This design comes from an exercise in tuning for a short achievable clock period and few clock cycles on the open sky130 flow, not from production work. Only simulation tests tie the RTL to the original design; equivalence was not proved. Not every run is shown, and edits may drop behaviour that the tests do not exercise. Power and IR drop assume default switching activity.

### flow/run.sh
#!/bin/bash
# synth_recipe.tcl (not shown) runs the flow's synth.tcl, then flattens the netlist and writes it again
# the make line also repeats each setting of config.mk as NAME=value (left out here)
make -C /OpenROAD-flow-scripts/flow DESIGN_CONFIG=/design/flow/config.mk WORK_HOME=/design/flow/orfs CLKGATE_MAP_FILE= SYNTH_SCRIPT=/design/flow/synth_recipe.tcl finish
### flow/config.mk
export PLATFORM = sky130hd
export DESIGN_NAME = CPU_pipelined_module
export DESIGN_NICKNAME = CPU_pipelined_module
export VERILOG_FILES = /design/flow/design.v
export SDC_FILE = /design/flow/constraint.sdc
export NUM_CORES = 4
export LEC_CHECK = 0
export ABC_CLOCK_PERIOD_IN_PS = 3500
export CAP_MARGIN = 20
export CORE_MARGIN = 2
export CORE_UTILIZATION = 40
export SETUP_SLACK_MARGIN = 5
export SLEW_MARGIN = 20
### flow/constraint.sdc
create_clock -name core_clock -period 13.5 [get_ports {clk}]
set_input_delay 2.7000 -clock core_clock [delete_from_list [all_inputs] [get_ports {clk}]]
set_output_delay 2.7000 -clock core_clock [all_outputs]
set_load 0.01 [all_outputs]
### flow/design.v
module alu_module (
    input [31:0] in_A, in_B,
    input [2:0] alu_sel,
    input variant_sel,
    output reg [31:0] alu_out
);
    wire [31:0] sum = variant_sel ? in_A - in_B : in_A + in_B;
    wire lt  = $signed(in_A) < $signed(in_B);
    wire ltu = in_A < in_B;
    wire [31:0] shl = in_A << in_B[4:0];
    wire [31:0] shr = $signed({variant_sel & in_A[31], in_A}) >>> in_B[4:0];
    always @(*) begin
        case (alu_sel)
        3'b000: alu_out = sum;
        3'b001:     alu_out = shl;
        3'b010:     alu_out = {31'd0, lt};
        3'b011:    alu_out = {31'd0, ltu};
        3'b100:     alu_out = in_A ^ in_B;
        3'b110:      alu_out = in_A | in_B;
        3'b111:     alu_out = in_A & in_B;
        default:      alu_out = shr;
        endcase
    end
endmodule
module branch_comp(
    input [31:0] rs1,
    input [31:0] rs2,
    input [2:0] branch_sel,
    output reg branch_taken
);
    wire eq  = rs1 == rs2;
    wire lt  = $signed(rs1) < $signed(rs2);
    wire ltu = rs1 < rs2;
    always @(*) begin
        case (branch_sel)
            3'b000:  branch_taken = eq;
            3'b001:  branch_taken = !eq;
            3'b100:  branch_taken = lt;
            3'b101:  branch_taken = !lt;
            3'b110: branch_taken = ltu;
            3'b111: branch_taken = !ltu;
            default:   branch_taken = 1'b0;
        endcase
    end
endmodule
module instruction_decoder(
    input [31:0] inst,
    output [4:0] rs1,
    output [4:0] rs2,
    output [4:0] rd,
    output uses_rs1,
    output uses_rs2,
    output reg_write,      
    output is_load,
    output is_store,
    output is_branch,
    output is_jal,
    output is_jalr,
    output a_pc,           
    output a_zero,         
    output b_imm,          
    output [2:0] alu_f3,
    output alu_alt,
    output [2:0] f3,
    output [31:0] alu_imm,
    output [31:0] tgt_imm  
);
    wire [4:0] op = inst[6:2];
    wire lui    = op == 5'b01101;
    wire auipc  = op == 5'b00101;
    wire jal    = op == 5'b11011;
    wire jalr   = op == 5'b11001;
    wire branch = op == 5'b11000;
    wire load   = op == 5'b00000;
    wire store  = op == 5'b01000;
    wire opimm  = op == 5'b00100;
    wire opreg  = op == 5'b01100;
    assign rs1 = inst[19:15];
    assign rs2 = inst[24:20];
    assign rd  = inst[11:7];
    assign f3  = inst[14:12];
    assign uses_rs1  = jalr | branch | load | store | opimm | opreg;
    assign uses_rs2  = branch | store | opreg;
    assign reg_write = lui | auipc | jal | jalr | load | opimm | opreg;
    assign is_load   = load;
    assign is_store  = store;
    assign is_branch = branch;
    assign is_jal    = jal;
    assign is_jalr   = jalr;
    assign a_pc      = auipc;
    assign a_zero    = lui;
    assign b_imm     = !opreg;
    assign alu_f3    = (opimm | opreg) ? inst[14:12] : 3'b000;
    assign alu_alt   = inst[30] & (opreg | (opimm & inst[14:12] == 3'b101));
    wire [31:0] imm_i = {{21{inst[31]}}, inst[30:20]};
    wire [31:0] imm_s = {{21{inst[31]}}, inst[30:25], inst[11:7]};
    wire [31:0] imm_u = {inst[31:12], 12'd0};
    wire [31:0] imm_b = {{20{inst[31]}}, inst[7], inst[30:25], inst[11:8], 1'b0};
    wire [31:0] imm_j = {{12{inst[31]}}, inst[19:12], inst[20], inst[30:21], 1'b0};
    assign alu_imm = (lui | auipc) ? imm_u : store ? imm_s : imm_i;
    assign tgt_imm = jal ? imm_j : jalr ? imm_i : imm_b;
endmodule
module reg_file (
    input clk,
    input we,
    input [4:0] ra1, ra2, wa,
    input [31:0] wd,
    output [31:0] rd1, rd2
);
    reg [31:0] registers [31:1];
    assign rd1 = ra1 == 5'd0 ? 32'h00000000 : registers[ra1];
    assign rd2 = ra2 == 5'd0 ? 32'h00000000 : registers[ra2];
    always @(posedge clk) begin
        if (we && wa != 5'd0)
            registers[wa] <= wd;
    end
endmodule
module mem_r_decoder(
    input [2:0] fnc,
    input [1:0] byte_offset,
    input [31:0] raw_data,
    output [31:0] data_out
);
    wire [15:0] half = byte_offset[1] ? raw_data[31:16] : raw_data[15:0];
    wire [7:0]  bsel = byte_offset[0] ? half[15:8] : half[7:0];
    wire sgn_b = !fnc[2] & bsel[7];
    wire sgn_h = !fnc[2] & half[15];
    assign data_out = fnc[1] ? raw_data :
                      fnc[0] ? {{16{sgn_h}}, half} :
                               {{24{sgn_b}}, bsel};
endmodule
module mem_wr_decoder(
    input [2:0] fnc,
    input [1:0] addr,
    input [31:0] wr_data,
    output reg [31:0] wr_dout,
    output reg [3:0] wr_mask
);
    always @(*) begin
        case (fnc[1:0])
        2'b00: begin
            wr_dout = {4{wr_data[7:0]}};
            wr_mask = 4'b0001 << addr;
        end
        2'b01: begin
            wr_dout = {2{wr_data[15:0]}};
            wr_mask = addr[1] ? 4'b1100 : 4'b0011;
        end
        default: begin
            wr_dout = wr_data;
            wr_mask = 4'b1111;
        end
        endcase
    end
endmodule
module hazard_control (
    input [4:0] rs1, rs2,
    input uses_rs1, uses_rs2,
    input [31:0] rf_rs1, rf_rs2,
    input ex_we, ex_ld,
    input [4:0] ex_rd,
    input [31:0] ex_val,
    input m1_we, m1_ld,
    input [4:0] m1_rd,
    input [31:0] m1_val,
    input m2_we,
    input [4:0] m2_rd,
    input [31:0] m2_val,
    output [31:0] rs1_val, rs2_val,
    output stall
);
    wire e1 = ex_we && rs1 == ex_rd;
    wire e2 = ex_we && rs2 == ex_rd;
    wire a1 = m1_we && rs1 == m1_rd;
    wire a2 = m1_we && rs2 == m1_rd;
    wire b1 = m2_we && rs1 == m2_rd;
    wire b2 = m2_we && rs2 == m2_rd;
    assign rs1_val = e1 ? ex_val : a1 ? m1_val : b1 ? m2_val : rf_rs1;
    assign rs2_val = e2 ? ex_val : a2 ? m1_val : b2 ? m2_val : rf_rs2;
    assign stall = (uses_rs1 && ((e1 && ex_ld) || (a1 && m1_ld))) ||
                   (uses_rs2 && ((e2 && ex_ld) || (a2 && m1_ld)));
endmodule
module if_module #(
    parameter ENTRIES = 4     
)(
    input clk,
    input rst,
    input hold,                  
    input redirect,              
    input [31:0] redirect_pc,
    input btb_we,                
    input [31:0] btb_wpc,
    input [31:0] btb_wtgt,
    output [31:0] pc,
    output pred_taken,           
    output [31:0] pred_tgt       
);
    reg [31:0] curr_pc;
    assign pc = curr_pc;
    reg [ENTRIES-1:0] valid;
    reg [29:0] tag [0:ENTRIES-1];
    reg [29:0] tgt [0:ENTRIES-1];
    reg [1:0] victim;
    reg hit;
    reg [29:0] hit_tgt;
    integer i;
    always @(*) begin
        hit = 1'b0;
        hit_tgt = 30'd0;
        for (i = 0; i < ENTRIES; i = i + 1) begin
            if (valid[i] && tag[i] == curr_pc[31:2]) begin
                hit = 1'b1;
                hit_tgt = hit_tgt | tgt[i];
            end
        end
    end
    assign pred_taken = hit;
    assign pred_tgt = {hit_tgt, 2'b00};
    always @(posedge clk) begin
        if (rst)
            curr_pc <= 32'h40000000;
        else if (redirect)
            curr_pc <= redirect_pc;
        else if (!hold)
            curr_pc <= hit ? {hit_tgt, 2'b00} : curr_pc + 32'd4;
    end
    always @(posedge clk) begin
        if (rst) begin
            valid <= 0;
            victim <= 0;
        end else if (btb_we) begin
            valid[victim] <= 1'b1;
            victim <= victim + 1'b1;
        end
    end
    always @(posedge clk) begin
        if (btb_we) begin
            tag[victim] <= btb_wpc[31:2];
            tgt[victim] <= btb_wtgt[31:2];
        end
    end
endmodule
module dex_module(
    input [31:0] pc,
    input [31:0] pc4,
    input [31:0] rs1_val,
    input [31:0] rs2_val,
    input [31:0] alu_imm,
    input [31:0] tgt_imm,
    input a_pc, a_zero, b_imm,
    input [2:0] alu_f3,
    input alu_alt,
    input [2:0] f3,
    input is_branch, is_jal, is_jalr,
    input pred_taken,
    input [31:0] pred_tgt,
    output [31:0] result,       
    output [31:0] addr,         
    output mispredict,          
    output [31:0] next_pc,      
    output learn                
);
    wire [31:0] alu_a = a_pc ? pc : a_zero ? 32'd0 : rs1_val;
    wire [31:0] alu_b = b_imm ? alu_imm : rs2_val;
    wire [31:0] alu_out;
    alu_module alu (
        .in_A(alu_a),
        .in_B(alu_b),
        .alu_sel(alu_f3),
        .variant_sel(alu_alt),
        .alu_out(alu_out)
    );
    assign result = (is_jal || is_jalr) ? pc4 : alu_out;
    assign addr = rs1_val + alu_imm;
    wire cond;
    branch_comp bc (
        .rs1(rs1_val),
        .rs2(rs2_val),
        .branch_sel(f3),
        .branch_taken(cond)
    );
    wire [31:0] tgt_sum = (is_jalr ? rs1_val : pc) + tgt_imm;
    wire [31:0] tgt = {tgt_sum[31:1], 1'b0};
    wire taken = (is_branch && cond) || is_jal || is_jalr;
    wire tgt_ok = tgt[31:2] == pred_tgt[31:2];
    assign mispredict = taken ? !(pred_taken && tgt_ok) : pred_taken;
    assign next_pc = taken ? tgt : pc4;
    assign learn = is_branch && cond && !(pred_taken && tgt_ok);
endmodule
module ma_module(
    input clk,
    input rst,
    input st_en,
    input [2:0] f3,
    input [31:0] addr,
    input [31:0] st_data,
    input [31:0] pc,
    output reg [31:0] mem_addr,
    output reg mem_wr_en,
    output reg [3:0] mem_wr_mask,
    output reg [31:0] mem_wr_data,
    output reg [31:0] mem_pc,
    input [2:0] ld_f3,
    input [1:0] ld_off,
    input [31:0] mem_rd_data,
    output [31:0] ld_data
);
    wire [31:0] wr_dout;
    wire [3:0] wr_mask;
    mem_wr_decoder wr_fmt (
        .fnc(f3),
        .addr(addr[1:0]),
        .wr_data(st_data),
        .wr_dout(wr_dout),
        .wr_mask(wr_mask)
    );
    always @(posedge clk) begin
        if (rst)
            mem_wr_en <= 1'b0;
        else
            mem_wr_en <= st_en;
        mem_addr <= {addr[31:2], 2'b00};
        mem_wr_mask <= wr_mask;
        mem_wr_data <= wr_dout;
        mem_pc <= pc;
    end
    mem_r_decoder rd_fmt (
        .fnc(ld_f3),
        .byte_offset(ld_off),
        .raw_data(mem_rd_data),
        .data_out(ld_data)
    );
endmodule
module CPU_pipelined_module (
    input clk,
    input rst,
    output [31:0] pc,
    input [31:0] imem_data,
    output [31:0] data_pc,
    output data_wr_en,
    output [31:0] data_addr,
    output [3:0] data_wr_mask,
    output [31:0] data_wr_data,
    input [31:0] data_rd_data
);
    wire stall;          
    wire redirect;       
    wire [31:0] redirect_pc;
    wire learn;
    wire pred_taken;
    wire [31:0] pred_tgt;
    reg        e_valid;
    reg [31:0] e_pc, e_pc4;
    if_module ifetch (
        .clk(clk),
        .rst(rst),
        .hold(stall),
        .redirect(redirect),
        .redirect_pc(redirect_pc),
        .btb_we(learn),
        .btb_wpc(e_pc),
        .btb_wtgt(redirect_pc),
        .pc(pc),
        .pred_taken(pred_taken),
        .pred_tgt(pred_tgt)
    );
    reg        d_valid;
    reg [31:0] d_pc;
    reg        d_pred;
    reg [31:0] d_ptgt;
    reg        stall_q;
    reg [31:0] held_ir;
    wire [31:0] ir = stall_q ? held_ir : imem_data;
    wire [4:0] rs1, rs2, rd;
    wire uses_rs1, uses_rs2, reg_write, is_load, is_store, is_branch, is_jal, is_jalr;
    wire a_pc, a_zero, b_imm, alu_alt;
    wire [2:0] alu_f3, f3;
    wire [31:0] alu_imm, tgt_imm;
    instruction_decoder dec (
        .inst(ir),
        .rs1(rs1), .rs2(rs2), .rd(rd),
        .uses_rs1(uses_rs1), .uses_rs2(uses_rs2),
        .reg_write(reg_write),
        .is_load(is_load), .is_store(is_store), .is_branch(is_branch),
        .is_jal(is_jal), .is_jalr(is_jalr),
        .a_pc(a_pc), .a_zero(a_zero), .b_imm(b_imm),
        .alu_f3(alu_f3), .alu_alt(alu_alt), .f3(f3),
        .alu_imm(alu_imm), .tgt_imm(tgt_imm)
    );
    reg        m2_we, m2_ld;
    reg [4:0]  m2_rd;
    reg [31:0] m2_res;
    reg [2:0]  m2_f3;
    reg [1:0]  m2_off;
    wire [31:0] ld_data;
    wire [31:0] wb_val = m2_ld ? ld_data : m2_res;
    wire [31:0] rf_rs1, rf_rs2;
    reg_file rf (
        .clk(clk),
        .we(m2_we),
        .ra1(rs1), .ra2(rs2), .wa(m2_rd),
        .wd(wb_val),
        .rd1(rf_rs1), .rd2(rf_rs2)
    );
    reg [31:0] e_rs1v, e_rs2v, e_aimm, e_timm, e_ptgt;
    reg [4:0]  e_rd;
    reg        e_we, e_ld, e_st, e_br, e_jal, e_jalr, e_apc, e_azero, e_bimm, e_alt, e_pred;
    reg [2:0]  e_aluf3, e_f3;
    wire [31:0] ex_result;
    reg        m1_we, m1_ld;
    reg [4:0]  m1_rd;
    reg [31:0] m1_res;
    reg [2:0]  m1_f3;
    reg [1:0]  m1_off;
    wire [31:0] rs1_val, rs2_val;
    wire haz;
    hazard_control haz_ctrl (
        .rs1(rs1), .rs2(rs2),
        .uses_rs1(uses_rs1), .uses_rs2(uses_rs2),
        .rf_rs1(rf_rs1), .rf_rs2(rf_rs2),
        .ex_we(e_we), .ex_ld(e_ld), .ex_rd(e_rd), .ex_val(ex_result),
        .m1_we(m1_we), .m1_ld(m1_ld), .m1_rd(m1_rd), .m1_val(m1_res),
        .m2_we(m2_we), .m2_rd(m2_rd), .m2_val(wb_val),
        .rs1_val(rs1_val), .rs2_val(rs2_val),
        .stall(haz)
    );
    assign stall = d_valid && haz;
    wire go = d_valid && !stall && !redirect;    
    always @(posedge clk) begin
        held_ir <= ir;
        if (rst) begin
            d_valid <= 1'b0;
            stall_q <= 1'b0;
        end else if (redirect) begin
            d_valid <= 1'b0;
            stall_q <= 1'b0;
        end else if (stall) begin
            stall_q <= 1'b1;
        end else begin
            d_valid <= 1'b1;
            stall_q <= 1'b0;
        end
        if (!stall) begin
            d_pc <= pc;
            d_pred <= pred_taken;
            d_ptgt <= pred_tgt;
        end
    end
    always @(posedge clk) begin
        if (rst) begin
            e_valid <= 1'b0;
            e_we <= 1'b0;
            e_ld <= 1'b0;
            e_st <= 1'b0;
            e_br <= 1'b0;
            e_jal <= 1'b0;
            e_jalr <= 1'b0;
            e_pred <= 1'b0;
        end else begin
            e_valid <= go;
            e_we <= go && reg_write && rd != 5'd0;
            e_ld <= go && is_load;
            e_st <= go && is_store;
            e_br <= go && is_branch;
            e_jal <= go && is_jal;
            e_jalr <= go && is_jalr;
            e_pred <= go && d_pred;
        end
        e_pc <= d_pc;
        e_pc4 <= d_pc + 32'd4;
        e_rs1v <= rs1_val;
        e_rs2v <= rs2_val;
        e_aimm <= alu_imm;
        e_timm <= tgt_imm;
        e_ptgt <= d_ptgt;
        e_rd <= rd;
        e_apc <= a_pc;
        e_azero <= a_zero;
        e_bimm <= b_imm;
        e_aluf3 <= alu_f3;
        e_alt <= alu_alt;
        e_f3 <= f3;
    end
    wire [31:0] ex_addr;
    wire mispredict;
    dex_module dex (
        .pc(e_pc), .pc4(e_pc4),
        .rs1_val(e_rs1v), .rs2_val(e_rs2v),
        .alu_imm(e_aimm), .tgt_imm(e_timm),
        .a_pc(e_apc), .a_zero(e_azero), .b_imm(e_bimm),
        .alu_f3(e_aluf3), .alu_alt(e_alt), .f3(e_f3),
        .is_branch(e_br), .is_jal(e_jal), .is_jalr(e_jalr),
        .pred_taken(e_pred), .pred_tgt(e_ptgt),
        .result(ex_result),
        .addr(ex_addr),
        .mispredict(mispredict),
        .next_pc(redirect_pc),
        .learn(learn)
    );
    assign redirect = e_valid && mispredict;
    ma_module ma (
        .clk(clk),
        .rst(rst),
        .st_en(e_st),
        .f3(e_f3),
        .addr(ex_addr),
        .st_data(e_rs2v),
        .pc(e_pc),
        .mem_addr(data_addr),
        .mem_wr_en(data_wr_en),
        .mem_wr_mask(data_wr_mask),
        .mem_wr_data(data_wr_data),
        .mem_pc(data_pc),
        .ld_f3(m2_f3),
        .ld_off(m2_off),
        .mem_rd_data(data_rd_data),
        .ld_data(ld_data)
    );
    always @(posedge clk) begin
        if (rst) begin
            m1_we <= 1'b0;
            m1_ld <= 1'b0;
            m2_we <= 1'b0;
            m2_ld <= 1'b0;
        end else begin
            m1_we <= e_we;
            m1_ld <= e_ld;
            m2_we <= m1_we;
            m2_ld <= m1_ld;
        end
        m1_rd <= e_rd;
        m1_res <= ex_result;
        m1_f3 <= e_f3;
        m1_off <= ex_addr[1:0];
        m2_rd <= m1_rd;
        m2_res <= m1_res;
        m2_f3 <= m1_f3;
        m2_off <= m1_off;
    end
endmodule
### Wiring heat map, run 1

The die is cut into 24 by 24 equal tiles; black is low, pale yellow is high, scaled to the fullest tile. Values are wire area over tile area, all layers added.
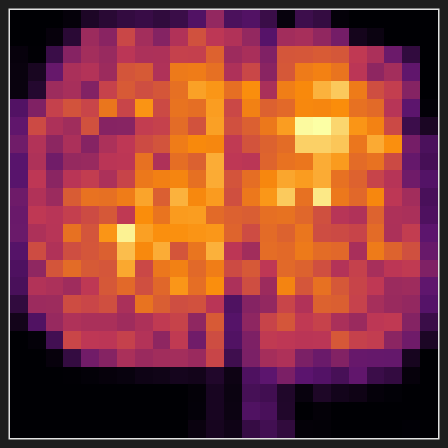
The mean over all tiles is 0.27. 44% of the tiles are over half the peak. The emptiest ninth of the die: bottom left. The fullest tile reaches 0.66. 15% of the tiles are nearly empty. The densest ninth of the die: middle.

### Nets reached from selected ports, run 1

Drawn at 1.5 px/um.
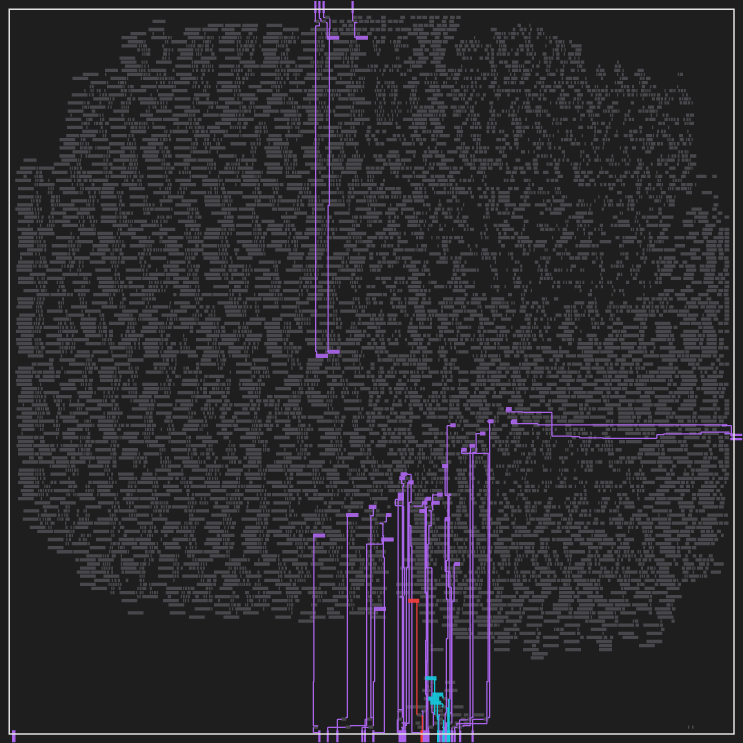
Cyan stands for `data_wr_mask`, bits 4, direction output, edge bottom, end cells 4, buffers 4, wire 105 um. Red stands for `data_wr_en`, bits 1, direction output, edge bottom, end cells 1, buffers 1, wire 88.5 um. Purple stands for `imem_data`, bits 32, direction input, edge 26 bottom, 4 top, 2 right, end cells 31, buffers 30, wire 4860 um.

### Cells by drive strength, run 1

Drawn at 1.5 px/um.
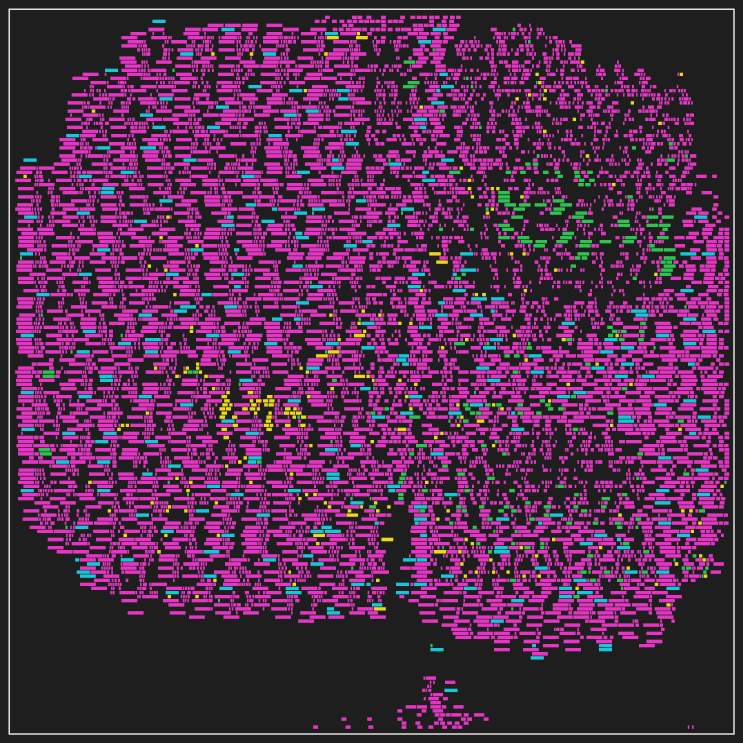
Magenta stands for _0 and _1 cells, cells 8736, most used nand2_1. Cyan stands for _6 and larger, cells 260, most used clkbuf_16. Green stands for _2 cells, cells 247, most used mux2_2. Yellow stands for _3 and _4 cells, cells 224, most used buf_4.

==> metrics.csv, run 1 <==
metric,value,unit
status,no timing/DRC/antenna violations,
clkbuf_count,254,
area_growth,12.3,%
hpwl,237,mm
drt_iter0_markers,10221,
via_per_inst,6.25,
placed_area,96400,um^2
cts_buffer_depth,3,
diodes,8,
skew,0.0401,ns
root_buffer,clkbuf_16,
power.group.top,sequential cells,
min_period_over_period,53.0,%
stdcell_count,12484,
yosysTopAreaCellShare,42.5,%
core,227000,um^2
die-area,233000,um^2
clock_net_power,5.23,mW
synth_fa_ha_area_share,2.80,%
final-clk-cell-share,6.09,%
ctsResizeCount,0,
clock_sinks,1768,
n_all_buffers,378,
finalSetupViolations,0,
reg2reg_depth,15,
slew_headroom,12.6,%
multi_input_gates,6705,
synthMostInstantiatedCell,nand2_1,
p_per_area,140,nW/um^2
cp-start-kind,primary input,
required,14.18,ns
setup_tns,0,ns
inverters_excl_clock,266,
muxShareOfSynthArea,3.88,%
power_frac_seq,45.4,%
grt-ovfl-total,0,
rrSetupSlack,7.02,ns
grt_start_max_net_pins,156,
final_common_cell,nand2_1,
via_count,77979,
antenna_found_initial,22,
hp-class,reg -> reg,
crit_type,in -> reg,
synth_seq_cells,1768,
register_area,48400,um^2
finalWirelength,366,mm
cts_setup_buffers,0,
arrival,7.84,ns
use_met3,6.96,%
Testbench counts for the RTL of run 1, summed over its fixed seeds: cycles 122,614.
### Metal 4, run 1

Drawn at 1 px/um. Supply wires on this layer in grey.
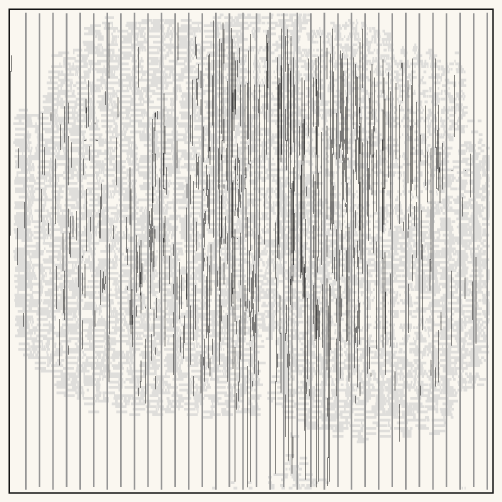

==> inputs of run 2 (changes only) <==
==> flow/flow/run.sh (new file) <==
#!/bin/bash
set -euo pipefail
bash standard.sh SETUP_SLACK_MARGIN=9.5 finish > flow_make.log 2>&1
==> flow/standard.sh (new file) <==
#!/bin/bash
# synth_recipe.tcl (not shown) runs the flow's synth.tcl, then flattens the netlist and writes it again
# the make line also repeats each setting of config.mk as NAME=value (left out here)
make -C /OpenROAD-flow-scripts/flow DESIGN_CONFIG=/design/flow/config.mk WORK_HOME=/design/flow/orfs CLKGATE_MAP_FILE= SYNTH_SCRIPT=/design/flow/synth_recipe.tcl "${@:-finish}"
removed: flow/run.sh
### Metal 4, run 2

Drawn at 1 px/um. Supply wires on this layer in grey.
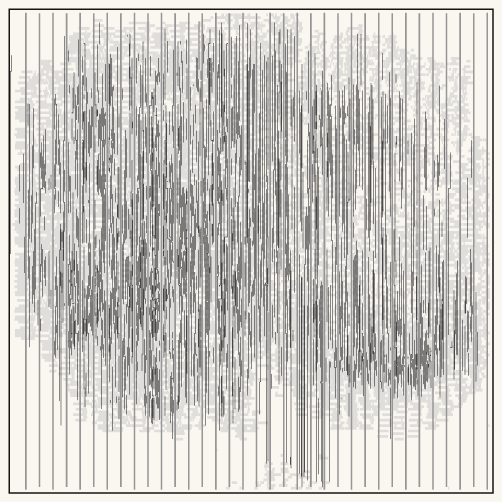
The layer carries 53.7 mm of wire. The longest straight run is 219 um. The wires run mostly vertical.

### Wiring heat map, run 2

The die is cut into 24 by 24 equal tiles; black is low, pale yellow is high, scaled to the fullest tile. Values are wire area over tile area, all layers added.
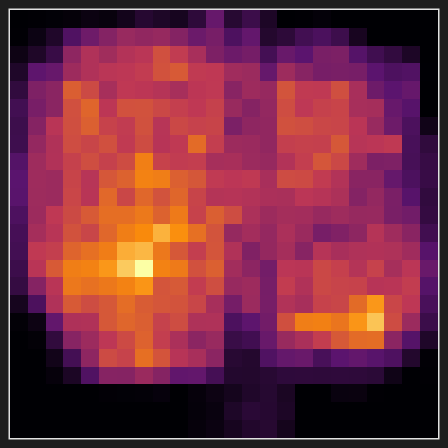
final WL: 478 mm
DR WL/cell: 35.8 um

==> run 2 against run 1 <==
  * Still clean on timing, DRC and antenna
  * Utilization rose by 10 points
  * Via count is 15% higher
  * Synthesized cell count unchanged
  * Clock skew up 0.036 ns
  * Global-route usage grew 8.7 points
  * Power increased by 9.1%
  * Sequential share of layout area down 8.3 points
  * Synthesized area is the same
  * Non-clock buffer count grew 787
  * Clock-buffer cell count up 5
  * Combinational power rose by 46%
  * Final area grew 22%
  * Critical endpoint is now e_rs2v[4]
==> metrics.csv, run 2 <==
metric,value,unit,change
via_count,89683,,+15%
synthMostInstantiatedCell,nand2_1,,
power_frac_seq,41.8,%,-3.6 points
final-clk-cell-share,4.97,%,-1.1 points
slew_viol_final,0,,
biggestCellCategory,sequential cells,,
n_all_buffers,1165,,+210%
clock_sinks,1768,,unchanged
yosysTopAreaCellShare,42.5,%,unchanged
drtPass1Iterations,9,,
buffer_area_share,13.5,%,
required,14.22,ns,+0.04 ns
setup_tns,0,ns,unchanged
final_common_cell,nand2_1,,
crit_type,in -> reg,,
area_growth,37.1,%,
cts_setup_buffers,471,,+471
p_leak,47.0,nW,
p_sw_share,31.6,%,
route.met2.wl,201,mm,
root_buffer,clkbuf_16,,
clkbuf_count,259,,+2.0%
grt-ovfl-total,0,,unchanged
slew_headroom,19.0,%,+6.4 points
rsz0062_at_grt,yes,,
top_usage_layer,met2,,
clock_net_power,5.31,mW,+2%
muxShareOfSynthArea,3.88,%,unchanged
synth_fa_ha_area_share,2.80,%,unchanged
ctsResizeCount,2426,,+2426
cts_buffer_depth,3,,unchanged
reg2reg_depth,19,,+4
numPlacedInstances,12112,,
stdcell_count,13344,,+6.9%
cp-start-kind,primary input,,
use_met3,14.7,%,+7.7 points
placed_area,97000,um^2,+0.63%
status,no timing/DRC/antenna violations,,
grt_start_max_net_pins,65,,-58%
crit_path_top_delay_cell,a21oi_2,,
hp-class,reg -> reg,,
hpwl,235,mm,-0.73%
diodes,24,,+16
antenna_found_initial,45,,+100%
skew,0.0761,ns,+0.0360 ns
drt_iter0_markers,15490,,+52%
rrSetupSlack,8.78,ns,+1.76 ns
multi_input_gates,6741,,+0.54%
die_height,482,um,
power.group.top,sequential cells,,
arrival,5.51,ns,-2.33 ns
die-area,233000,um^2,unchanged
finalSetupViolations,0,,unchanged
ctsHoldBuffers,0,,
synth_seq_cells,1768,,unchanged
via_per_inst,6.72,,+7.6%
inverters_excl_clock,292,,+9.8%
### Nets reached from selected ports, run 2

Drawn at 1.5 px/um.
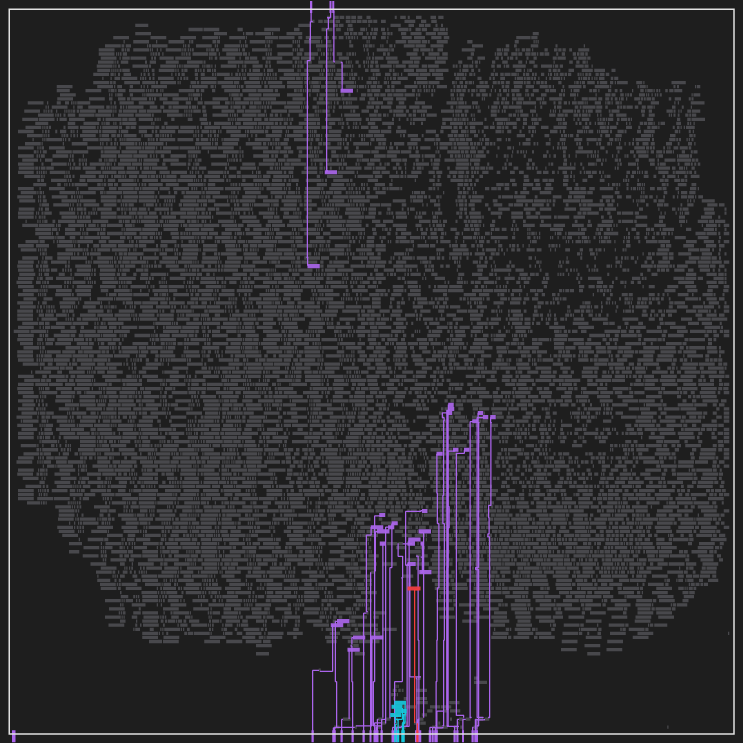
Cyan stands for `data_wr_mask`, bits 4, direction output, edge bottom, end cells 4, buffers 4, wire 73.3 um. Purple stands for `imem_data`, bits 32, direction input, edge 29 bottom, 3 top, end cells 31, buffers 30, wire 4530 um. Red stands for `data_wr_en`, bits 1, direction output, edge bottom, end cells 1, buffers 1, wire 97.3 um.

### Cells by drive strength, run 2

Drawn at 1.5 px/um.
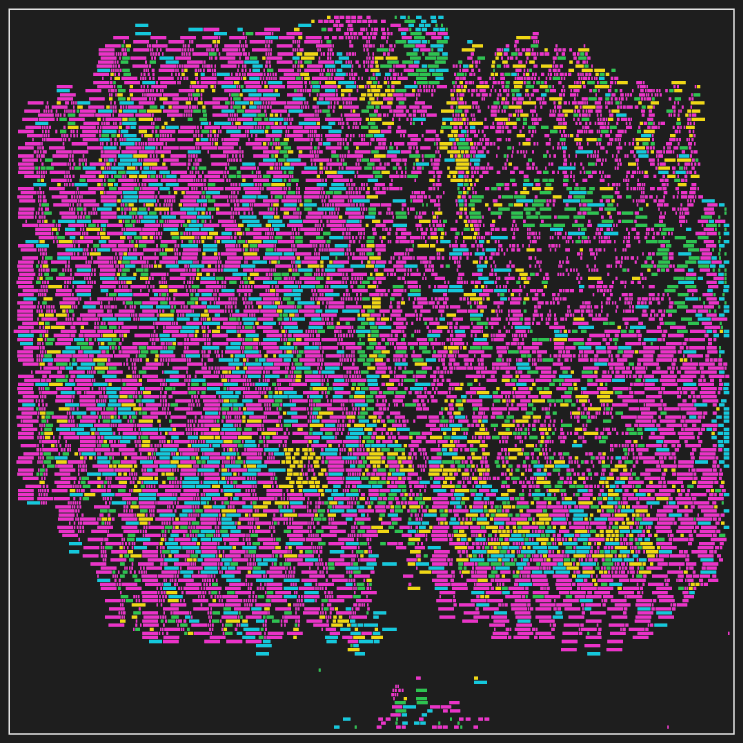
Magenta stands for _0 and _1 cells, cells 7318, most used nand2_1. Yellow stands for _3 and _4 cells, cells 1037, most used buf_4. Green stands for _2 cells, cells 1066, most used a311oi_2. Cyan stands for _6 and larger, cells 890, most used clkbuf_16.

### Routing view, run 2

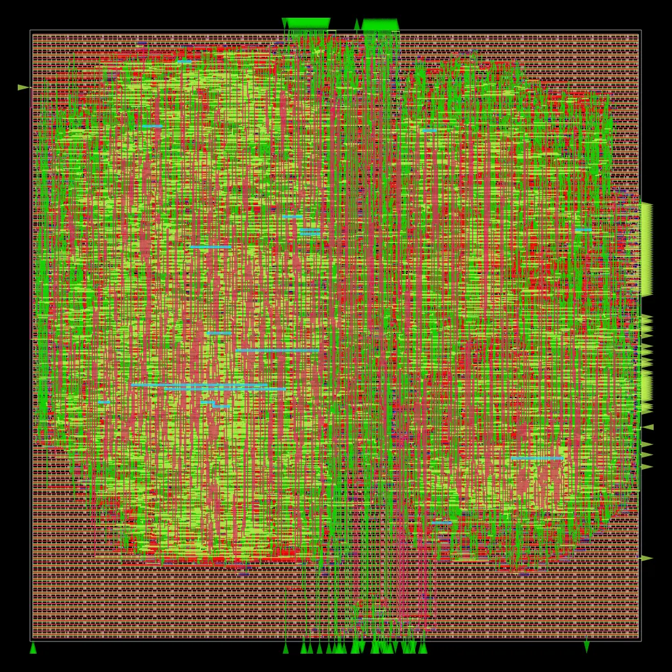

==> inputs of run 3 (changes only) <==
--- a/flow/design.v
+++ b/flow/design.v
@@ -190,2 +190,4 @@
     input [31:0] redirect_pc,
+    input d_redirect,            
+    input [31:0] d_redirect_pc,
     input btb_we,                
@@ -223,5 +225,19 @@
             curr_pc <= redirect_pc;
-        else if (!hold)
+        else if (hold)
+            curr_pc <= curr_pc;
+        else if (d_redirect)
+            curr_pc <= d_redirect_pc;
+        else
             curr_pc <= hit ? {hit_tgt, 2'b00} : curr_pc + 32'd4;
     end
+    reg        w_en;
+    reg [29:0] w_tag, w_tgt;
+    always @(posedge clk) begin
+        if (rst)
+            w_en <= 1'b0;
+        else
+            w_en <= btb_we;
+        w_tag <= btb_wpc[31:2];
+        w_tgt <= btb_wtgt[31:2];
+    end
     always @(posedge clk) begin
@@ -230,3 +246,3 @@
             victim <= 0;
-        end else if (btb_we) begin
+        end else if (w_en) begin
             valid[victim] <= 1'b1;
@@ -236,5 +252,5 @@
     always @(posedge clk) begin
-        if (btb_we) begin
-            tag[victim] <= btb_wpc[31:2];
-            tgt[victim] <= btb_wtgt[31:2];
+        if (w_en) begin
+            tag[victim] <= w_tag;
+            tgt[victim] <= w_tgt;
         end
@@ -249,2 +265,3 @@
     input [31:0] tgt_imm,
+    input [31:0] tgt,           
     input a_pc, a_zero, b_imm,
@@ -254,4 +271,5 @@
     input is_branch, is_jal, is_jalr,
-    input pred_taken,
-    input [31:0] pred_tgt,
+    input btb_hit,              
+    input [31:0] btb_tgt,
+    input d_jump,               
     output [31:0] result,       
@@ -281,9 +299,13 @@
     );
-    wire [31:0] tgt_sum = (is_jalr ? rs1_val : pc) + tgt_imm;
-    wire [31:0] tgt = {tgt_sum[31:1], 1'b0};
-    wire taken = (is_branch && cond) || is_jal || is_jalr;
-    wire tgt_ok = tgt[31:2] == pred_tgt[31:2];
-    assign mispredict = taken ? !(pred_taken && tgt_ok) : pred_taken;
-    assign next_pc = taken ? tgt : pc4;
-    assign learn = is_branch && cond && !(pred_taken && tgt_ok);
+    wire [31:0] jalr_sum = rs1_val + tgt_imm;
+    wire btb_ok = tgt[31:2] == btb_tgt[31:2];
+    wire pred_ok = btb_hit ? btb_ok : d_jump;
+    wire pred_taken = btb_hit || d_jump;
+    assign mispredict = is_jalr ? 1'b1 :
+                        is_jal ? !pred_ok :
+                        is_branch ? (cond ? !pred_ok : pred_taken) :
+                        pred_taken;
+    assign next_pc = is_jalr ? {jalr_sum[31:1], 1'b0} :
+                     (is_jal || (is_branch && cond)) ? tgt : pc4;
+    assign learn = is_branch && cond && !(btb_hit && btb_ok);
 endmodule
@@ -348,2 +370,4 @@
     wire [31:0] redirect_pc;
+    wire d_redirect;     
+    wire [31:0] d_tgt;
     wire learn;
@@ -351,4 +375,3 @@
     wire [31:0] pred_tgt;
-    reg        e_valid;
-    reg [31:0] e_pc, e_pc4;
+    reg [31:0] e_pc;
     if_module ifetch (
@@ -359,2 +382,4 @@
         .redirect_pc(redirect_pc),
+        .d_redirect(d_redirect),
+        .d_redirect_pc(d_tgt),
         .btb_we(learn),
@@ -366,9 +391,13 @@
     );
+    reg        f2_valid;
+    reg [31:0] f2_pc;
+    reg        f2_pred;
+    reg [31:0] f2_ptgt;
+    reg        stall_q;
+    reg        s_valid;
+    reg [31:0] s_ir, s_pc, s_ptgt;
+    reg        s_pred;
     reg        d_valid;
-    reg [31:0] d_pc;
+    reg [31:0] d_ir, d_pc, d_ptgt;
     reg        d_pred;
-    reg [31:0] d_ptgt;
-    reg        stall_q;
-    reg [31:0] held_ir;
-    wire [31:0] ir = stall_q ? held_ir : imem_data;
     wire [4:0] rs1, rs2, rd;
@@ -379,3 +408,3 @@
     instruction_decoder dec (
-        .inst(ir),
+        .inst(d_ir),
         .rs1(rs1), .rs2(rs2), .rd(rd),
@@ -404,5 +433,7 @@
     );
-    reg [31:0] e_rs1v, e_rs2v, e_aimm, e_timm, e_ptgt;
+    reg        e_valid;
+    reg [31:0] e_pc4, e_rs1v, e_rs2v, e_aimm, e_timm, e_tgt, e_ptgt;
     reg [4:0]  e_rd;
-    reg        e_we, e_ld, e_st, e_br, e_jal, e_jalr, e_apc, e_azero, e_bimm, e_alt, e_pred;
+    reg        e_we, e_ld, e_st, e_br, e_jal, e_jalr, e_apc, e_azero, e_bimm, e_alt;
+    reg        e_btbhit, e_djump;
     reg [2:0]  e_aluf3, e_f3;
@@ -428,20 +459,39 @@
     wire go = d_valid && !stall && !redirect;    
+    wire d_jump = !d_pred && (is_jal || (is_branch && d_ir[31]));
+    assign d_tgt = d_pc + tgt_imm;
+    assign d_redirect = go && d_jump;
     always @(posedge clk) begin
-        held_ir <= ir;
+        f2_pc <= pc;
+        f2_pred <= pred_taken;
+        f2_ptgt <= pred_tgt;
         if (rst) begin
-            d_valid <= 1'b0;
+            f2_valid <= 1'b0;
             stall_q <= 1'b0;
-        end else if (redirect) begin
+            s_valid <= 1'b0;
             d_valid <= 1'b0;
+        end else if (redirect) begin
+            f2_valid <= 1'b0;
             stall_q <= 1'b0;
+            d_valid <= 1'b0;
         end else if (stall) begin
+            f2_valid <= 1'b1;
             stall_q <= 1'b1;
+            if (!stall_q)
+                s_valid <= f2_valid;
         end else begin
-            d_valid <= 1'b1;
+            f2_valid <= !d_redirect;
             stall_q <= 1'b0;
+            d_valid <= !d_redirect && (stall_q ? s_valid : f2_valid);
+        end
+        if (!stall_q) begin
+            s_ir <= imem_data;
+            s_pc <= f2_pc;
+            s_pred <= f2_pred;
+            s_ptgt <= f2_ptgt;
         end
         if (!stall) begin
-            d_pc <= pc;
-            d_pred <= pred_taken;
-            d_ptgt <= pred_tgt;
+            d_ir <= stall_q ? s_ir : imem_data;
+            d_pc <= stall_q ? s_pc : f2_pc;
+            d_pred <= stall_q ? s_pred : f2_pred;
+            d_ptgt <= stall_q ? s_ptgt : f2_ptgt;
         end
@@ -457,3 +507,4 @@
             e_jalr <= 1'b0;
-            e_pred <= 1'b0;
+            e_btbhit <= 1'b0;
+            e_djump <= 1'b0;
         end else begin
@@ -466,3 +517,4 @@
             e_jalr <= go && is_jalr;
-            e_pred <= go && d_pred;
+            e_btbhit <= go && d_pred;
+            e_djump <= go && d_jump;
         end
@@ -474,2 +526,3 @@
         e_timm <= tgt_imm;
+        e_tgt <= d_tgt;
         e_ptgt <= d_ptgt;
@@ -488,3 +541,3 @@
         .rs1_val(e_rs1v), .rs2_val(e_rs2v),
-        .alu_imm(e_aimm), .tgt_imm(e_timm),
+        .alu_imm(e_aimm), .tgt_imm(e_timm), .tgt(e_tgt),
         .a_pc(e_apc), .a_zero(e_azero), .b_imm(e_bimm),
@@ -492,3 +545,3 @@
         .is_branch(e_br), .is_jal(e_jal), .is_jalr(e_jalr),
-        .pred_taken(e_pred), .pred_tgt(e_ptgt),
+        .btb_hit(e_btbhit), .btb_tgt(e_ptgt), .d_jump(e_djump),
         .result(ex_result),
--- a/flow/config.mk
+++ b/flow/config.mk
@@ -10,3 +10,3 @@
 export CORE_MARGIN = 2
-export CORE_UTILIZATION = 40
+export CORE_UTILIZATION = 30
 export SETUP_SLACK_MARGIN = 5
### Routing view, run 3

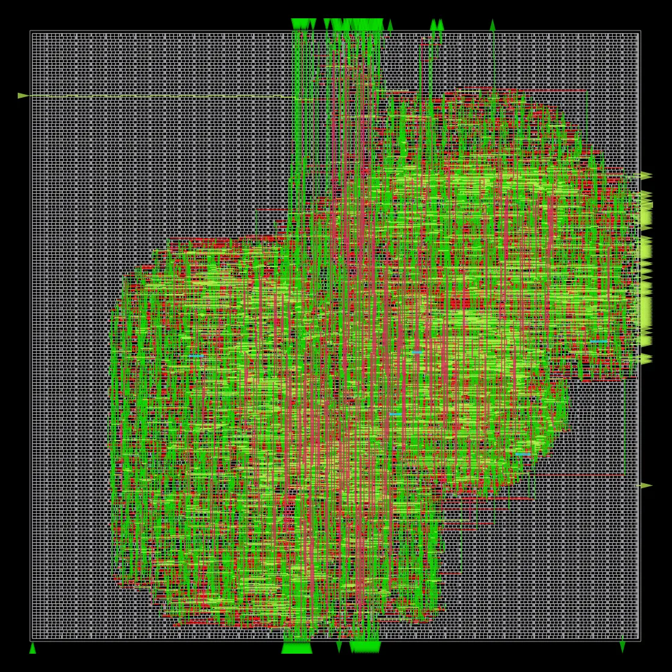
routed length on met3: 34.1 mm
final WL: 362 mm
wire length on met1: 133 mm

### Metal 4, run 3

Drawn at 1 px/um. Supply wires on this layer in grey.
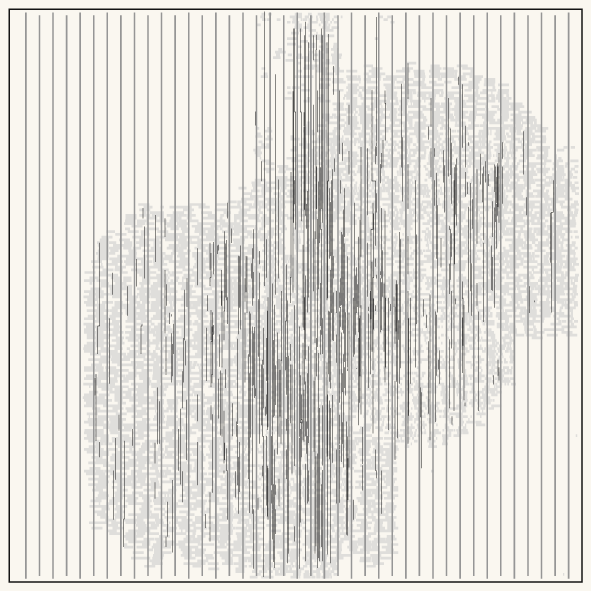
The layer holds 7.4% of the routed length. The longest straight run is 274 um. The layer carries 26.7 mm of wire.

==> run 3 against run 2 <==
  * Still clean
  * Synthesized area is 5.5% higher
  * Sequential power is 12% higher
  * Clock skew is 0.039 ns higher
  * Non-clock buffer count is 546 lower
  * Cell count is 9.6% lower
  * First-iteration DRC count is 46% lower
  * Global-route usage is 18 points lower
  * Setup slack better by 0.62 ns
  * Largest power group unchanged
==> metrics.csv, run 3 <==
metric,value,unit,change
stdcell_count,12065,,-9.6%
crit_type,reg -> reg,,
power.group.top,sequential cells,,
clock_sinks,2015,,+14%
skew,0.116,ns,+0.0394 ns
required,14.28,ns,+0.06 ns
cts_buffer_depth,4,,+1
setup_tns,0,ns,unchanged
arrival,4.94,ns,-0.57 ns
ctsResizeCount,1187,,-51%
muxShareOfSynthArea,18.7,%,+15 points
use_met3,4.54,%,-10 points
n_all_buffers,619,,-47%
final_common_cell,edfxtp_1,,
route.met2.wl,168,mm,-16%
diodes,30,,+25%
inverters_excl_clock,238,,-18%
clock_net_power,5.95,mW,+12%
ctsHoldBuffers,0,,unchanged
status,no timing/DRC/antenna violations,,
finalSetupViolations,0,,unchanged
synth_seq_cells,2015,,+14%
via_per_inst,5.64,,-16%
biggestCellCategory,sequential cells,,
p_sw_share,28.9,%,-2.8 points
multi_input_gates,4474,,-34%
Testbench counts for the RTL of run 3, summed over its fixed seeds: cycles 127,278.
### Nets reached from selected ports, run 3

Drawn at 1 px/um.
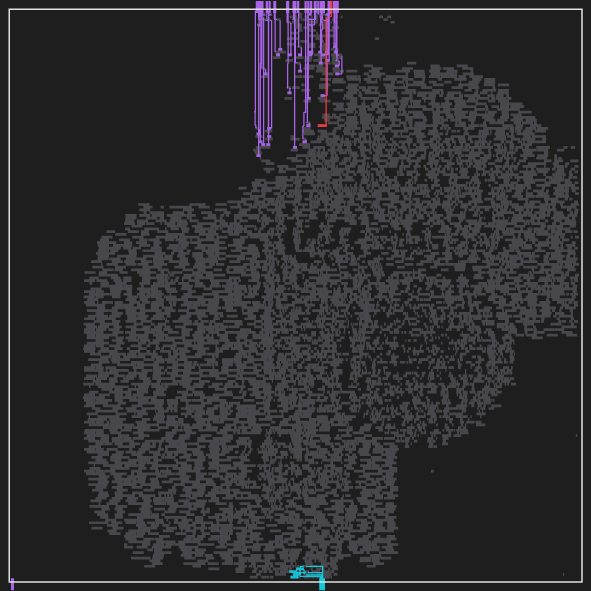
Red stands for `data_wr_en`, bits 1, direction output, edge top, end cells 1, buffers 1, wire 118 um. Purple stands for `imem_data`, bits 32, direction input, edge 30 top, 2 bottom, end cells 30, buffers 30, wire 2450 um. Cyan stands for `data_wr_mask`, bits 4, direction output, edge bottom, end cells 4, buffers 4, wire 130 um.

### Wiring heat map, run 3

Drawn at 0.5 px/um. The die is cut into 29 by 29 equal tiles; black is low, pale yellow is high, scaled to the fullest tile. Values are wire area over tile area, all layers added.
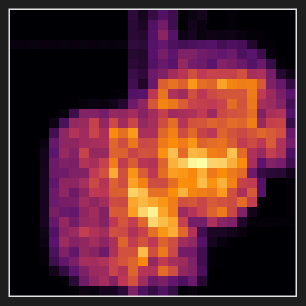
The mean over all tiles is 0.19. The densest ninth of the die: middle. 34% of the tiles are nearly empty.

==> inputs of run 4 (changes only) <==
--- a/flow/design.v
+++ b/flow/design.v
@@ -372,2 +372,4 @@
     wire [31:0] d_tgt;
+    wire f2_redirect;    
+    wire [31:0] f2_tgt;
     wire learn;
@@ -382,4 +384,4 @@
         .redirect_pc(redirect_pc),
-        .d_redirect(d_redirect),
-        .d_redirect_pc(d_tgt),
+        .d_redirect(d_redirect || f2_redirect),
+        .d_redirect_pc(d_redirect ? d_tgt : f2_tgt),
         .btb_we(learn),
@@ -395,2 +397,4 @@
     reg [31:0] f2_ptgt;
+    reg [10:0] f2_hj, f2_hj_p, f2_hj_m;
+    reg [18:0] f2_hb, f2_hb_p, f2_hb_m;
     reg        stall_q;
@@ -402,2 +406,3 @@
     reg        d_pred;
+    reg        d_fj;         
     wire [4:0] rs1, rs2, rd;
@@ -459,7 +464,23 @@
     wire go = d_valid && !stall && !redirect;    
-    wire d_jump = !d_pred && (is_jal || (is_branch && d_ir[31]));
+    wire d_jump = !d_pred && !d_fj && (is_jal || (is_branch && d_ir[31]));
     assign d_tgt = d_pc + tgt_imm;
     assign d_redirect = go && d_jump;
+    wire [31:0] fi = imem_data;
+    wire f2_jal = fi[6:0] == 7'b1101111;
+    wire f2_bb  = fi[6:0] == 7'b1100011 && fi[31];
+    wire [21:0] f2_lj = {1'b0, f2_pc[20:0]} + {1'b0, fi[31], fi[19:12], fi[20], fi[30:21], 1'b0};
+    wire [13:0] f2_lb = {1'b0, f2_pc[12:0]} + {1'b0, fi[31], fi[7], fi[30:25], fi[11:8], 1'b0};
+    wire [10:0] f2_uj = (f2_lj[21] == fi[31]) ? f2_hj : f2_lj[21] ? f2_hj_p : f2_hj_m;
+    wire [18:0] f2_ub = (f2_lb[13] == fi[31]) ? f2_hb : f2_lb[13] ? f2_hb_p : f2_hb_m;
+    wire f2_jump = !f2_pred && (f2_jal || f2_bb);
+    assign f2_tgt = f2_jal ? {f2_uj, f2_lj[20:0]} : {f2_ub, f2_lb[12:0]};
+    assign f2_redirect = f2_valid && !stall_q && !stall && !redirect && !d_redirect && f2_jump;
     always @(posedge clk) begin
         f2_pc <= pc;
+        f2_hj <= pc[31:21];
+        f2_hj_p <= pc[31:21] + 11'd1;
+        f2_hj_m <= pc[31:21] - 11'd1;
+        f2_hb <= pc[31:13];
+        f2_hb_p <= pc[31:13] + 19'd1;
+        f2_hb_m <= pc[31:13] - 19'd1;
         f2_pred <= pred_taken;
@@ -481,3 +502,3 @@
         end else begin
-            f2_valid <= !d_redirect;
+            f2_valid <= !d_redirect && !f2_redirect;
             stall_q <= 1'b0;
@@ -496,2 +517,3 @@
             d_ptgt <= stall_q ? s_ptgt : f2_ptgt;
+            d_fj <= f2_redirect;
         end
@@ -518,3 +540,3 @@
             e_btbhit <= go && d_pred;
-            e_djump <= go && d_jump;
+            e_djump <= go && (d_jump || d_fj);
         end
### Nets reached from selected ports, run 4

Drawn at 1 px/um.
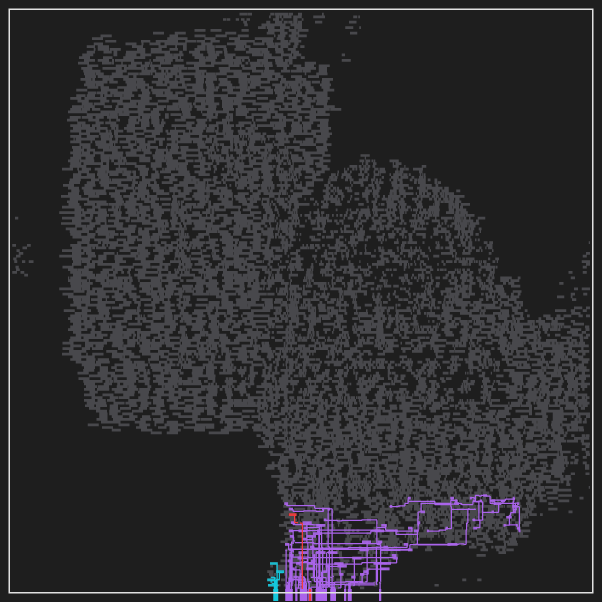
Purple stands for `imem_data`, bits 32, direction input, edge bottom, end cells 94, buffers 35, wire 3550 um. Red stands for `data_wr_en`, bits 1, direction output, edge bottom, end cells 1, buffers 1, wire 90.2 um. Cyan stands for `data_wr_mask`, bits 4, direction output, edge bottom, end cells 4, buffers 4, wire 100 um.

### Metal 4, run 4

Drawn at 1 px/um. Supply wires on this layer in grey.
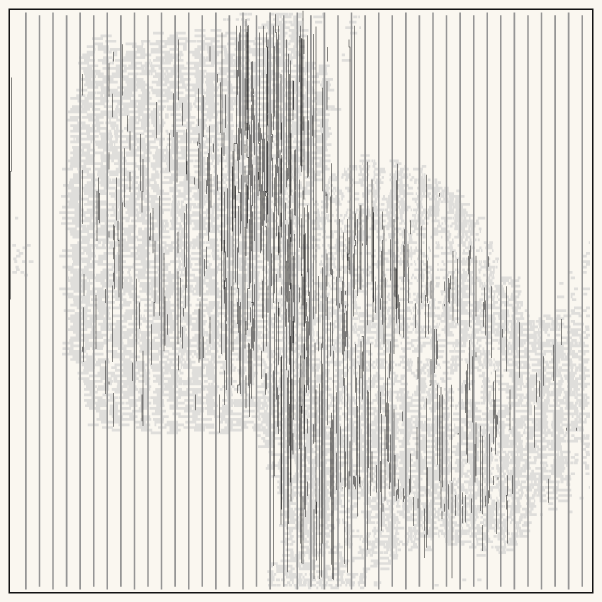
The longest straight run is 287 um. The layer holds 7.4% of the routed length.

### Routing view, run 4

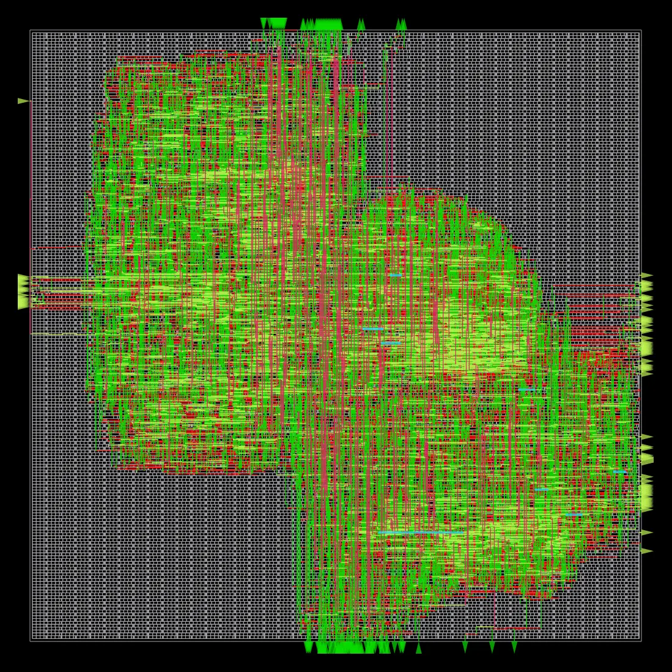
GRT Total Usage: 23.1%
final WL: 406 mm

### Wiring heat map, run 4

Drawn at 0.5 px/um. The die is cut into 29 by 29 equal tiles; black is low, pale yellow is high, scaled to the fullest tile. Values are wire area over tile area, all layers added.
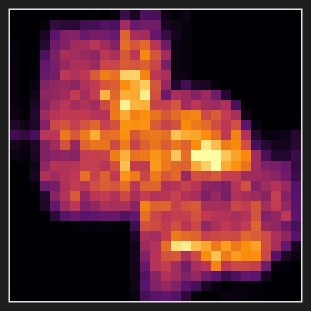
via count: 74325
DR WL/cell: 31.7 um

==> run 4 against run 3 <==
  * Still clean
  * Power increased by 4.9%
  * Critical path depth fell by 2
  * Clock-buffer cell count grew 21
  * Non-clock buffer count increased by 106
  * Utilization is 0.56 points higher
  * Global-route usage up 1.6 points
  * Worst hold slack gained 0.0023 ns
  * Cell count is 6.3% higher
  * Flip-flop and latch count rose by 59
  * Die area rose by 3.8%
  * Wire length grew 12%
  * Critical path type is now in -> reg
  * Critical endpoint is now ifetch.curr_pc[31]
  * Largest cell class unchanged
  * Highest routed layer unchanged
==> metrics.csv, run 4 <==
metric,value,unit,change
multi_input_gates,4956,,+11%
synthTopCellsByArea,"edfxtp_1, dfxtp_1, mux4_2, ha_1, mux2i_1",,
status,no timing/DRC/antenna violations,,
crit_type,in -> reg,,
setup_tns,0,ns,unchanged
placed_area,108000,um^2,
n_all_buffers,725,,+17%
biggestCellCategory,sequential cells,,
dr_wl_met3,41.2,mm,+21%
diodes,31,,+3.3%
p_sw_share,29.3,%,+0.42 points
synth_top_family_by_area,multiplexers,,
inverters_excl_clock,243,,+2.1%
hold_depth,0,,
use_met3,5.38,%,+0.84 points
via_per_inst,5.79,,+2.7%
stdcell_count,12826,,+6.3%
synthTopCellsByCount,"edfxtp_1, dfxtp_1, nand2_1",,
route.met2.wl,186,mm,+10%
cp-start-kind,primary input,,
powerComb,3.29,mW,
arrival,5.60,ns,+0.66 ns
power.group.top,sequential cells,,
skew,0.0852,ns,-0.0304 ns
clock_net_power,6.28,mW,+5.5%
clkbuf_count,294,,
rrSetupSlack,8.99,ns,
finalSetupViolations,0,,unchanged
wl_met1,150,mm,+13%
ctsHoldBuffers,0,,unchanged
cts_buffer_depth,4,,unchanged
max_freq,208,MHz,
p_per_area,140,nW/um^2,
synth_seq_cells,2074,,+2.9%
final_common_cell,edfxtp_1,,
clock_sinks,2074,,+2.9%
Testbench counts for the RTL of run 4, summed over its fixed seeds: cycles 124,762.
==> inputs of run 5 (changes only) <==
--- a/flow/design.v
+++ b/flow/design.v
@@ -89,3 +89,3 @@
     assign is_jalr   = jalr;
-    assign a_pc      = auipc;
+    assign a_pc      = auipc | jal | jalr;
     assign a_zero    = lui;
@@ -99,3 +99,3 @@
     wire [31:0] imm_j = {{12{inst[31]}}, inst[19:12], inst[20], inst[30:21], 1'b0};
-    assign alu_imm = (lui | auipc) ? imm_u : store ? imm_s : imm_i;
+    assign alu_imm = (lui | auipc) ? imm_u : store ? imm_s : (jal | jalr) ? 32'd4 : imm_i;
     assign tgt_imm = jal ? imm_j : jalr ? imm_i : imm_b;
@@ -159,2 +159,4 @@
     input [31:0] rf_rs1, rf_rs2,
+    input a_pc, a_zero, b_imm,
+    input [31:0] pc, imm,
     input ex_we, ex_ld,
@@ -165,6 +167,11 @@
     input [31:0] m1_val,
-    input m2_we,
+    input m2_we, m2_ld,
     input [4:0] m2_rd,
     input [31:0] m2_val,
-    output [31:0] rs1_val, rs2_val,
+    input [31:0] m2_ld_val,
+    input w_we,
+    input [4:0] w_rd,
+    input [31:0] w_val,
+    output [31:0] rs1_val, rs2_val,    
+    output [31:0] a_val, b_val,        
     output stall
@@ -177,4 +184,20 @@
     wire b2 = m2_we && rs2 == m2_rd;
-    assign rs1_val = e1 ? ex_val : a1 ? m1_val : b1 ? m2_val : rf_rs1;
-    assign rs2_val = e2 ? ex_val : a2 ? m1_val : b2 ? m2_val : rf_rs2;
+    wire c1 = w_we && rs1 == w_rd;
+    wire c2 = w_we && rs2 == w_rd;
+    wire l1 = b1 && m2_ld && !e1 && !a1;
+    wire l2 = b2 && m2_ld && !e2 && !a2;
+    wire [31:0] r1 = a1 ? m1_val : b1 ? m2_val : c1 ? w_val : rf_rs1;
+    wire [31:0] r2 = a2 ? m1_val : b2 ? m2_val : c2 ? w_val : rf_rs2;
+    function [31:0] pick3;
+        input s_ex, s_ld;
+        input [31:0] v_ex, v_ld, v_other;
+        pick3 = ({32{s_ex}} & v_ex) | ({32{s_ld}} & v_ld) | ({32{!s_ex && !s_ld}} & v_other);
+    endfunction
+    assign rs1_val = pick3(e1, l1, ex_val, m2_ld_val, r1);
+    assign rs2_val = pick3(e2, l2, ex_val, m2_ld_val, r2);
+    wire a_reg = !a_pc && !a_zero;
+    wire [31:0] a_early = a_pc ? pc : a_zero ? 32'd0 : r1;
+    wire [31:0] b_early = b_imm ? imm : r2;
+    assign a_val = pick3(a_reg && e1, a_reg && l1, ex_val, m2_ld_val, a_early);
+    assign b_val = pick3(!b_imm && e2, !b_imm && l2, ex_val, m2_ld_val, b_early);
     assign stall = (uses_rs1 && ((e1 && ex_ld) || (a1 && m1_ld))) ||
@@ -195,3 +218,4 @@
     input [31:0] btb_wtgt,
-    output [31:0] pc,
+    output [31:0] pc,            
+    output [31:0] pc_int,        
     output pred_taken,           
@@ -200,3 +224,6 @@
     reg [31:0] curr_pc;
+    reg [31:0] pc_n;
+    wire [31:0] pc_i = ~pc_n;
     assign pc = curr_pc;
+    assign pc_int = pc_i;
     reg [ENTRIES-1:0] valid;
@@ -212,3 +239,3 @@
         for (i = 0; i < ENTRIES; i = i + 1) begin
-            if (valid[i] && tag[i] == curr_pc[31:2]) begin
+            if (valid[i] && tag[i] == pc_i[31:2]) begin
                 hit = 1'b1;
@@ -220,13 +247,18 @@
     assign pred_tgt = {hit_tgt, 2'b00};
-    always @(posedge clk) begin
+    reg [31:0] next_pc;
+    always @(*) begin
         if (rst)
-            curr_pc <= 32'h40000000;
+            next_pc = 32'h40000000;
         else if (redirect)
-            curr_pc <= redirect_pc;
+            next_pc = redirect_pc;
         else if (hold)
-            curr_pc <= curr_pc;
+            next_pc = pc_i;
         else if (d_redirect)
-            curr_pc <= d_redirect_pc;
+            next_pc = d_redirect_pc;
         else
-            curr_pc <= hit ? {hit_tgt, 2'b00} : curr_pc + 32'd4;
+            next_pc = hit ? {hit_tgt, 2'b00} : pc_i + 32'd4;
+    end
+    always @(posedge clk) begin
+        curr_pc <= next_pc;
+        pc_n <= ~next_pc;
     end
@@ -266,3 +298,3 @@
     input [31:0] tgt,           
-    input a_pc, a_zero, b_imm,
+    input [31:0] alu_a, alu_b,   
     input [2:0] alu_f3,
@@ -280,4 +312,2 @@
 );
-    wire [31:0] alu_a = a_pc ? pc : a_zero ? 32'd0 : rs1_val;
-    wire [31:0] alu_b = b_imm ? alu_imm : rs2_val;
     wire [31:0] alu_out;
@@ -290,3 +320,3 @@
     );
-    assign result = (is_jal || is_jalr) ? pc4 : alu_out;
+    assign result = alu_out;    
     assign addr = rs1_val + alu_imm;
@@ -372,4 +402,2 @@
     wire [31:0] d_tgt;
-    wire f2_redirect;    
-    wire [31:0] f2_tgt;
     wire learn;
@@ -378,2 +406,3 @@
     reg [31:0] e_pc;
+    wire [31:0] f1_pc;   
     if_module ifetch (
@@ -384,4 +413,4 @@
         .redirect_pc(redirect_pc),
-        .d_redirect(d_redirect || f2_redirect),
-        .d_redirect_pc(d_redirect ? d_tgt : f2_tgt),
+        .d_redirect(d_redirect),
+        .d_redirect_pc(d_tgt),
         .btb_we(learn),
@@ -390,2 +419,3 @@
         .pc(pc),
+        .pc_int(f1_pc),
         .pred_taken(pred_taken),
@@ -397,4 +427,2 @@
     reg [31:0] f2_ptgt;
-    reg [10:0] f2_hj, f2_hj_p, f2_hj_m;
-    reg [18:0] f2_hb, f2_hb_p, f2_hb_m;
     reg        stall_q;
@@ -406,3 +434,2 @@
     reg        d_pred;
-    reg        d_fj;         
     wire [4:0] rs1, rs2, rd;
@@ -430,2 +457,5 @@
     wire [31:0] wb_val = m2_ld ? ld_data : m2_res;
+    reg        w_we;
+    reg [4:0]  w_rd;
+    reg [31:0] w_val;
     wire [31:0] rf_rs1, rf_rs2;
@@ -433,5 +463,5 @@
         .clk(clk),
-        .we(m2_we),
-        .ra1(rs1), .ra2(rs2), .wa(m2_rd),
-        .wd(wb_val),
+        .we(w_we),
+        .ra1(rs1), .ra2(rs2), .wa(w_rd),
+        .wd(w_val),
         .rd1(rf_rs1), .rd2(rf_rs2)
@@ -441,3 +471,4 @@
     reg [4:0]  e_rd;
-    reg        e_we, e_ld, e_st, e_br, e_jal, e_jalr, e_apc, e_azero, e_bimm, e_alt;
+    reg        e_we, e_ld, e_st, e_br, e_jal, e_jalr, e_alt;
+    reg [31:0] e_a, e_b;
     reg        e_btbhit, e_djump;
@@ -450,3 +481,3 @@
     reg [1:0]  m1_off;
-    wire [31:0] rs1_val, rs2_val;
+    wire [31:0] rs1_val, rs2_val, a_val, b_val;
     wire haz;
@@ -458,4 +489,8 @@
         .m1_we(m1_we), .m1_ld(m1_ld), .m1_rd(m1_rd), .m1_val(m1_res),
-        .m2_we(m2_we), .m2_rd(m2_rd), .m2_val(wb_val),
+        .m2_we(m2_we), .m2_ld(m2_ld), .m2_rd(m2_rd), .m2_val(m2_res), .m2_ld_val(ld_data),
+        .w_we(w_we), .w_rd(w_rd), .w_val(w_val),
+        .a_pc(a_pc), .a_zero(a_zero), .b_imm(b_imm),
+        .pc(d_pc), .imm(alu_imm),
         .rs1_val(rs1_val), .rs2_val(rs2_val),
+        .a_val(a_val), .b_val(b_val),
         .stall(haz)
@@ -464,23 +499,9 @@
     wire go = d_valid && !stall && !redirect;    
-    wire d_jump = !d_pred && !d_fj && (is_jal || (is_branch && d_ir[31]));
-    assign d_tgt = d_pc + tgt_imm;
+    wire d_jump = !d_pred && (is_jal || (is_branch && d_ir[31]));
+    wire [31:0] d_tgt_j = d_pc + {{12{d_ir[31]}}, d_ir[19:12], d_ir[20], d_ir[30:21], 1'b0};
+    wire [31:0] d_tgt_b = d_pc + {{20{d_ir[31]}}, d_ir[7], d_ir[30:25], d_ir[11:8], 1'b0};
+    assign d_tgt = is_jal ? d_tgt_j : d_tgt_b;
     assign d_redirect = go && d_jump;
-    wire [31:0] fi = imem_data;
-    wire f2_jal = fi[6:0] == 7'b1101111;
-    wire f2_bb  = fi[6:0] == 7'b1100011 && fi[31];
-    wire [21:0] f2_lj = {1'b0, f2_pc[20:0]} + {1'b0, fi[31], fi[19:12], fi[20], fi[30:21], 1'b0};
-    wire [13:0] f2_lb = {1'b0, f2_pc[12:0]} + {1'b0, fi[31], fi[7], fi[30:25], fi[11:8], 1'b0};
-    wire [10:0] f2_uj = (f2_lj[21] == fi[31]) ? f2_hj : f2_lj[21] ? f2_hj_p : f2_hj_m;
-    wire [18:0] f2_ub = (f2_lb[13] == fi[31]) ? f2_hb : f2_lb[13] ? f2_hb_p : f2_hb_m;
-    wire f2_jump = !f2_pred && (f2_jal || f2_bb);
-    assign f2_tgt = f2_jal ? {f2_uj, f2_lj[20:0]} : {f2_ub, f2_lb[12:0]};
-    assign f2_redirect = f2_valid && !stall_q && !stall && !redirect && !d_redirect && f2_jump;
     always @(posedge clk) begin
-        f2_pc <= pc;
-        f2_hj <= pc[31:21];
-        f2_hj_p <= pc[31:21] + 11'd1;
-        f2_hj_m <= pc[31:21] - 11'd1;
-        f2_hb <= pc[31:13];
-        f2_hb_p <= pc[31:13] + 19'd1;
-        f2_hb_m <= pc[31:13] - 19'd1;
+        f2_pc <= f1_pc;
         f2_pred <= pred_taken;
@@ -502,3 +523,3 @@
         end else begin
-            f2_valid <= !d_redirect && !f2_redirect;
+            f2_valid <= !d_redirect;
             stall_q <= 1'b0;
@@ -517,3 +538,2 @@
             d_ptgt <= stall_q ? s_ptgt : f2_ptgt;
-            d_fj <= f2_redirect;
         end
@@ -540,3 +560,3 @@
             e_btbhit <= go && d_pred;
-            e_djump <= go && (d_jump || d_fj);
+            e_djump <= go && d_jump;
         end
@@ -551,5 +571,4 @@
         e_rd <= rd;
-        e_apc <= a_pc;
-        e_azero <= a_zero;
-        e_bimm <= b_imm;
+        e_a <= a_val;
+        e_b <= b_val;
         e_aluf3 <= alu_f3;
@@ -564,3 +583,3 @@
         .alu_imm(e_aimm), .tgt_imm(e_timm), .tgt(e_tgt),
-        .a_pc(e_apc), .a_zero(e_azero), .b_imm(e_bimm),
+        .alu_a(e_a), .alu_b(e_b),
         .alu_f3(e_aluf3), .alu_alt(e_alt), .f3(e_f3),
@@ -599,2 +618,3 @@
             m2_ld <= 1'b0;
+            w_we <= 1'b0;
         end else begin
@@ -604,2 +624,3 @@
             m2_ld <= m1_ld;
+            w_we <= m2_we;
         end
@@ -613,2 +634,4 @@
         m2_off <= m1_off;
+        w_rd <= m2_rd;
+        w_val <= wb_val;
     end
==> flow/flow/run.sh (replaced) <==
#!/bin/bash
set -euo pipefail
bash standard.sh SETUP_SLACK_MARGIN=9.8 finish > flow_make.log 2>&1
--- a/flow/config.mk
+++ b/flow/config.mk
@@ -10,3 +10,5 @@
 export CORE_MARGIN = 2
-export CORE_UTILIZATION = 30
+export CORE_UTILIZATION = 40
+export CTS_CLUSTER_DIAMETER = 100
+export CTS_CLUSTER_SIZE = 20
 export SETUP_SLACK_MARGIN = 5
### Cells by drive strength, run 5

Drawn at 1.5 px/um.
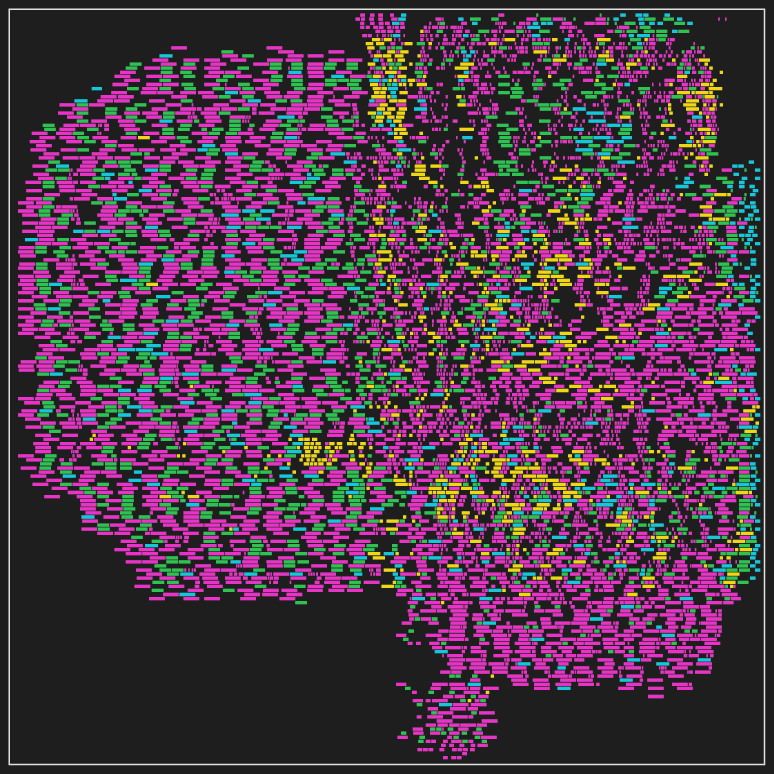
synth-to-layout area growth: 18.8%
Design Area, Final: 118000 um^2
Non-CTS buffers: 737

### Routing view, run 5

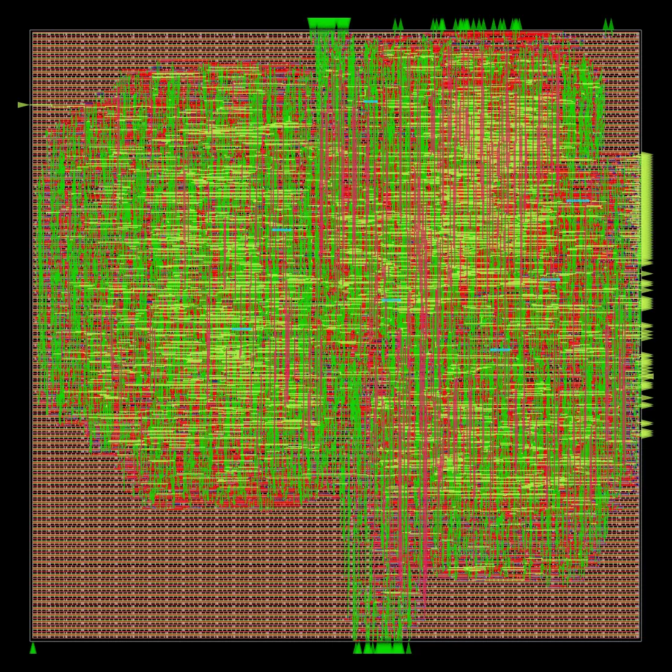
met2 wire length: 170 mm
routed length on met3: 39.7 mm
final WL: 379 mm
via count: 70119

==> run 5 against run 4 <==
  * Clock power down 33%
  * Cell count down 13%
  * Clock skew down 0.043 ns
  * Critical endpoint is now ifetch.curr_pc[21]
  * Largest cell class unchanged
  * Largest power group unchanged
==> metrics.csv, run 5 <==
metric,value,unit,change
status,no timing/DRC/antenna violations,,
powerComb,2.98,mW,-9.4%
numPortBuffers,194,,
cts_buffer_depth,3,,-1
setup_tns,0,ns,unchanged
crit_type,reg -> reg,,
rrSetupSlack,9.35,ns,+0.36 ns
grt-ovfl-total,0,,
final-clk-cell-share,3.29,%,
multi_input_gates,4420,,-11%
stdcell_count,11108,,-13%
hold_depth,0,,unchanged
biggestCellCategory,sequential cells,,
synth_top_family_by_area,multiplexers,,
p_sw_share,30.4,%,+1.1 points
arrival,4.86,ns,-0.74 ns
via_per_inst,6.31,,+8.9%
synthTopCellsByCount,"edfxtp_1, dfxtp_1, mux4_2",,
fill_cells,21372,,
p_int,10.8,mW,
synth_seq_cells,2146,,+3.5%
drtPass1Iterations,6,,
die_height,503,um,
ctsHoldBuffers,0,,unchanged
finalSetupViolations,0,,unchanged
max_freq,241,MHz,+16%
cp-start-kind,flop,,
worstHoldEndpoint,ma.mem_pc[30],,
die-area,253000,um^2,
worstReg2RegStart,d_ir[5],,
power.group.top,sequential cells,,
clock_net_power,4.19,mW,-33%
diodes,13,,-58%
top_usage_layer,met2,,
min_period_over_period,30.7,%,
final_common_cell,edfxtp_1,,
power_frac_seq,53.6,%,
hpwl,239,mm,
sh_seq_area,48.0,%,
cts_htree_levels,4,,
skew,0.0421,ns,-0.0431 ns
wl_met1,144,mm,-3.5%
clock_sinks,2146,,+3.5%
grt_pass1_vias,67084,,
seq_power,8.29,mW,
r2r_end,ifetch.curr_pc[21],,
placed_area,105000,um^2,-2.6%
synthTopCellsByArea,"edfxtp_1, dfxtp_1, mux4_2, ha_1, mux2_2",,
clkbuf_count,187,,-36%
clk_latency,0.84,ns,
inverters_excl_clock,251,,+3.3%
p_per_area,131,nW/um^2,-6.2%
Testbench counts for the RTL of run 5, summed over its fixed seeds: cycles 127,278.
### Wiring heat map, run 5

The die is cut into 25 by 25 equal tiles; black is low, pale yellow is high, scaled to the fullest tile. Values are wire area over tile area, all layers added.
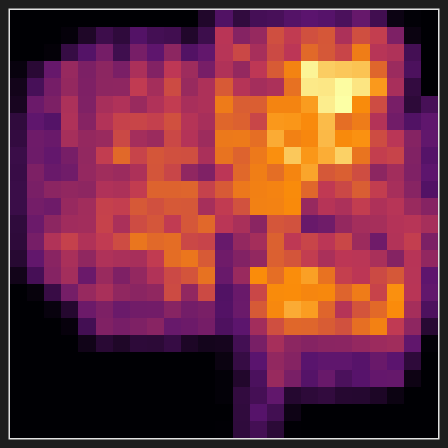
DR WL/cell: 34.1 um
GRT Total Usage: 29.1%

### Metal 4, run 5

Drawn at 1 px/um. Supply wires on this layer in grey.
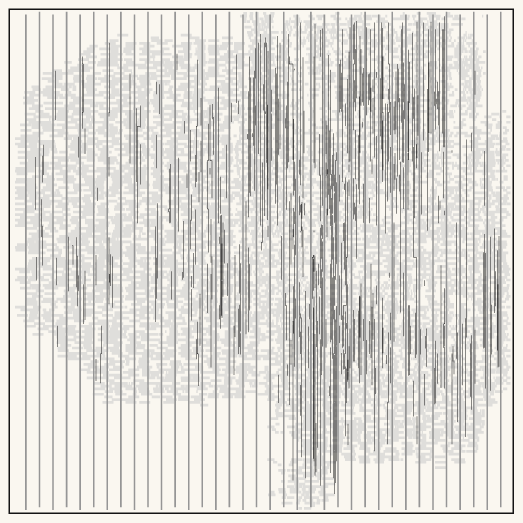
The longest straight run is 203 um. The wires run mostly vertical. The layer carries 24.7 mm of wire. 301 nets have wire on it.

### Nets reached from selected ports, run 5

Drawn at 1.5 px/um.
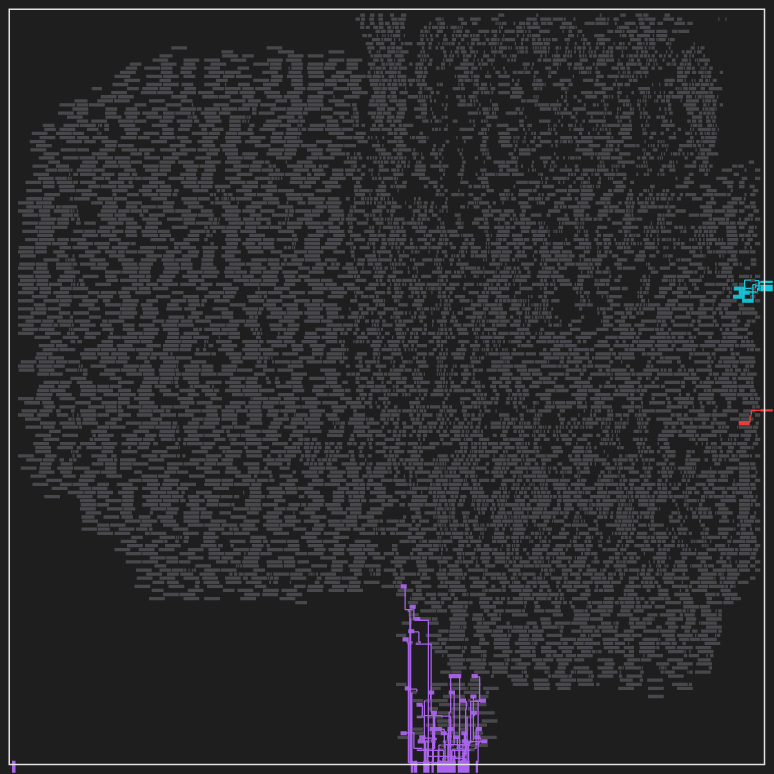

==> inputs of run 6 (changes only) <==
--- a/flow/design.v
+++ b/flow/design.v
@@ -271,4 +271,6 @@
             w_en <= btb_we;
-        w_tag <= btb_wpc[31:2];
-        w_tgt <= btb_wtgt[31:2];
+        if (btb_we) begin
+            w_tag <= btb_wpc[31:2];
+            w_tgt <= btb_wtgt[31:2];
+        end
     end
### Nets reached from selected ports, run 6

Drawn at 1.5 px/um.
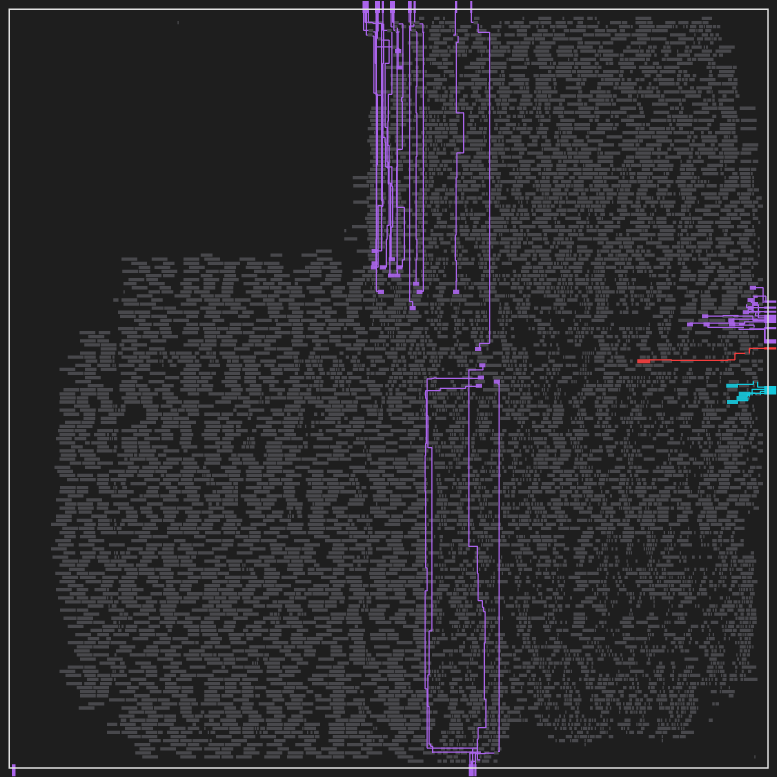
Purple stands for `imem_data`, bits 32, direction input, edge 16 top, 10 right, 6 bottom, end cells 30, buffers 30, wire 4290 um. Cyan stands for `data_wr_mask`, bits 4, direction output, edge right, end cells 4, buffers 4, wire 75.4 um. Red stands for `data_wr_en`, bits 1, direction output, edge right, end cells 1, buffers 1, wire 84.0 um.

### Metal 4, run 6

Drawn at 1 px/um. Supply wires on this layer in grey.
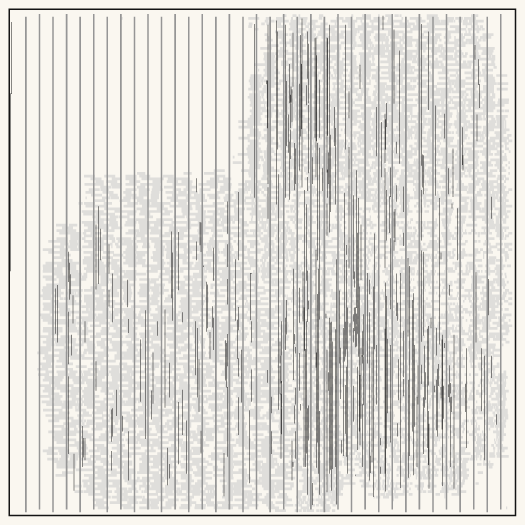
The wires run mostly vertical. The longest straight run is 245 um. The layer holds 5.4% of the routed length. The layer carries 19100 um of wire. 218 nets have wire on it.

==> run 6 against run 5 <==
  * Power fell by 1.0%
  * Critical endpoint is now ifetch.curr_pc[0]
  * First-iteration DRC count fell by 13%
  * Clock power barely moved
  * Synthesized cell count rose by 1.0%
  * Via count fell by 2.3%
  * Combinational power fell by 8.7%
  * Critical path type unchanged
==> metrics.csv, run 6 <==
metric,value,unit,change
p_sw_share,29.6,%,-0.79 points
r2r_end,ifetch.curr_pc[0],,
worstHoldEndpoint,e_ptgt[30],,
skew,0.0613,ns,+0.0192 ns
final-clk-cell-share,3.36,%,+0.073 points
multi_input_gates,4472,,+1.2%
clkbuf_count,176,,-5.9%
ctsHoldBuffers,0,,unchanged
min_period_over_period,31.3,%,+0.57 points
hpwl,224,mm,-6.6%
sh_seq_area,48.9,%,+0.93 points
biggestCellCategory,sequential cells,,
fill_cells,21594,,+1.0%
via_per_inst,6.17,,-2.3%
rrSetupSlack,9.28,ns,-0.08 ns
grt-ovfl-total,0,,unchanged
seq_power,8.38,mW,+1%
finalWirelength,353,mm,-6.9%
p_per_area,130,nW/um^2,-0.97%
max_freq,237,MHz,-1.8%
power_frac_seq,54.8,%,+1.2 points
crit_type,reg -> reg,,
synth_seq_cells,2176,,+1.4%
cp-start-kind,flop,,
status,no timing/DRC/antenna violations,,
placed_area,106000,um^2,+1.1%
via_count,68525,,-2.3%
finalSetupViolations,0,,unchanged
die-area,255000,um^2,+0.89%
grt_pass1_vias,65616,,-2.2%
cts_buffer_depth,3,,unchanged
clock_sinks,2176,,+1.4%
power.group.top,sequential cells,,
diodes,7,,-6
dr_wl_met3,30.6,mm,-23%
clock_net_power,4.20,mW,about the same
p_int,10.8,mW,+0.12%
route.met2.wl,165,mm,-3.0%
Testbench counts for the RTL of run 6, summed over its fixed seeds: cycles 127,278.
### Wiring heat map, run 6

The die is cut into 25 by 25 equal tiles; black is low, pale yellow is high, scaled to the fullest tile. Values are wire area over tile area, all layers added.
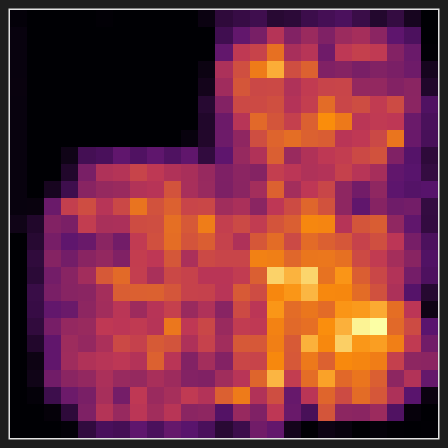
The mean over all tiles is 0.23. The fullest tile reaches 0.65. 19% of the tiles are nearly empty.

### Cells by drive strength, run 6

Drawn at 1.5 px/um.
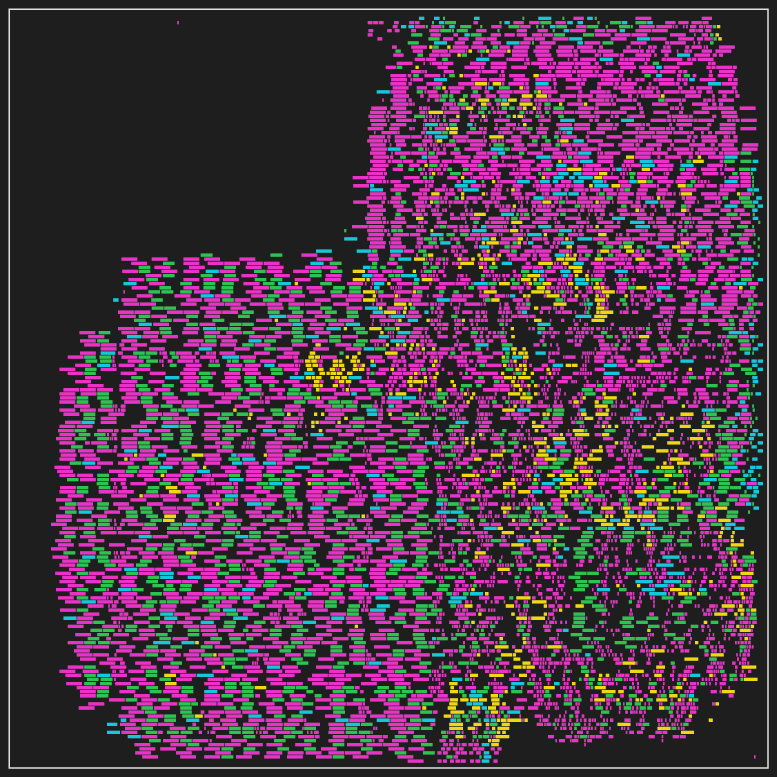
Worst Setup Slack, final: 9.28 ns
Non-CTS buffers: 674
Design Area, Final: 118000 um^2
synth-to-layout area growth: 17.7%

### Routing view, run 6

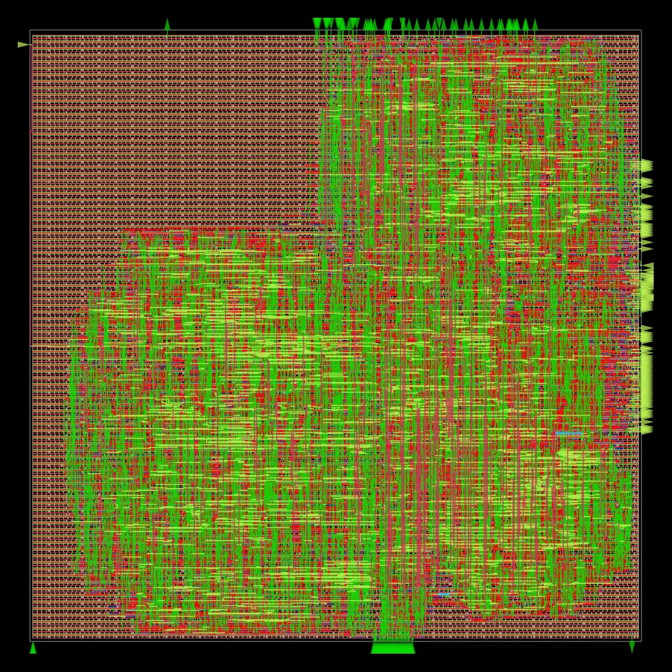

==> inputs of run 7 (changes only) <==
--- a/flow/design.v
+++ b/flow/design.v
@@ -2,5 +2,5 @@
     input [31:0] in_A, in_B,
-    input [2:0] alu_sel,
+    input [7:0] alu_sel,
     input variant_sel,
-    output reg [31:0] alu_out
+    output [31:0] alu_out
 );
@@ -11,14 +11,10 @@
     wire [31:0] shr = $signed({variant_sel & in_A[31], in_A}) >>> in_B[4:0];
-    always @(*) begin
-        case (alu_sel)
-        3'b000: alu_out = sum;
-        3'b001:     alu_out = shl;
-        3'b010:     alu_out = {31'd0, lt};
-        3'b011:    alu_out = {31'd0, ltu};
-        3'b100:     alu_out = in_A ^ in_B;
-        3'b110:      alu_out = in_A | in_B;
-        3'b111:     alu_out = in_A & in_B;
-        default:      alu_out = shr;
-        endcase
-    end
+    assign alu_out = ({32{alu_sel[3'b000]}} & sum) |
+                     ({32{alu_sel[3'b001]}}     & shl) |
+                     {31'd0, alu_sel[3'b010]  & lt} |
+                     {31'd0, alu_sel[3'b011] & ltu} |
+                     ({32{alu_sel[3'b100]}}     & (in_A ^ in_B)) |
+                     ({32{alu_sel[3'b110]}}      & (in_A | in_B)) |
+                     ({32{alu_sel[3'b111]}}     & (in_A & in_B)) |
+                     ({32{alu_sel[3'b101]}} & shr);
 endmodule
@@ -271,6 +267,4 @@
             w_en <= btb_we;
-        if (btb_we) begin
-            w_tag <= btb_wpc[31:2];
-            w_tgt <= btb_wtgt[31:2];
-        end
+        w_tag <= btb_wpc[31:2];
+        w_tgt <= btb_wtgt[31:2];
     end
@@ -301,3 +295,3 @@
     input [31:0] alu_a, alu_b,   
-    input [2:0] alu_f3,
+    input [7:0] alu_sel,        
     input alu_alt,
@@ -318,3 +312,3 @@
         .in_B(alu_b),
-        .alu_sel(alu_f3),
+        .alu_sel(alu_sel),
         .variant_sel(alu_alt),
@@ -476,3 +470,4 @@
     reg        e_btbhit, e_djump;
-    reg [2:0]  e_aluf3, e_f3;
+    reg [2:0]  e_f3;
+    reg [7:0]  e_alusel;     
     wire [31:0] ex_result;
@@ -575,3 +570,3 @@
         e_b <= b_val;
-        e_aluf3 <= alu_f3;
+        e_alusel <= 8'd1 << alu_f3;
         e_alt <= alu_alt;
@@ -586,3 +581,3 @@
         .alu_a(e_a), .alu_b(e_b),
-        .alu_f3(e_aluf3), .alu_alt(e_alt), .f3(e_f3),
+        .alu_sel(e_alusel), .alu_alt(e_alt), .f3(e_f3),
         .is_branch(e_br), .is_jal(e_jal), .is_jalr(e_jalr),
### Routing view, run 7

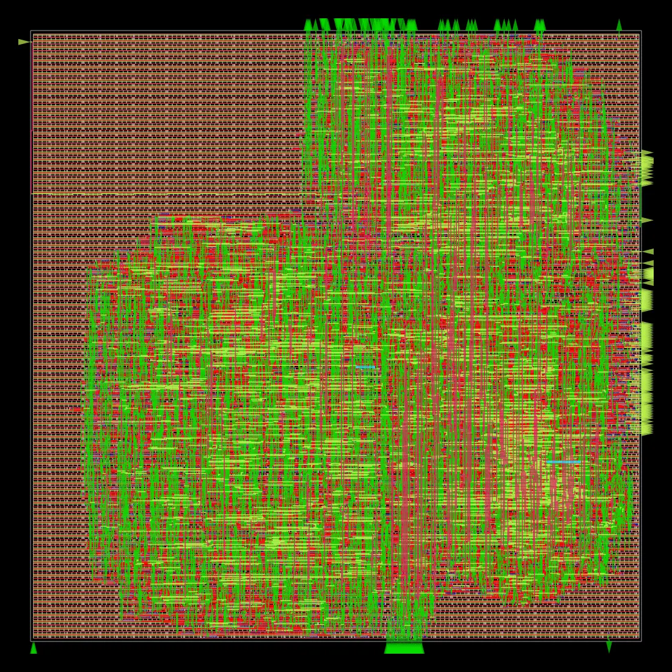
final WL: 355 mm
wire length on met1: 135 mm
met2 wire length: 163 mm
GRT Total Usage: 27.1%

### Cells by drive strength, run 7

Drawn at 1.5 px/um.
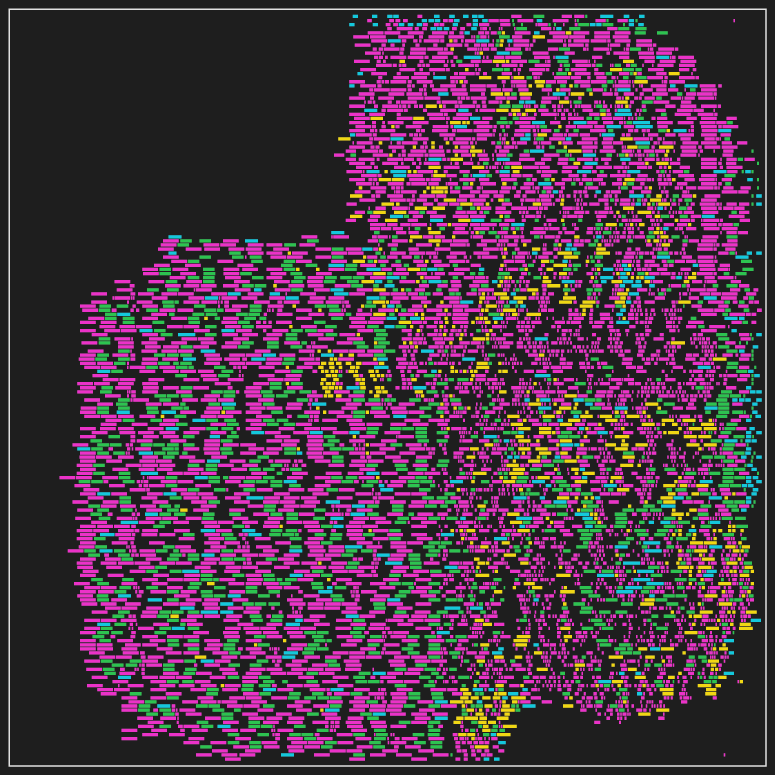
Green stands for _2 cells, cells 1248, most used mux4_2. Magenta stands for _0 and _1 cells, cells 5436, most used edfxtp_1. Cyan stands for _6 and larger, cells 390, most used buf_6. Yellow stands for _3 and _4 cells, cells 714, most used buf_4.

==> run 7 against run 6 <==
  * Still clean on timing, DRC and antenna
  * Power down 2.1%
  * Sequential power down 1%
  * Flip-flop and latch count down 25
  * Cell count up 0.17%
  * Clock skew up 0.044 ns
  * Via count up 0.86%
  * Utilization down 0.19 points
  * Final area down 0.59%
  * Setup slack better by 0.18 ns
  * Wire length up 0.76%
  * Global-route usage up 0.57 points
  * Non-clock buffer count up 42
  * Largest cell class unchanged
==> metrics.csv, run 7 <==
metric,value,unit,change
p_per_area,128,nW/um^2,-1.5%
sh_seq_area,48.4,%,-0.54 points
slew_headroom,14.3,%,
rrSetupSlack,9.48,ns,+0.20 ns
skew,0.105,ns,+0.0435 ns
clkbuf_count,179,,+1.7%
n_all_buffers,716,,+6.2%
cts_buffer_depth,3,,unchanged
grt_start_max_net_pins,104,,
worstHoldEndpoint,e_ptgt[5],,
final-clk-cell-share,3.00,%,-0.36 points
finalSetupViolations,0,,unchanged
cts_tree,done,,
grt-ovfl-total,0,,unchanged
crit_end,data_pc[17],,
ctsHoldBuffers,0,,unchanged
clock_sinks,2151,,-1.1%
required,10.80,ns,
cp-start-kind,flop,,
max_freq,247,MHz,+4.4%
via_per_inst,6.21,,+0.68%
biggestCellCategory,sequential cells,,
area_growth,17.6,%,about the same
yosys.area_share.simple,6.75,%,
power_frac_seq,55.1,%,+0.3 points
crit_type,reg -> out,,
clock_net_power,3.92,mW,-6.7%
synth_ff_type,edfxtp_1,,
power.group.top,sequential cells,,
multi_input_gates,4503,,+0.69%
async_flop_share,0,%,
min_period_over_period,30.0,%,-1.3 points
grt_pass1_vias,66440,,+1.3%
fill_cells,21370,,-1.0%
p_int,10.5,mW,-2.2%
hpwl,222,mm,-0.97%
dr_wl_met3,33.7,mm,+9.9%
cp_slowest_stage_delay,0.40,ns,
status,no timing/DRC/antenna violations,,
seq_power,8.26,mW,-1%
placed_area,106000,um^2,-0.72%
fin_area,117000,um^2,-0.59%
setup_ws,9.45,ns,+0.177 ns
arrival,1.35,ns,
Testbench counts for the RTL of run 7, summed over its fixed seeds: cycles 127,278.
### Metal 4, run 7

Drawn at 1 px/um. Supply wires on this layer in grey.
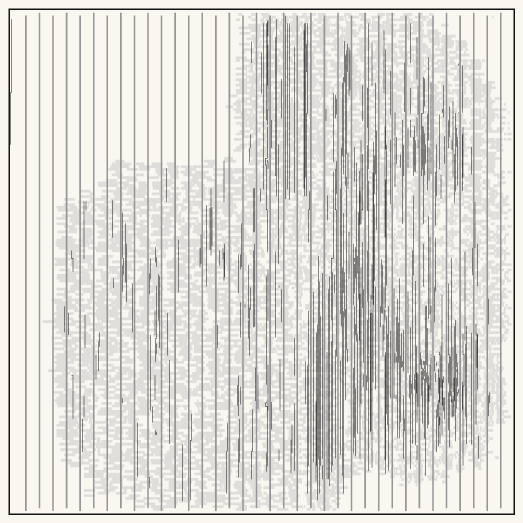
via count: 69112

### Nets reached from selected ports, run 7

Drawn at 1.5 px/um.
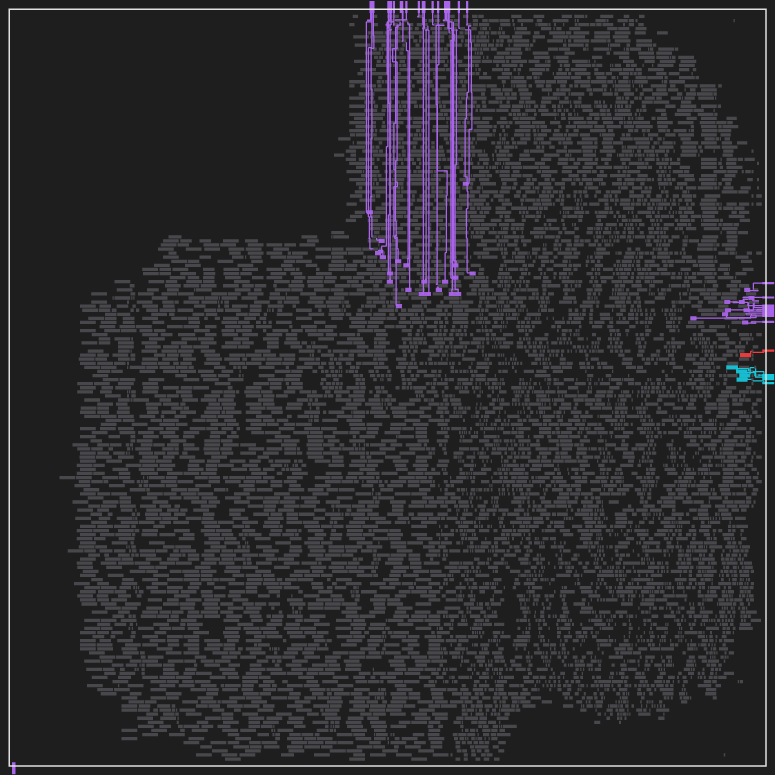
# port buffers: 194
I/O pin total: 199

### Wiring heat map, run 7

The die is cut into 25 by 25 equal tiles; black is low, pale yellow is high, scaled to the fullest tile. Values are wire area over tile area, all layers added.
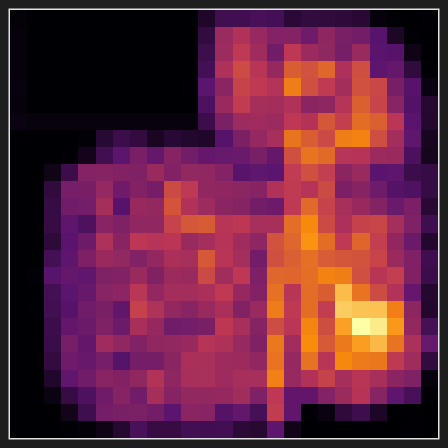

==> inputs of run 8 (changes only) <==
--- a/flow/design.v
+++ b/flow/design.v
@@ -267,4 +267,6 @@
             w_en <= btb_we;
-        w_tag <= btb_wpc[31:2];
-        w_tgt <= btb_wtgt[31:2];
+        if (btb_we) begin
+            w_tag <= btb_wpc[31:2];
+            w_tgt <= btb_wtgt[31:2];
+        end
     end
### Wiring heat map, run 8

The die is cut into 25 by 25 equal tiles; black is low, pale yellow is high, scaled to the fullest tile. Values are wire area over tile area, all layers added.
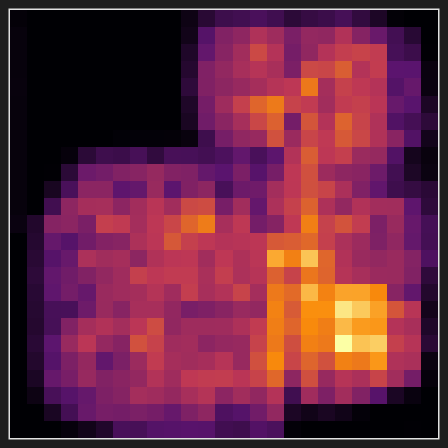
DR WL/cell: 32.0 um
final WL: 351 mm
via count: 67744
GRT Total Usage: 26.6%

### Metal 4, run 8

Drawn at 1 px/um. Supply wires on this layer in grey.
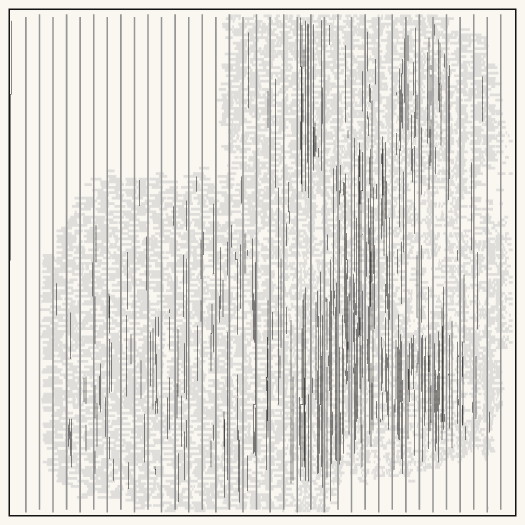
The wires run mostly vertical. The layer holds 5.8% of the routed length.

### Cells by drive strength, run 8

Drawn at 1.5 px/um.
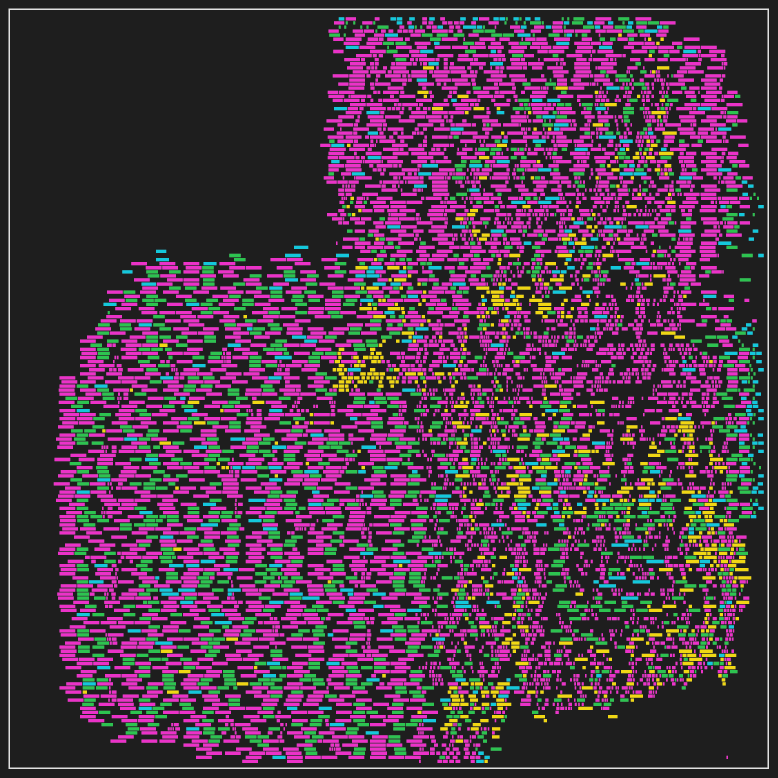
Non-CTS buffers: 660
synth-to-layout area growth: 16.4%

### Routing view, run 8

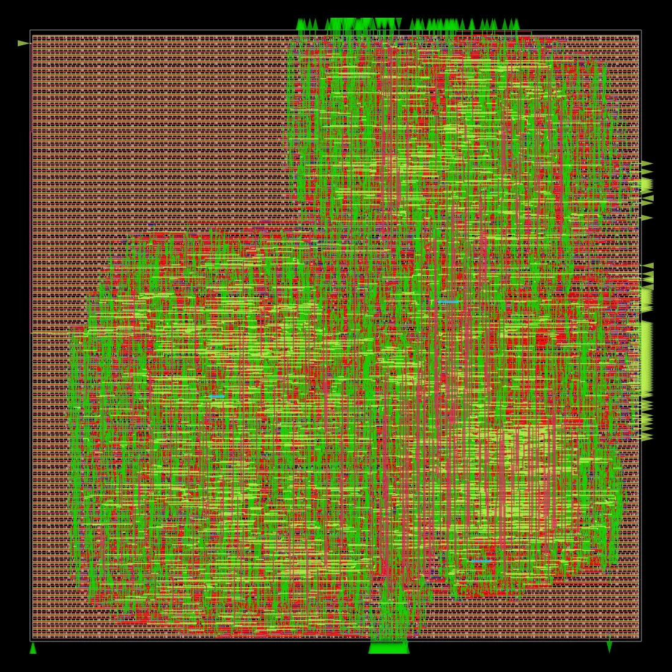
wire length on met1: 137 mm
uppermost layer routed: met5

==> run 8 against run 7 <==
  * Die area grew 0.63%
  * Fmax is 1.3% higher
  * Highest routed layer unchanged
  * Still clean
  * Power is 2.0% higher
  * Largest cell class unchanged
==> metrics.csv, run 8 <==
metric,value,unit,change
status,no timing/DRC/antenna violations,,
clock_net_power,4.11,mW,+5%
crit_type,reg -> out,,
route.met2.wl,160,mm,-1.6%
final-clk-cell-share,3.24,%,+0.25 points
dr_wl_met3,33.2,mm,-1.4%
synth_ff_type,edfxtp_1,,
fin_area,117000,um^2,-0.41%
rrSetupSlack,9.52,ns,+0.04 ns
clkbuf_count,173,,-3.4%
sh_seq_area,49.5,%,+1.1 points
via_per_inst,6.17,,-0.67%
min_period_over_period,29.6,%,-0.40 points
cp_slowest_stage_delay,0.34,ns,-0.06 ns
async_flop_share,0,%,unchanged
arrival,1.29,ns,-0.06 ns
setup_ws,9.51,ns,+0.0538 ns
required,10.80,ns,about the same
worstHoldEndpoint,e_ptgt[3],,
cts_tree,done,,
skew,0.0517,ns,-0.0531 ns
crit_end,data_wr_data[4],,
grt_start_max_net_pins,69,,-34%
grt-ovfl-total,0,,unchanged
slew_headroom,21.0,%,+6.7 points
Testbench counts for the RTL of run 8, summed over its fixed seeds: cycles 127,278.
### Nets reached from selected ports, run 8

Drawn at 1.5 px/um.
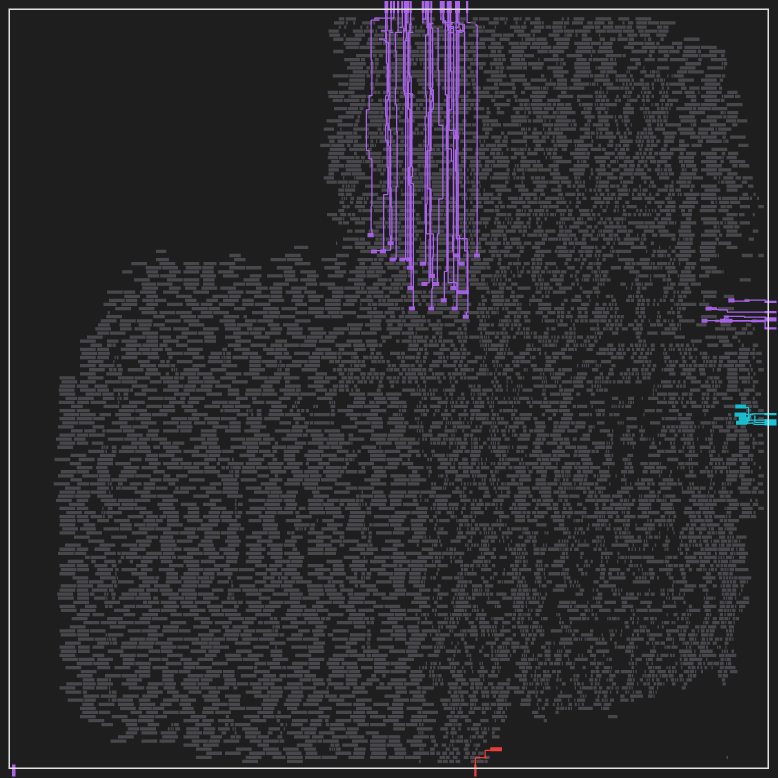

==> inputs of run 9 (changes only) <==
--- a/flow/design.v
+++ b/flow/design.v
@@ -154,2 +154,3 @@
     input uses_rs1, uses_rs2,
+    input is_store,            
     input [31:0] rf_rs1, rf_rs2,
@@ -172,2 +173,3 @@
     output [31:0] a_val, b_val,        
+    output st_from_ld,         
     output stall
@@ -198,4 +200,5 @@
     assign b_val = pick3(!b_imm && e2, !b_imm && l2, ex_val, m2_ld_val, b_early);
+    assign st_from_ld = is_store && !e2 && a2 && m1_ld;
     assign stall = (uses_rs1 && ((e1 && ex_ld) || (a1 && m1_ld))) ||
-                   (uses_rs2 && ((e2 && ex_ld) || (a2 && m1_ld)));
+                   (uses_rs2 && ((e2 && ex_ld) || (a2 && m1_ld && !is_store)));
 endmodule
@@ -267,6 +270,4 @@
             w_en <= btb_we;
-        if (btb_we) begin
-            w_tag <= btb_wpc[31:2];
-            w_tgt <= btb_wtgt[31:2];
-        end
+        w_tag <= btb_wpc[31:2];
+        w_tgt <= btb_wtgt[31:2];
     end
@@ -482,2 +483,4 @@
     wire haz;
+    wire st_from_ld;
+    reg  e_stld;         
     hazard_control haz_ctrl (
@@ -485,2 +488,3 @@
         .uses_rs1(uses_rs1), .uses_rs2(uses_rs2),
+        .is_store(is_store),
         .rf_rs1(rf_rs1), .rf_rs2(rf_rs2),
@@ -494,2 +498,3 @@
         .a_val(a_val), .b_val(b_val),
+        .st_from_ld(st_from_ld),
         .stall(haz)
@@ -575,2 +580,3 @@
         e_f3 <= f3;
+        e_stld <= st_from_ld;
     end
@@ -599,3 +605,3 @@
         .addr(ex_addr),
-        .st_data(e_rs2v),
+        .st_data(e_stld ? ld_data : e_rs2v),
         .pc(e_pc),
### Nets reached from selected ports, run 9

Drawn at 1.5 px/um.
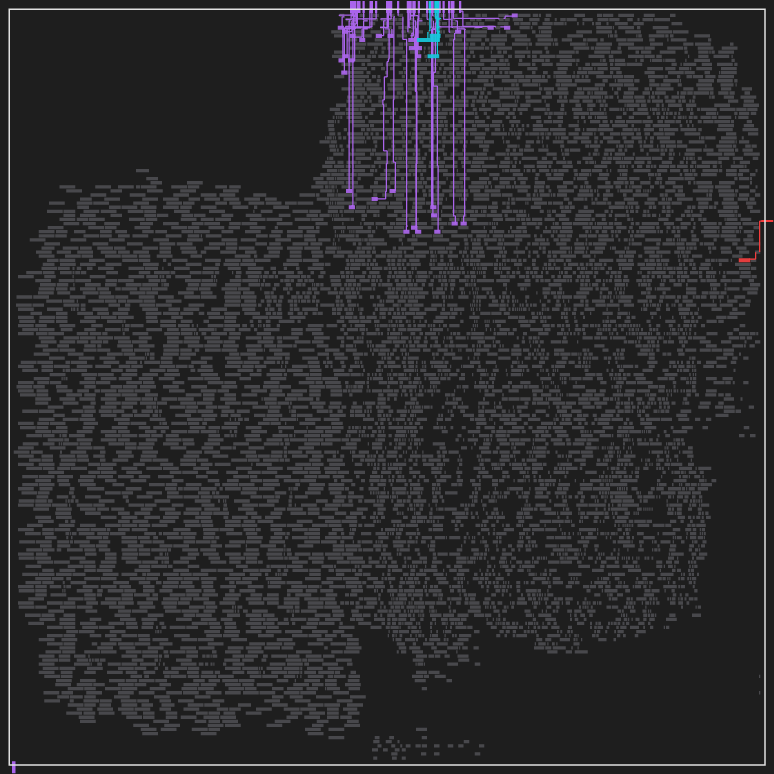
Purple stands for `imem_data`, bits 32, direction input, edge 30 top, 2 bottom, end cells 30, buffers 30, wire 2300 um. Cyan stands for `data_wr_mask`, bits 4, direction output, edge top, end cells 4, buffers 4, wire 95.0 um. Red stands for `data_wr_en`, bits 1, direction output, edge right, end cells 1, buffers 1, wire 31.7 um.

### Metal 4, run 9

Drawn at 1 px/um. Supply wires on this layer in grey.
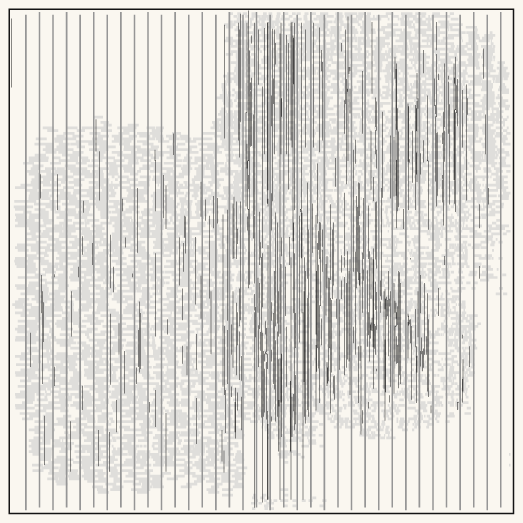
The layer holds 6.3% of the routed length. 286 nets have wire on it. The wires run mostly vertical.

==> run 9 against run 8 <==
  * Die area is 0.89% lower
  * Global-route usage increased by 1.3 points
  * Power hardly changed
  * Combinational power is 1% higher
  * Setup slack worse by 0.11 ns
  * Largest power group unchanged
  * First-iteration DRC count is 8.6% higher
  * Highest routed layer unchanged
  * Sequential power decreased by 2%
  * Critical path type unchanged
  * Sequential share of layout area decreased by 1.1 points
  * Largest cell class unchanged
  * Via count increased by 1.8%
  * Cell count up 0.33%
  * Synthesized cell count is 0.14% lower
  * Final area is 0.29% higher
==> metrics.csv, run 9 <==
metric,value,unit,change
status,no timing/DRC/antenna violations,,
min_period_over_period,30.4,%,+0.81 points
via_per_inst,6.26,,+1.4%
muxShareOfSynthArea,18.0,%,
p_leak,41.5,nW,
maxCapViolCount,0,,
cts_tree,done,,
slew_headroom,12.9,%,-8.1 points
clk_latency,0.84,ns,
grt-ovfl-total,0,,unchanged
final-clk-cell-share,3.34,%,+0.097 points
clkbuf_count,188,,+8.7%
async_flop_share,0,%,unchanged
cts_htree_levels,4,,
pre_cts_ws,7.54,ns,
grt_start_max_net_pins,62,,-10%
skew,0.0504,ns,-0.00132 ns
ctsResizeCount,1421,,
finalCriticalPeriod,4.10,ns,
fin_area,117000,um^2,+0.29%
ctsHoldBuffers,0,,
diodes,22,,
rrSetupSlack,9.46,ns,-0.06 ns
grt_usage,27.9,%,+1.3 points
clock_net_power,4.20,mW,+2%
yosysTopAreaCellShare,40.0,%,
crit_path_top_delay_cell,dfxtp_4,,
top_layer,met5,,
worstHoldEndpoint,ma.mem_pc[4],,
sh_seq_area,48.5,%,-1.1 points
ys_types,99,,
dr_wl_met3,32.3,mm,-2.7%
avgSynthCellArea,13.7,um^2,
cp_slowest_stage_delay,0.44,ns,+0.10 ns
crit_buf_inv,1,,
setup_ws,9.40,ns,-0.110 ns
area_growth,17.8,%,
crit_type,reg -> out,,
via_count,68949,,+1.8%
met2_usage,43.9,%,
p_per_area,130,nW/um^2,
arrival,1.40,ns,+0.11 ns
n_all_buffers,681,,+3.2%
yosys.area.top_type,edfxtp_1,,
worstReg2RegStart,d_ir[4],,
largest_register_ff_count,992,,
cp_cell_sequence,buf_6,,
required,10.80,ns,about the same
synth_ff_type,edfxtp_1,,
use_met1,37.3,%,
finalWirelength,365,mm,+3.8%
top_usage_layer,met2,,
final_common_cell,edfxtp_1,,
crit_end,data_wr_data[29],,
synthTopCellsByArea,"edfxtp_1, dfxtp_1, mux4_2, ha_1, mux2_2",,
Testbench counts for the RTL of run 9, summed over its fixed seeds: cycles 126,349.
### Routing view, run 9

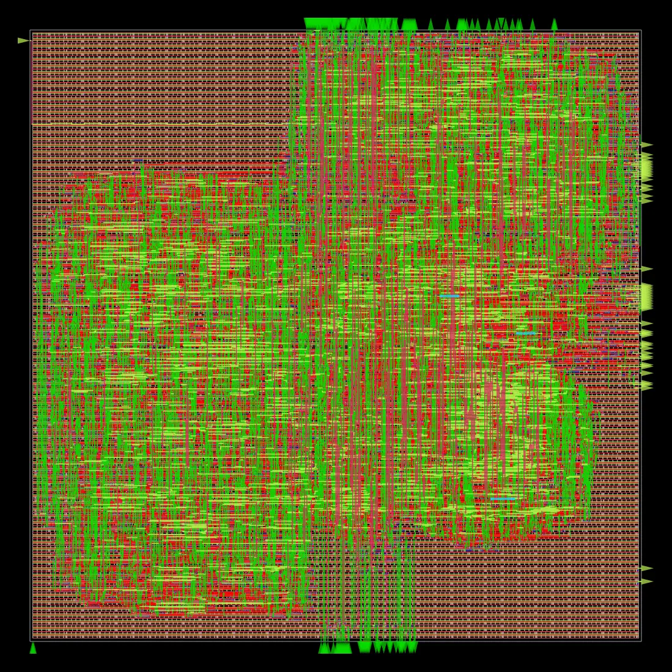
wire length on met1: 142 mm
DR WL/cell: 33.1 um
met2 wire length: 168 mm

### Cells by drive strength, run 9

Drawn at 1.5 px/um.
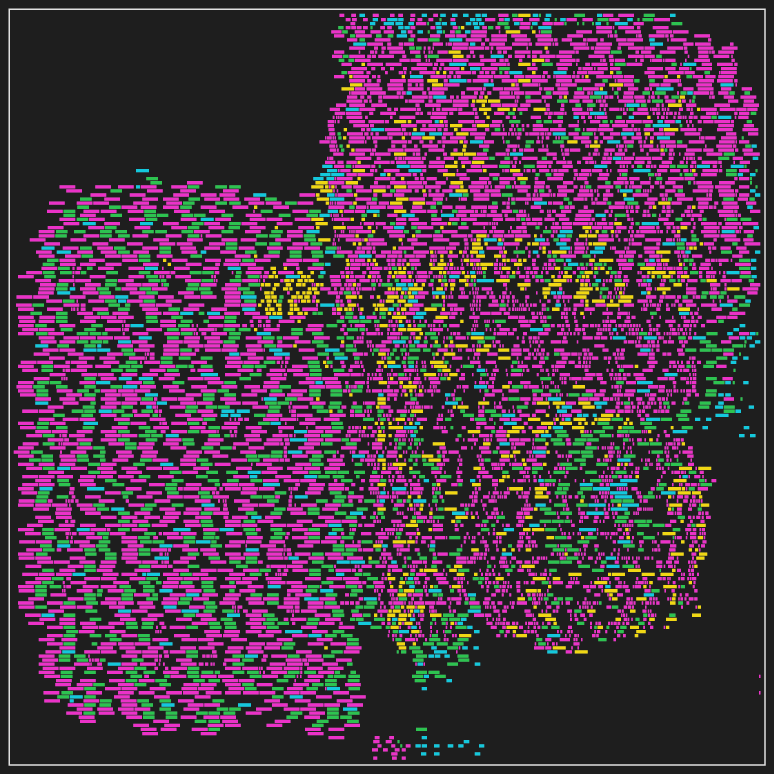
Magenta stands for _0 and _1 cells, cells 5299, most used edfxtp_1. Yellow stands for _3 and _4 cells, cells 650, most used buf_4. Cyan stands for _6 and larger, cells 422, most used buf_6. Green stands for _2 cells, cells 1294, most used mux4_2.

### Wiring heat map, run 9

The die is cut into 25 by 25 equal tiles; black is low, pale yellow is high, scaled to the fullest tile. Values are wire area over tile area, all layers added.
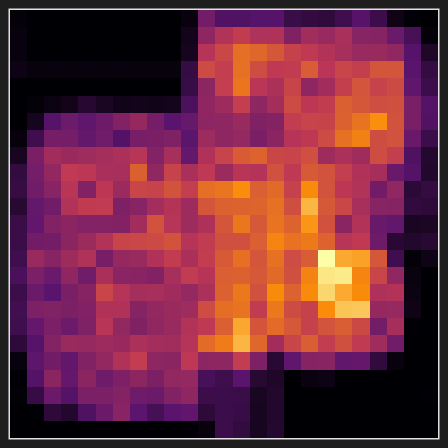

==> inputs of run 10 (changes only) <==
--- a/flow/design.v
+++ b/flow/design.v
@@ -270,4 +270,6 @@
             w_en <= btb_we;
-        w_tag <= btb_wpc[31:2];
-        w_tgt <= btb_wtgt[31:2];
+        if (btb_we) begin
+            w_tag <= btb_wpc[31:2];
+            w_tgt <= btb_wtgt[31:2];
+        end
     end
@@ -428,4 +430,4 @@
     reg        s_valid;
-    reg [31:0] s_ir, s_pc, s_ptgt;
-    reg        s_pred;
+    reg [31:0] s_ir, s_pc, s_ptgt, s_toff;
+    reg        s_pred, s_isjump;
     reg        d_valid;
@@ -433,2 +435,4 @@
     reg        d_pred;
+    reg [31:0] d_toff;       
+    reg        d_isjump;     
     wire [4:0] rs1, rs2, rd;
@@ -503,7 +507,9 @@
     wire go = d_valid && !stall && !redirect;    
-    wire d_jump = !d_pred && (is_jal || (is_branch && d_ir[31]));
-    wire [31:0] d_tgt_j = d_pc + {{12{d_ir[31]}}, d_ir[19:12], d_ir[20], d_ir[30:21], 1'b0};
-    wire [31:0] d_tgt_b = d_pc + {{20{d_ir[31]}}, d_ir[7], d_ir[30:25], d_ir[11:8], 1'b0};
-    assign d_tgt = is_jal ? d_tgt_j : d_tgt_b;
+    wire d_jump = !d_pred && d_isjump;
+    assign d_tgt = d_pc + d_toff;
     assign d_redirect = go && d_jump;
+    wire [31:0] fi = imem_data;
+    wire [31:0] f2_toff = fi[3] ? {{12{fi[31]}}, fi[19:12], fi[20], fi[30:21], 1'b0}
+                                : {{20{fi[31]}}, fi[7], fi[30:25], fi[11:8], 1'b0};
+    wire f2_isjump = fi[6:0] == 7'b1101111 || (fi[6:0] == 7'b1100011 && fi[31]);
     always @(posedge clk) begin
@@ -536,2 +542,4 @@
             s_ptgt <= f2_ptgt;
+            s_toff <= f2_toff;
+            s_isjump <= f2_isjump;
         end
@@ -542,2 +550,4 @@
             d_ptgt <= stall_q ? s_ptgt : f2_ptgt;
+            d_toff <= stall_q ? s_toff : f2_toff;
+            d_isjump <= stall_q ? s_isjump : f2_isjump;
         end
### Wiring heat map, run 10

The die is cut into 26 by 26 equal tiles; black is low, pale yellow is high, scaled to the fullest tile. Values are wire area over tile area, all layers added.
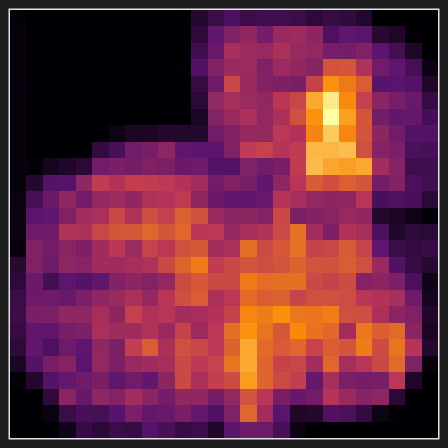
The mean over all tiles is 0.25. The fullest tile reaches 0.79. 23% of the tiles are over half the peak. The emptiest ninth of the die: top left. 18% of the tiles are nearly empty.

### Metal 4, run 10

Drawn at 1 px/um. Supply wires on this layer in grey.
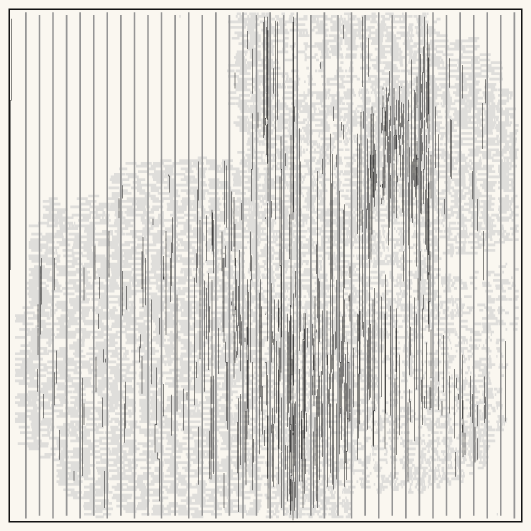
final WL: 388 mm
via count: 71592

==> run 10 against run 9 <==
  * Sequential power up 4.4%
  * Utilization down 0.42 points
  * Largest cell class unchanged
  * Critical endpoint is now pc[29]
  * Combinational power is 2% lower
  * Critical path depth did not move
  * Wire length grew 6.4%
  * Fmax increased by 0.25%
  * Critical path type unchanged
  * Sequential share of layout area increased by 1.3 points
==> metrics.csv, run 10 <==
metric,value,unit,change
met2_usage,42.9,%,-0.99 points
crit_path_top_delay_cell,dfxtp_4,,
crit_type,reg -> out,,
crit_end,pc[29],,
dr_wl_met3,37.3,mm,+15%
setup_ws,9.41,ns,+0.0103 ns
rrSetupSlack,9.63,ns,+0.17 ns
min_period_over_period,30.3,%,-0.077 points
area_growth,16.7,%,
arrival,1.39,ns,about the same
die_w,511,um,
ys_types,100,,+1.0%
grt-ovfl-total,0,,unchanged
skew,0.0610,ns,+0.0106 ns
required,10.80,ns,about the same
ctsHoldBuffers,0,,unchanged
status,no timing/DRC/antenna violations,,
yosysTopAreaCellShare,41.4,%,+1.4 points
p_int,11.0,mW,
top_usage_layer,met2,,
grt_start_max_net_pins,72,,+16%
use_met1,39.2,%,+1.9 points
clock_net_power,4.30,mW,+2%
p_leak,42.5,nW,+2.5%
pre_cts_ws,7.54,ns,-0.00359 ns
final_common_cell,edfxtp_1,,
slew_headroom,14.1,%,+1.2 points
maxCapViolCount,0,,unchanged
diodes,13,,-41%
muxShareOfSynthArea,17.4,%,-0.61 points
wl_per_cell,34.5,um,+4.3%
hold_violations,0,,
yosys.area.top_type,edfxtp_1,,
final-clk-cell-share,3.30,%,-0.043 points
ctsResizeCount,1331,,-6.3%
place.gp.congestion,0.981,,
sh_seq_area,49.7,%,+1.3 points
finalCriticalPeriod,4.09,ns,-0.0103 ns
worstHoldEndpoint,m2_off[0],,
cts_tree,done,,
cts_htree_levels,4,,unchanged
avgSynthCellArea,13.8,um^2,+0.60%
synth_ff_type,edfxtp_1,,
hold_depth,0,,
async_flop_share,0,%,unchanged
multi_input_area,44100,um^2,
clkbuf_count,186,,-1.1%
via_per_inst,6.37,,+1.8%
fin_area,120000,um^2,+2.4%
largest_register_ff_count,992,,unchanged
crit_buf_inv,1,,unchanged
Testbench counts for the RTL of run 10, summed over its fixed seeds: cycles 126,349.
### Nets reached from selected ports, run 10

Drawn at 1 px/um.
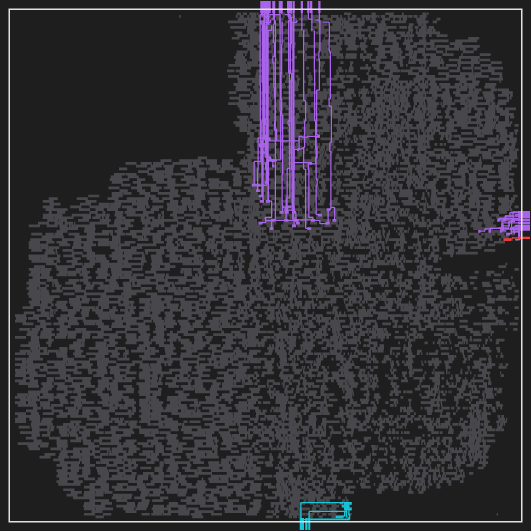
# port buffers: 196

### Routing view, run 10

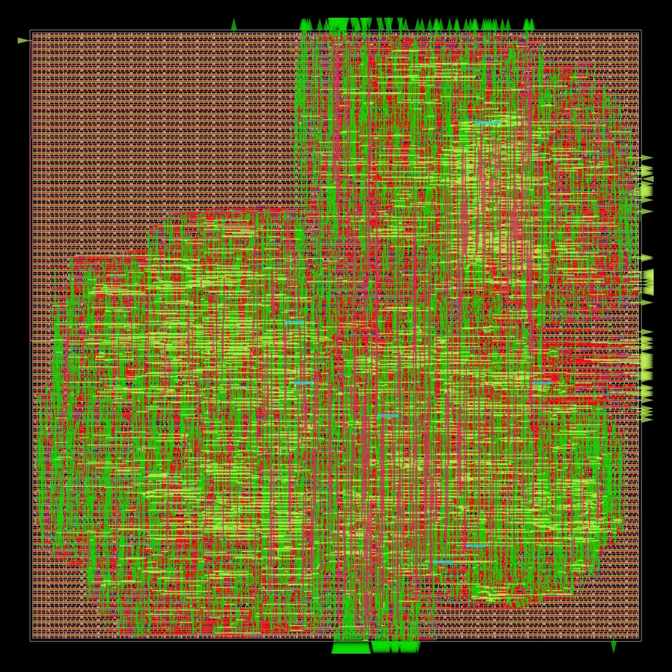
wire length on met1: 154 mm
GRT Total Usage: 28.6%
met2 wire length: 171 mm

==> inputs of run 11 (changes only) <==
--- a/flow/config.mk
+++ b/flow/config.mk
@@ -13,2 +13,3 @@
 export CTS_CLUSTER_SIZE = 20
+export PLACE_DENSITY = 0.75
 export SETUP_SLACK_MARGIN = 5
### Wiring heat map, run 11

The die is cut into 26 by 26 equal tiles; black is low, pale yellow is high, scaled to the fullest tile. Values are wire area over tile area, all layers added.
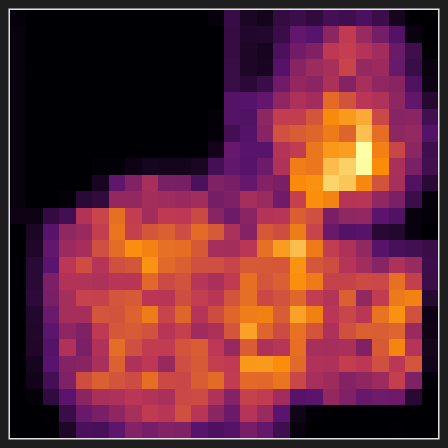
The densest ninth of the die: bottom middle. 29% of the tiles are over half the peak. The mean over all tiles is 0.26. The fullest tile reaches 0.81. 26% of the tiles are nearly empty.

### Metal 4, run 11

Drawn at 1 px/um. Supply wires on this layer in grey.
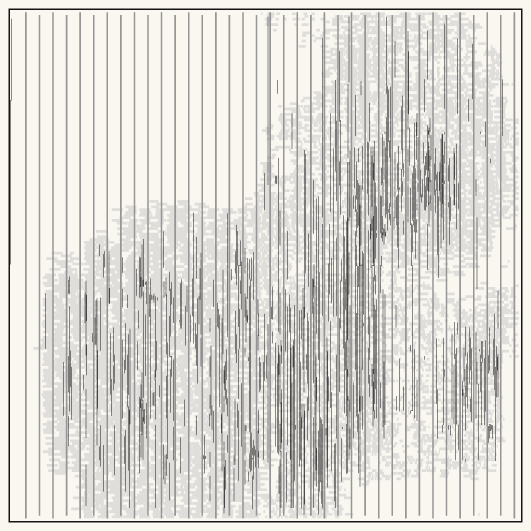
361 nets have wire on it. The wires run mostly vertical. The layer carries 27.5 mm of wire. The longest straight run is 226 um. The layer holds 7.2% of the routed length.

==> run 11 against run 10 <==
  * Synthesized area did not move
  * Sequential power barely moved
  * Register-to-register slack improved by 0.02 ns
  * Wire length fell by 1.9%
  * Non-clock buffer count did not move
  * Clock-buffer cell count rose by 12
  * Global-route usage fell by 0.75 points
  * Flip-flop and latch count did not move
  * Die area did not move
  * Critical path type unchanged
  * Critical endpoint is now pc[28]
==> metrics.csv, run 11 <==
metric,value,unit,change
status,no timing/DRC/antenna violations,,
finalWirelength,381,mm,-1.9%
p_int,11.1,mW,+0.55%
arrival,1.37,ns,-0.02 ns
yosysTopAreaCellShare,41.4,%,unchanged
synth_ff_type,edfxtp_1,,
muxShareOfSynthArea,17.4,%,unchanged
yosys.area.top_type,edfxtp_1,,
p_leak,42.5,nW,+0.10%
avgSynthCellArea,13.8,um^2,unchanged
die_w,511,um,unchanged
skew,0.0520,ns,-0.00902 ns
met2_usage,43.3,%,+0.44 points
crit_end,pc[28],,
slew_headroom,17.5,%,+3.4 points
fin_area,120000,um^2,about the same
crit_type,reg -> out,,
sh_seq_area,49.7,%,about the same
place.gp.congestion,1.07,,+9.1%
maxCapViolCount,0,,unchanged
multi_input_area,44000,um^2,about the same
area_growth,16.7,%,about the same
diodes,13,,unchanged
required,10.80,ns,about the same
cts_tree,done,,
hold_violations,0,,unchanged
rrSetupSlack,9.65,ns,+0.02 ns
clkbuf_count,198,,+6.5%
final-clk-cell-share,3.29,%,-0.0063 points
hold_depth,0,,unchanged
top_usage_layer,met2,,
setup_ws,9.43,ns,+0.0250 ns
via_per_inst,6.50,,+2.1%
min_period_over_period,30.1,%,-0.19 points
grt_usage,27.9,%,-0.75 points
ctsResizeCount,1314,,-1.3%
### Routing view, run 11

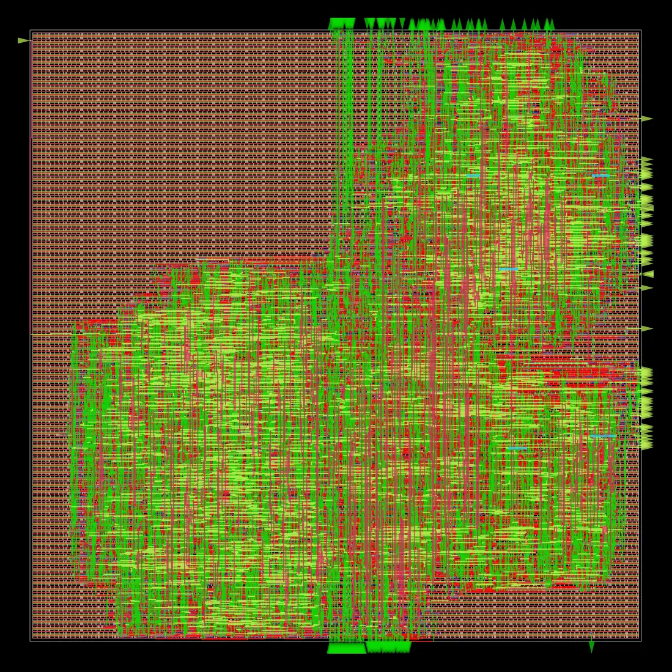
met2 wire length: 172 mm
wire length on met1: 136 mm
via count: 73127
routed length on met3: 44.9 mm
DR WL/cell: 33.8 um

### Nets reached from selected ports, run 11

Drawn at 1 px/um.
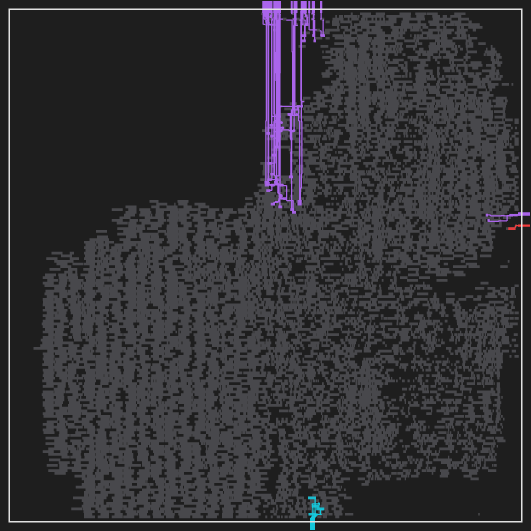
Cyan stands for `data_wr_mask`, bits 4, direction output, edge bottom, end cells 4, buffers 4, wire 89.2 um. Red stands for `data_wr_en`, bits 1, direction output, edge right, end cells 1, buffers 1, wire 7.00 um. Purple stands for `imem_data`, bits 32, direction input, edge 30 top, 2 right, end cells 46, buffers 32, wire 4170 um.

static timing again, ports no longer ideal:
No port has a modelled driver above. Below, the same layouts with a new extraction and two added sets of constraints.
Step 1, drivers: a clkbuf_16 drives clk and a buf_2 each remaining input, both assumed.
Step 2 also shifts input and output timing later by t, the mid clock arrival at the registers, as if the neighbouring blocks saw the same clock.
Three values: ideal, step 1, step 2; two values: the first two.
| run | t, ns | setup WS [ns] | worst setup path at the end | latest minus earliest clock arrival (ns) | cell pins on the clock port's net |
|---|---|---|---|---|---|
| run 1 | 0.936 | 6.344 / 6.410 / 5.474 | input to register | 0.045 / 0.045 | 1 |
| run 2 | 0.974 | 8.708 / 8.763 / 7.789 | input to register | 0.081 / 0.080 | 1 |
| run 3 | 0.972 | 9.332 / 9.238 / 8.451 | input to register | 0.129 / 0.129 | 1 |
| run 4 | 0.991 | 8.694 / 8.728 / 7.737 | input to register | 0.087 / 0.087 | 1 |
| run 5 | 0.920 | 9.352 / 9.285 / 8.786 | input to register | 0.042 / 0.042 | 1 |
| run 6 | 0.913 | 9.276 / 9.276 / 8.730 | input to register | 0.066 / 0.067 | 1 |
| run 7 | 0.899 | 9.453 / 9.360 / 8.878 | input to register | 0.110 / 0.110 | 1 |
| run 8 | 0.919 | 9.507 / 9.416 / 8.870 | input to register | 0.054 / 0.054 | 1 |
| run 9 | 0.909 | 9.397 / 9.302 / 8.668 | input to register | 0.050 / 0.051 | 1 |
| run 10 | 0.933 | 9.408 / 9.312 / 8.748 | input to register | 0.068 / 0.068 | 1 |
| run 11 | 0.918 | 9.433 / 9.341 / 8.722 | input to register | 0.067 / 0.067 | 1 |
After both steps every run listed still meets setup and hold. For run 4, which loses most, drivers alone change the setup slack by +0.034 ns; drivers and shift together by -0.957 ns.
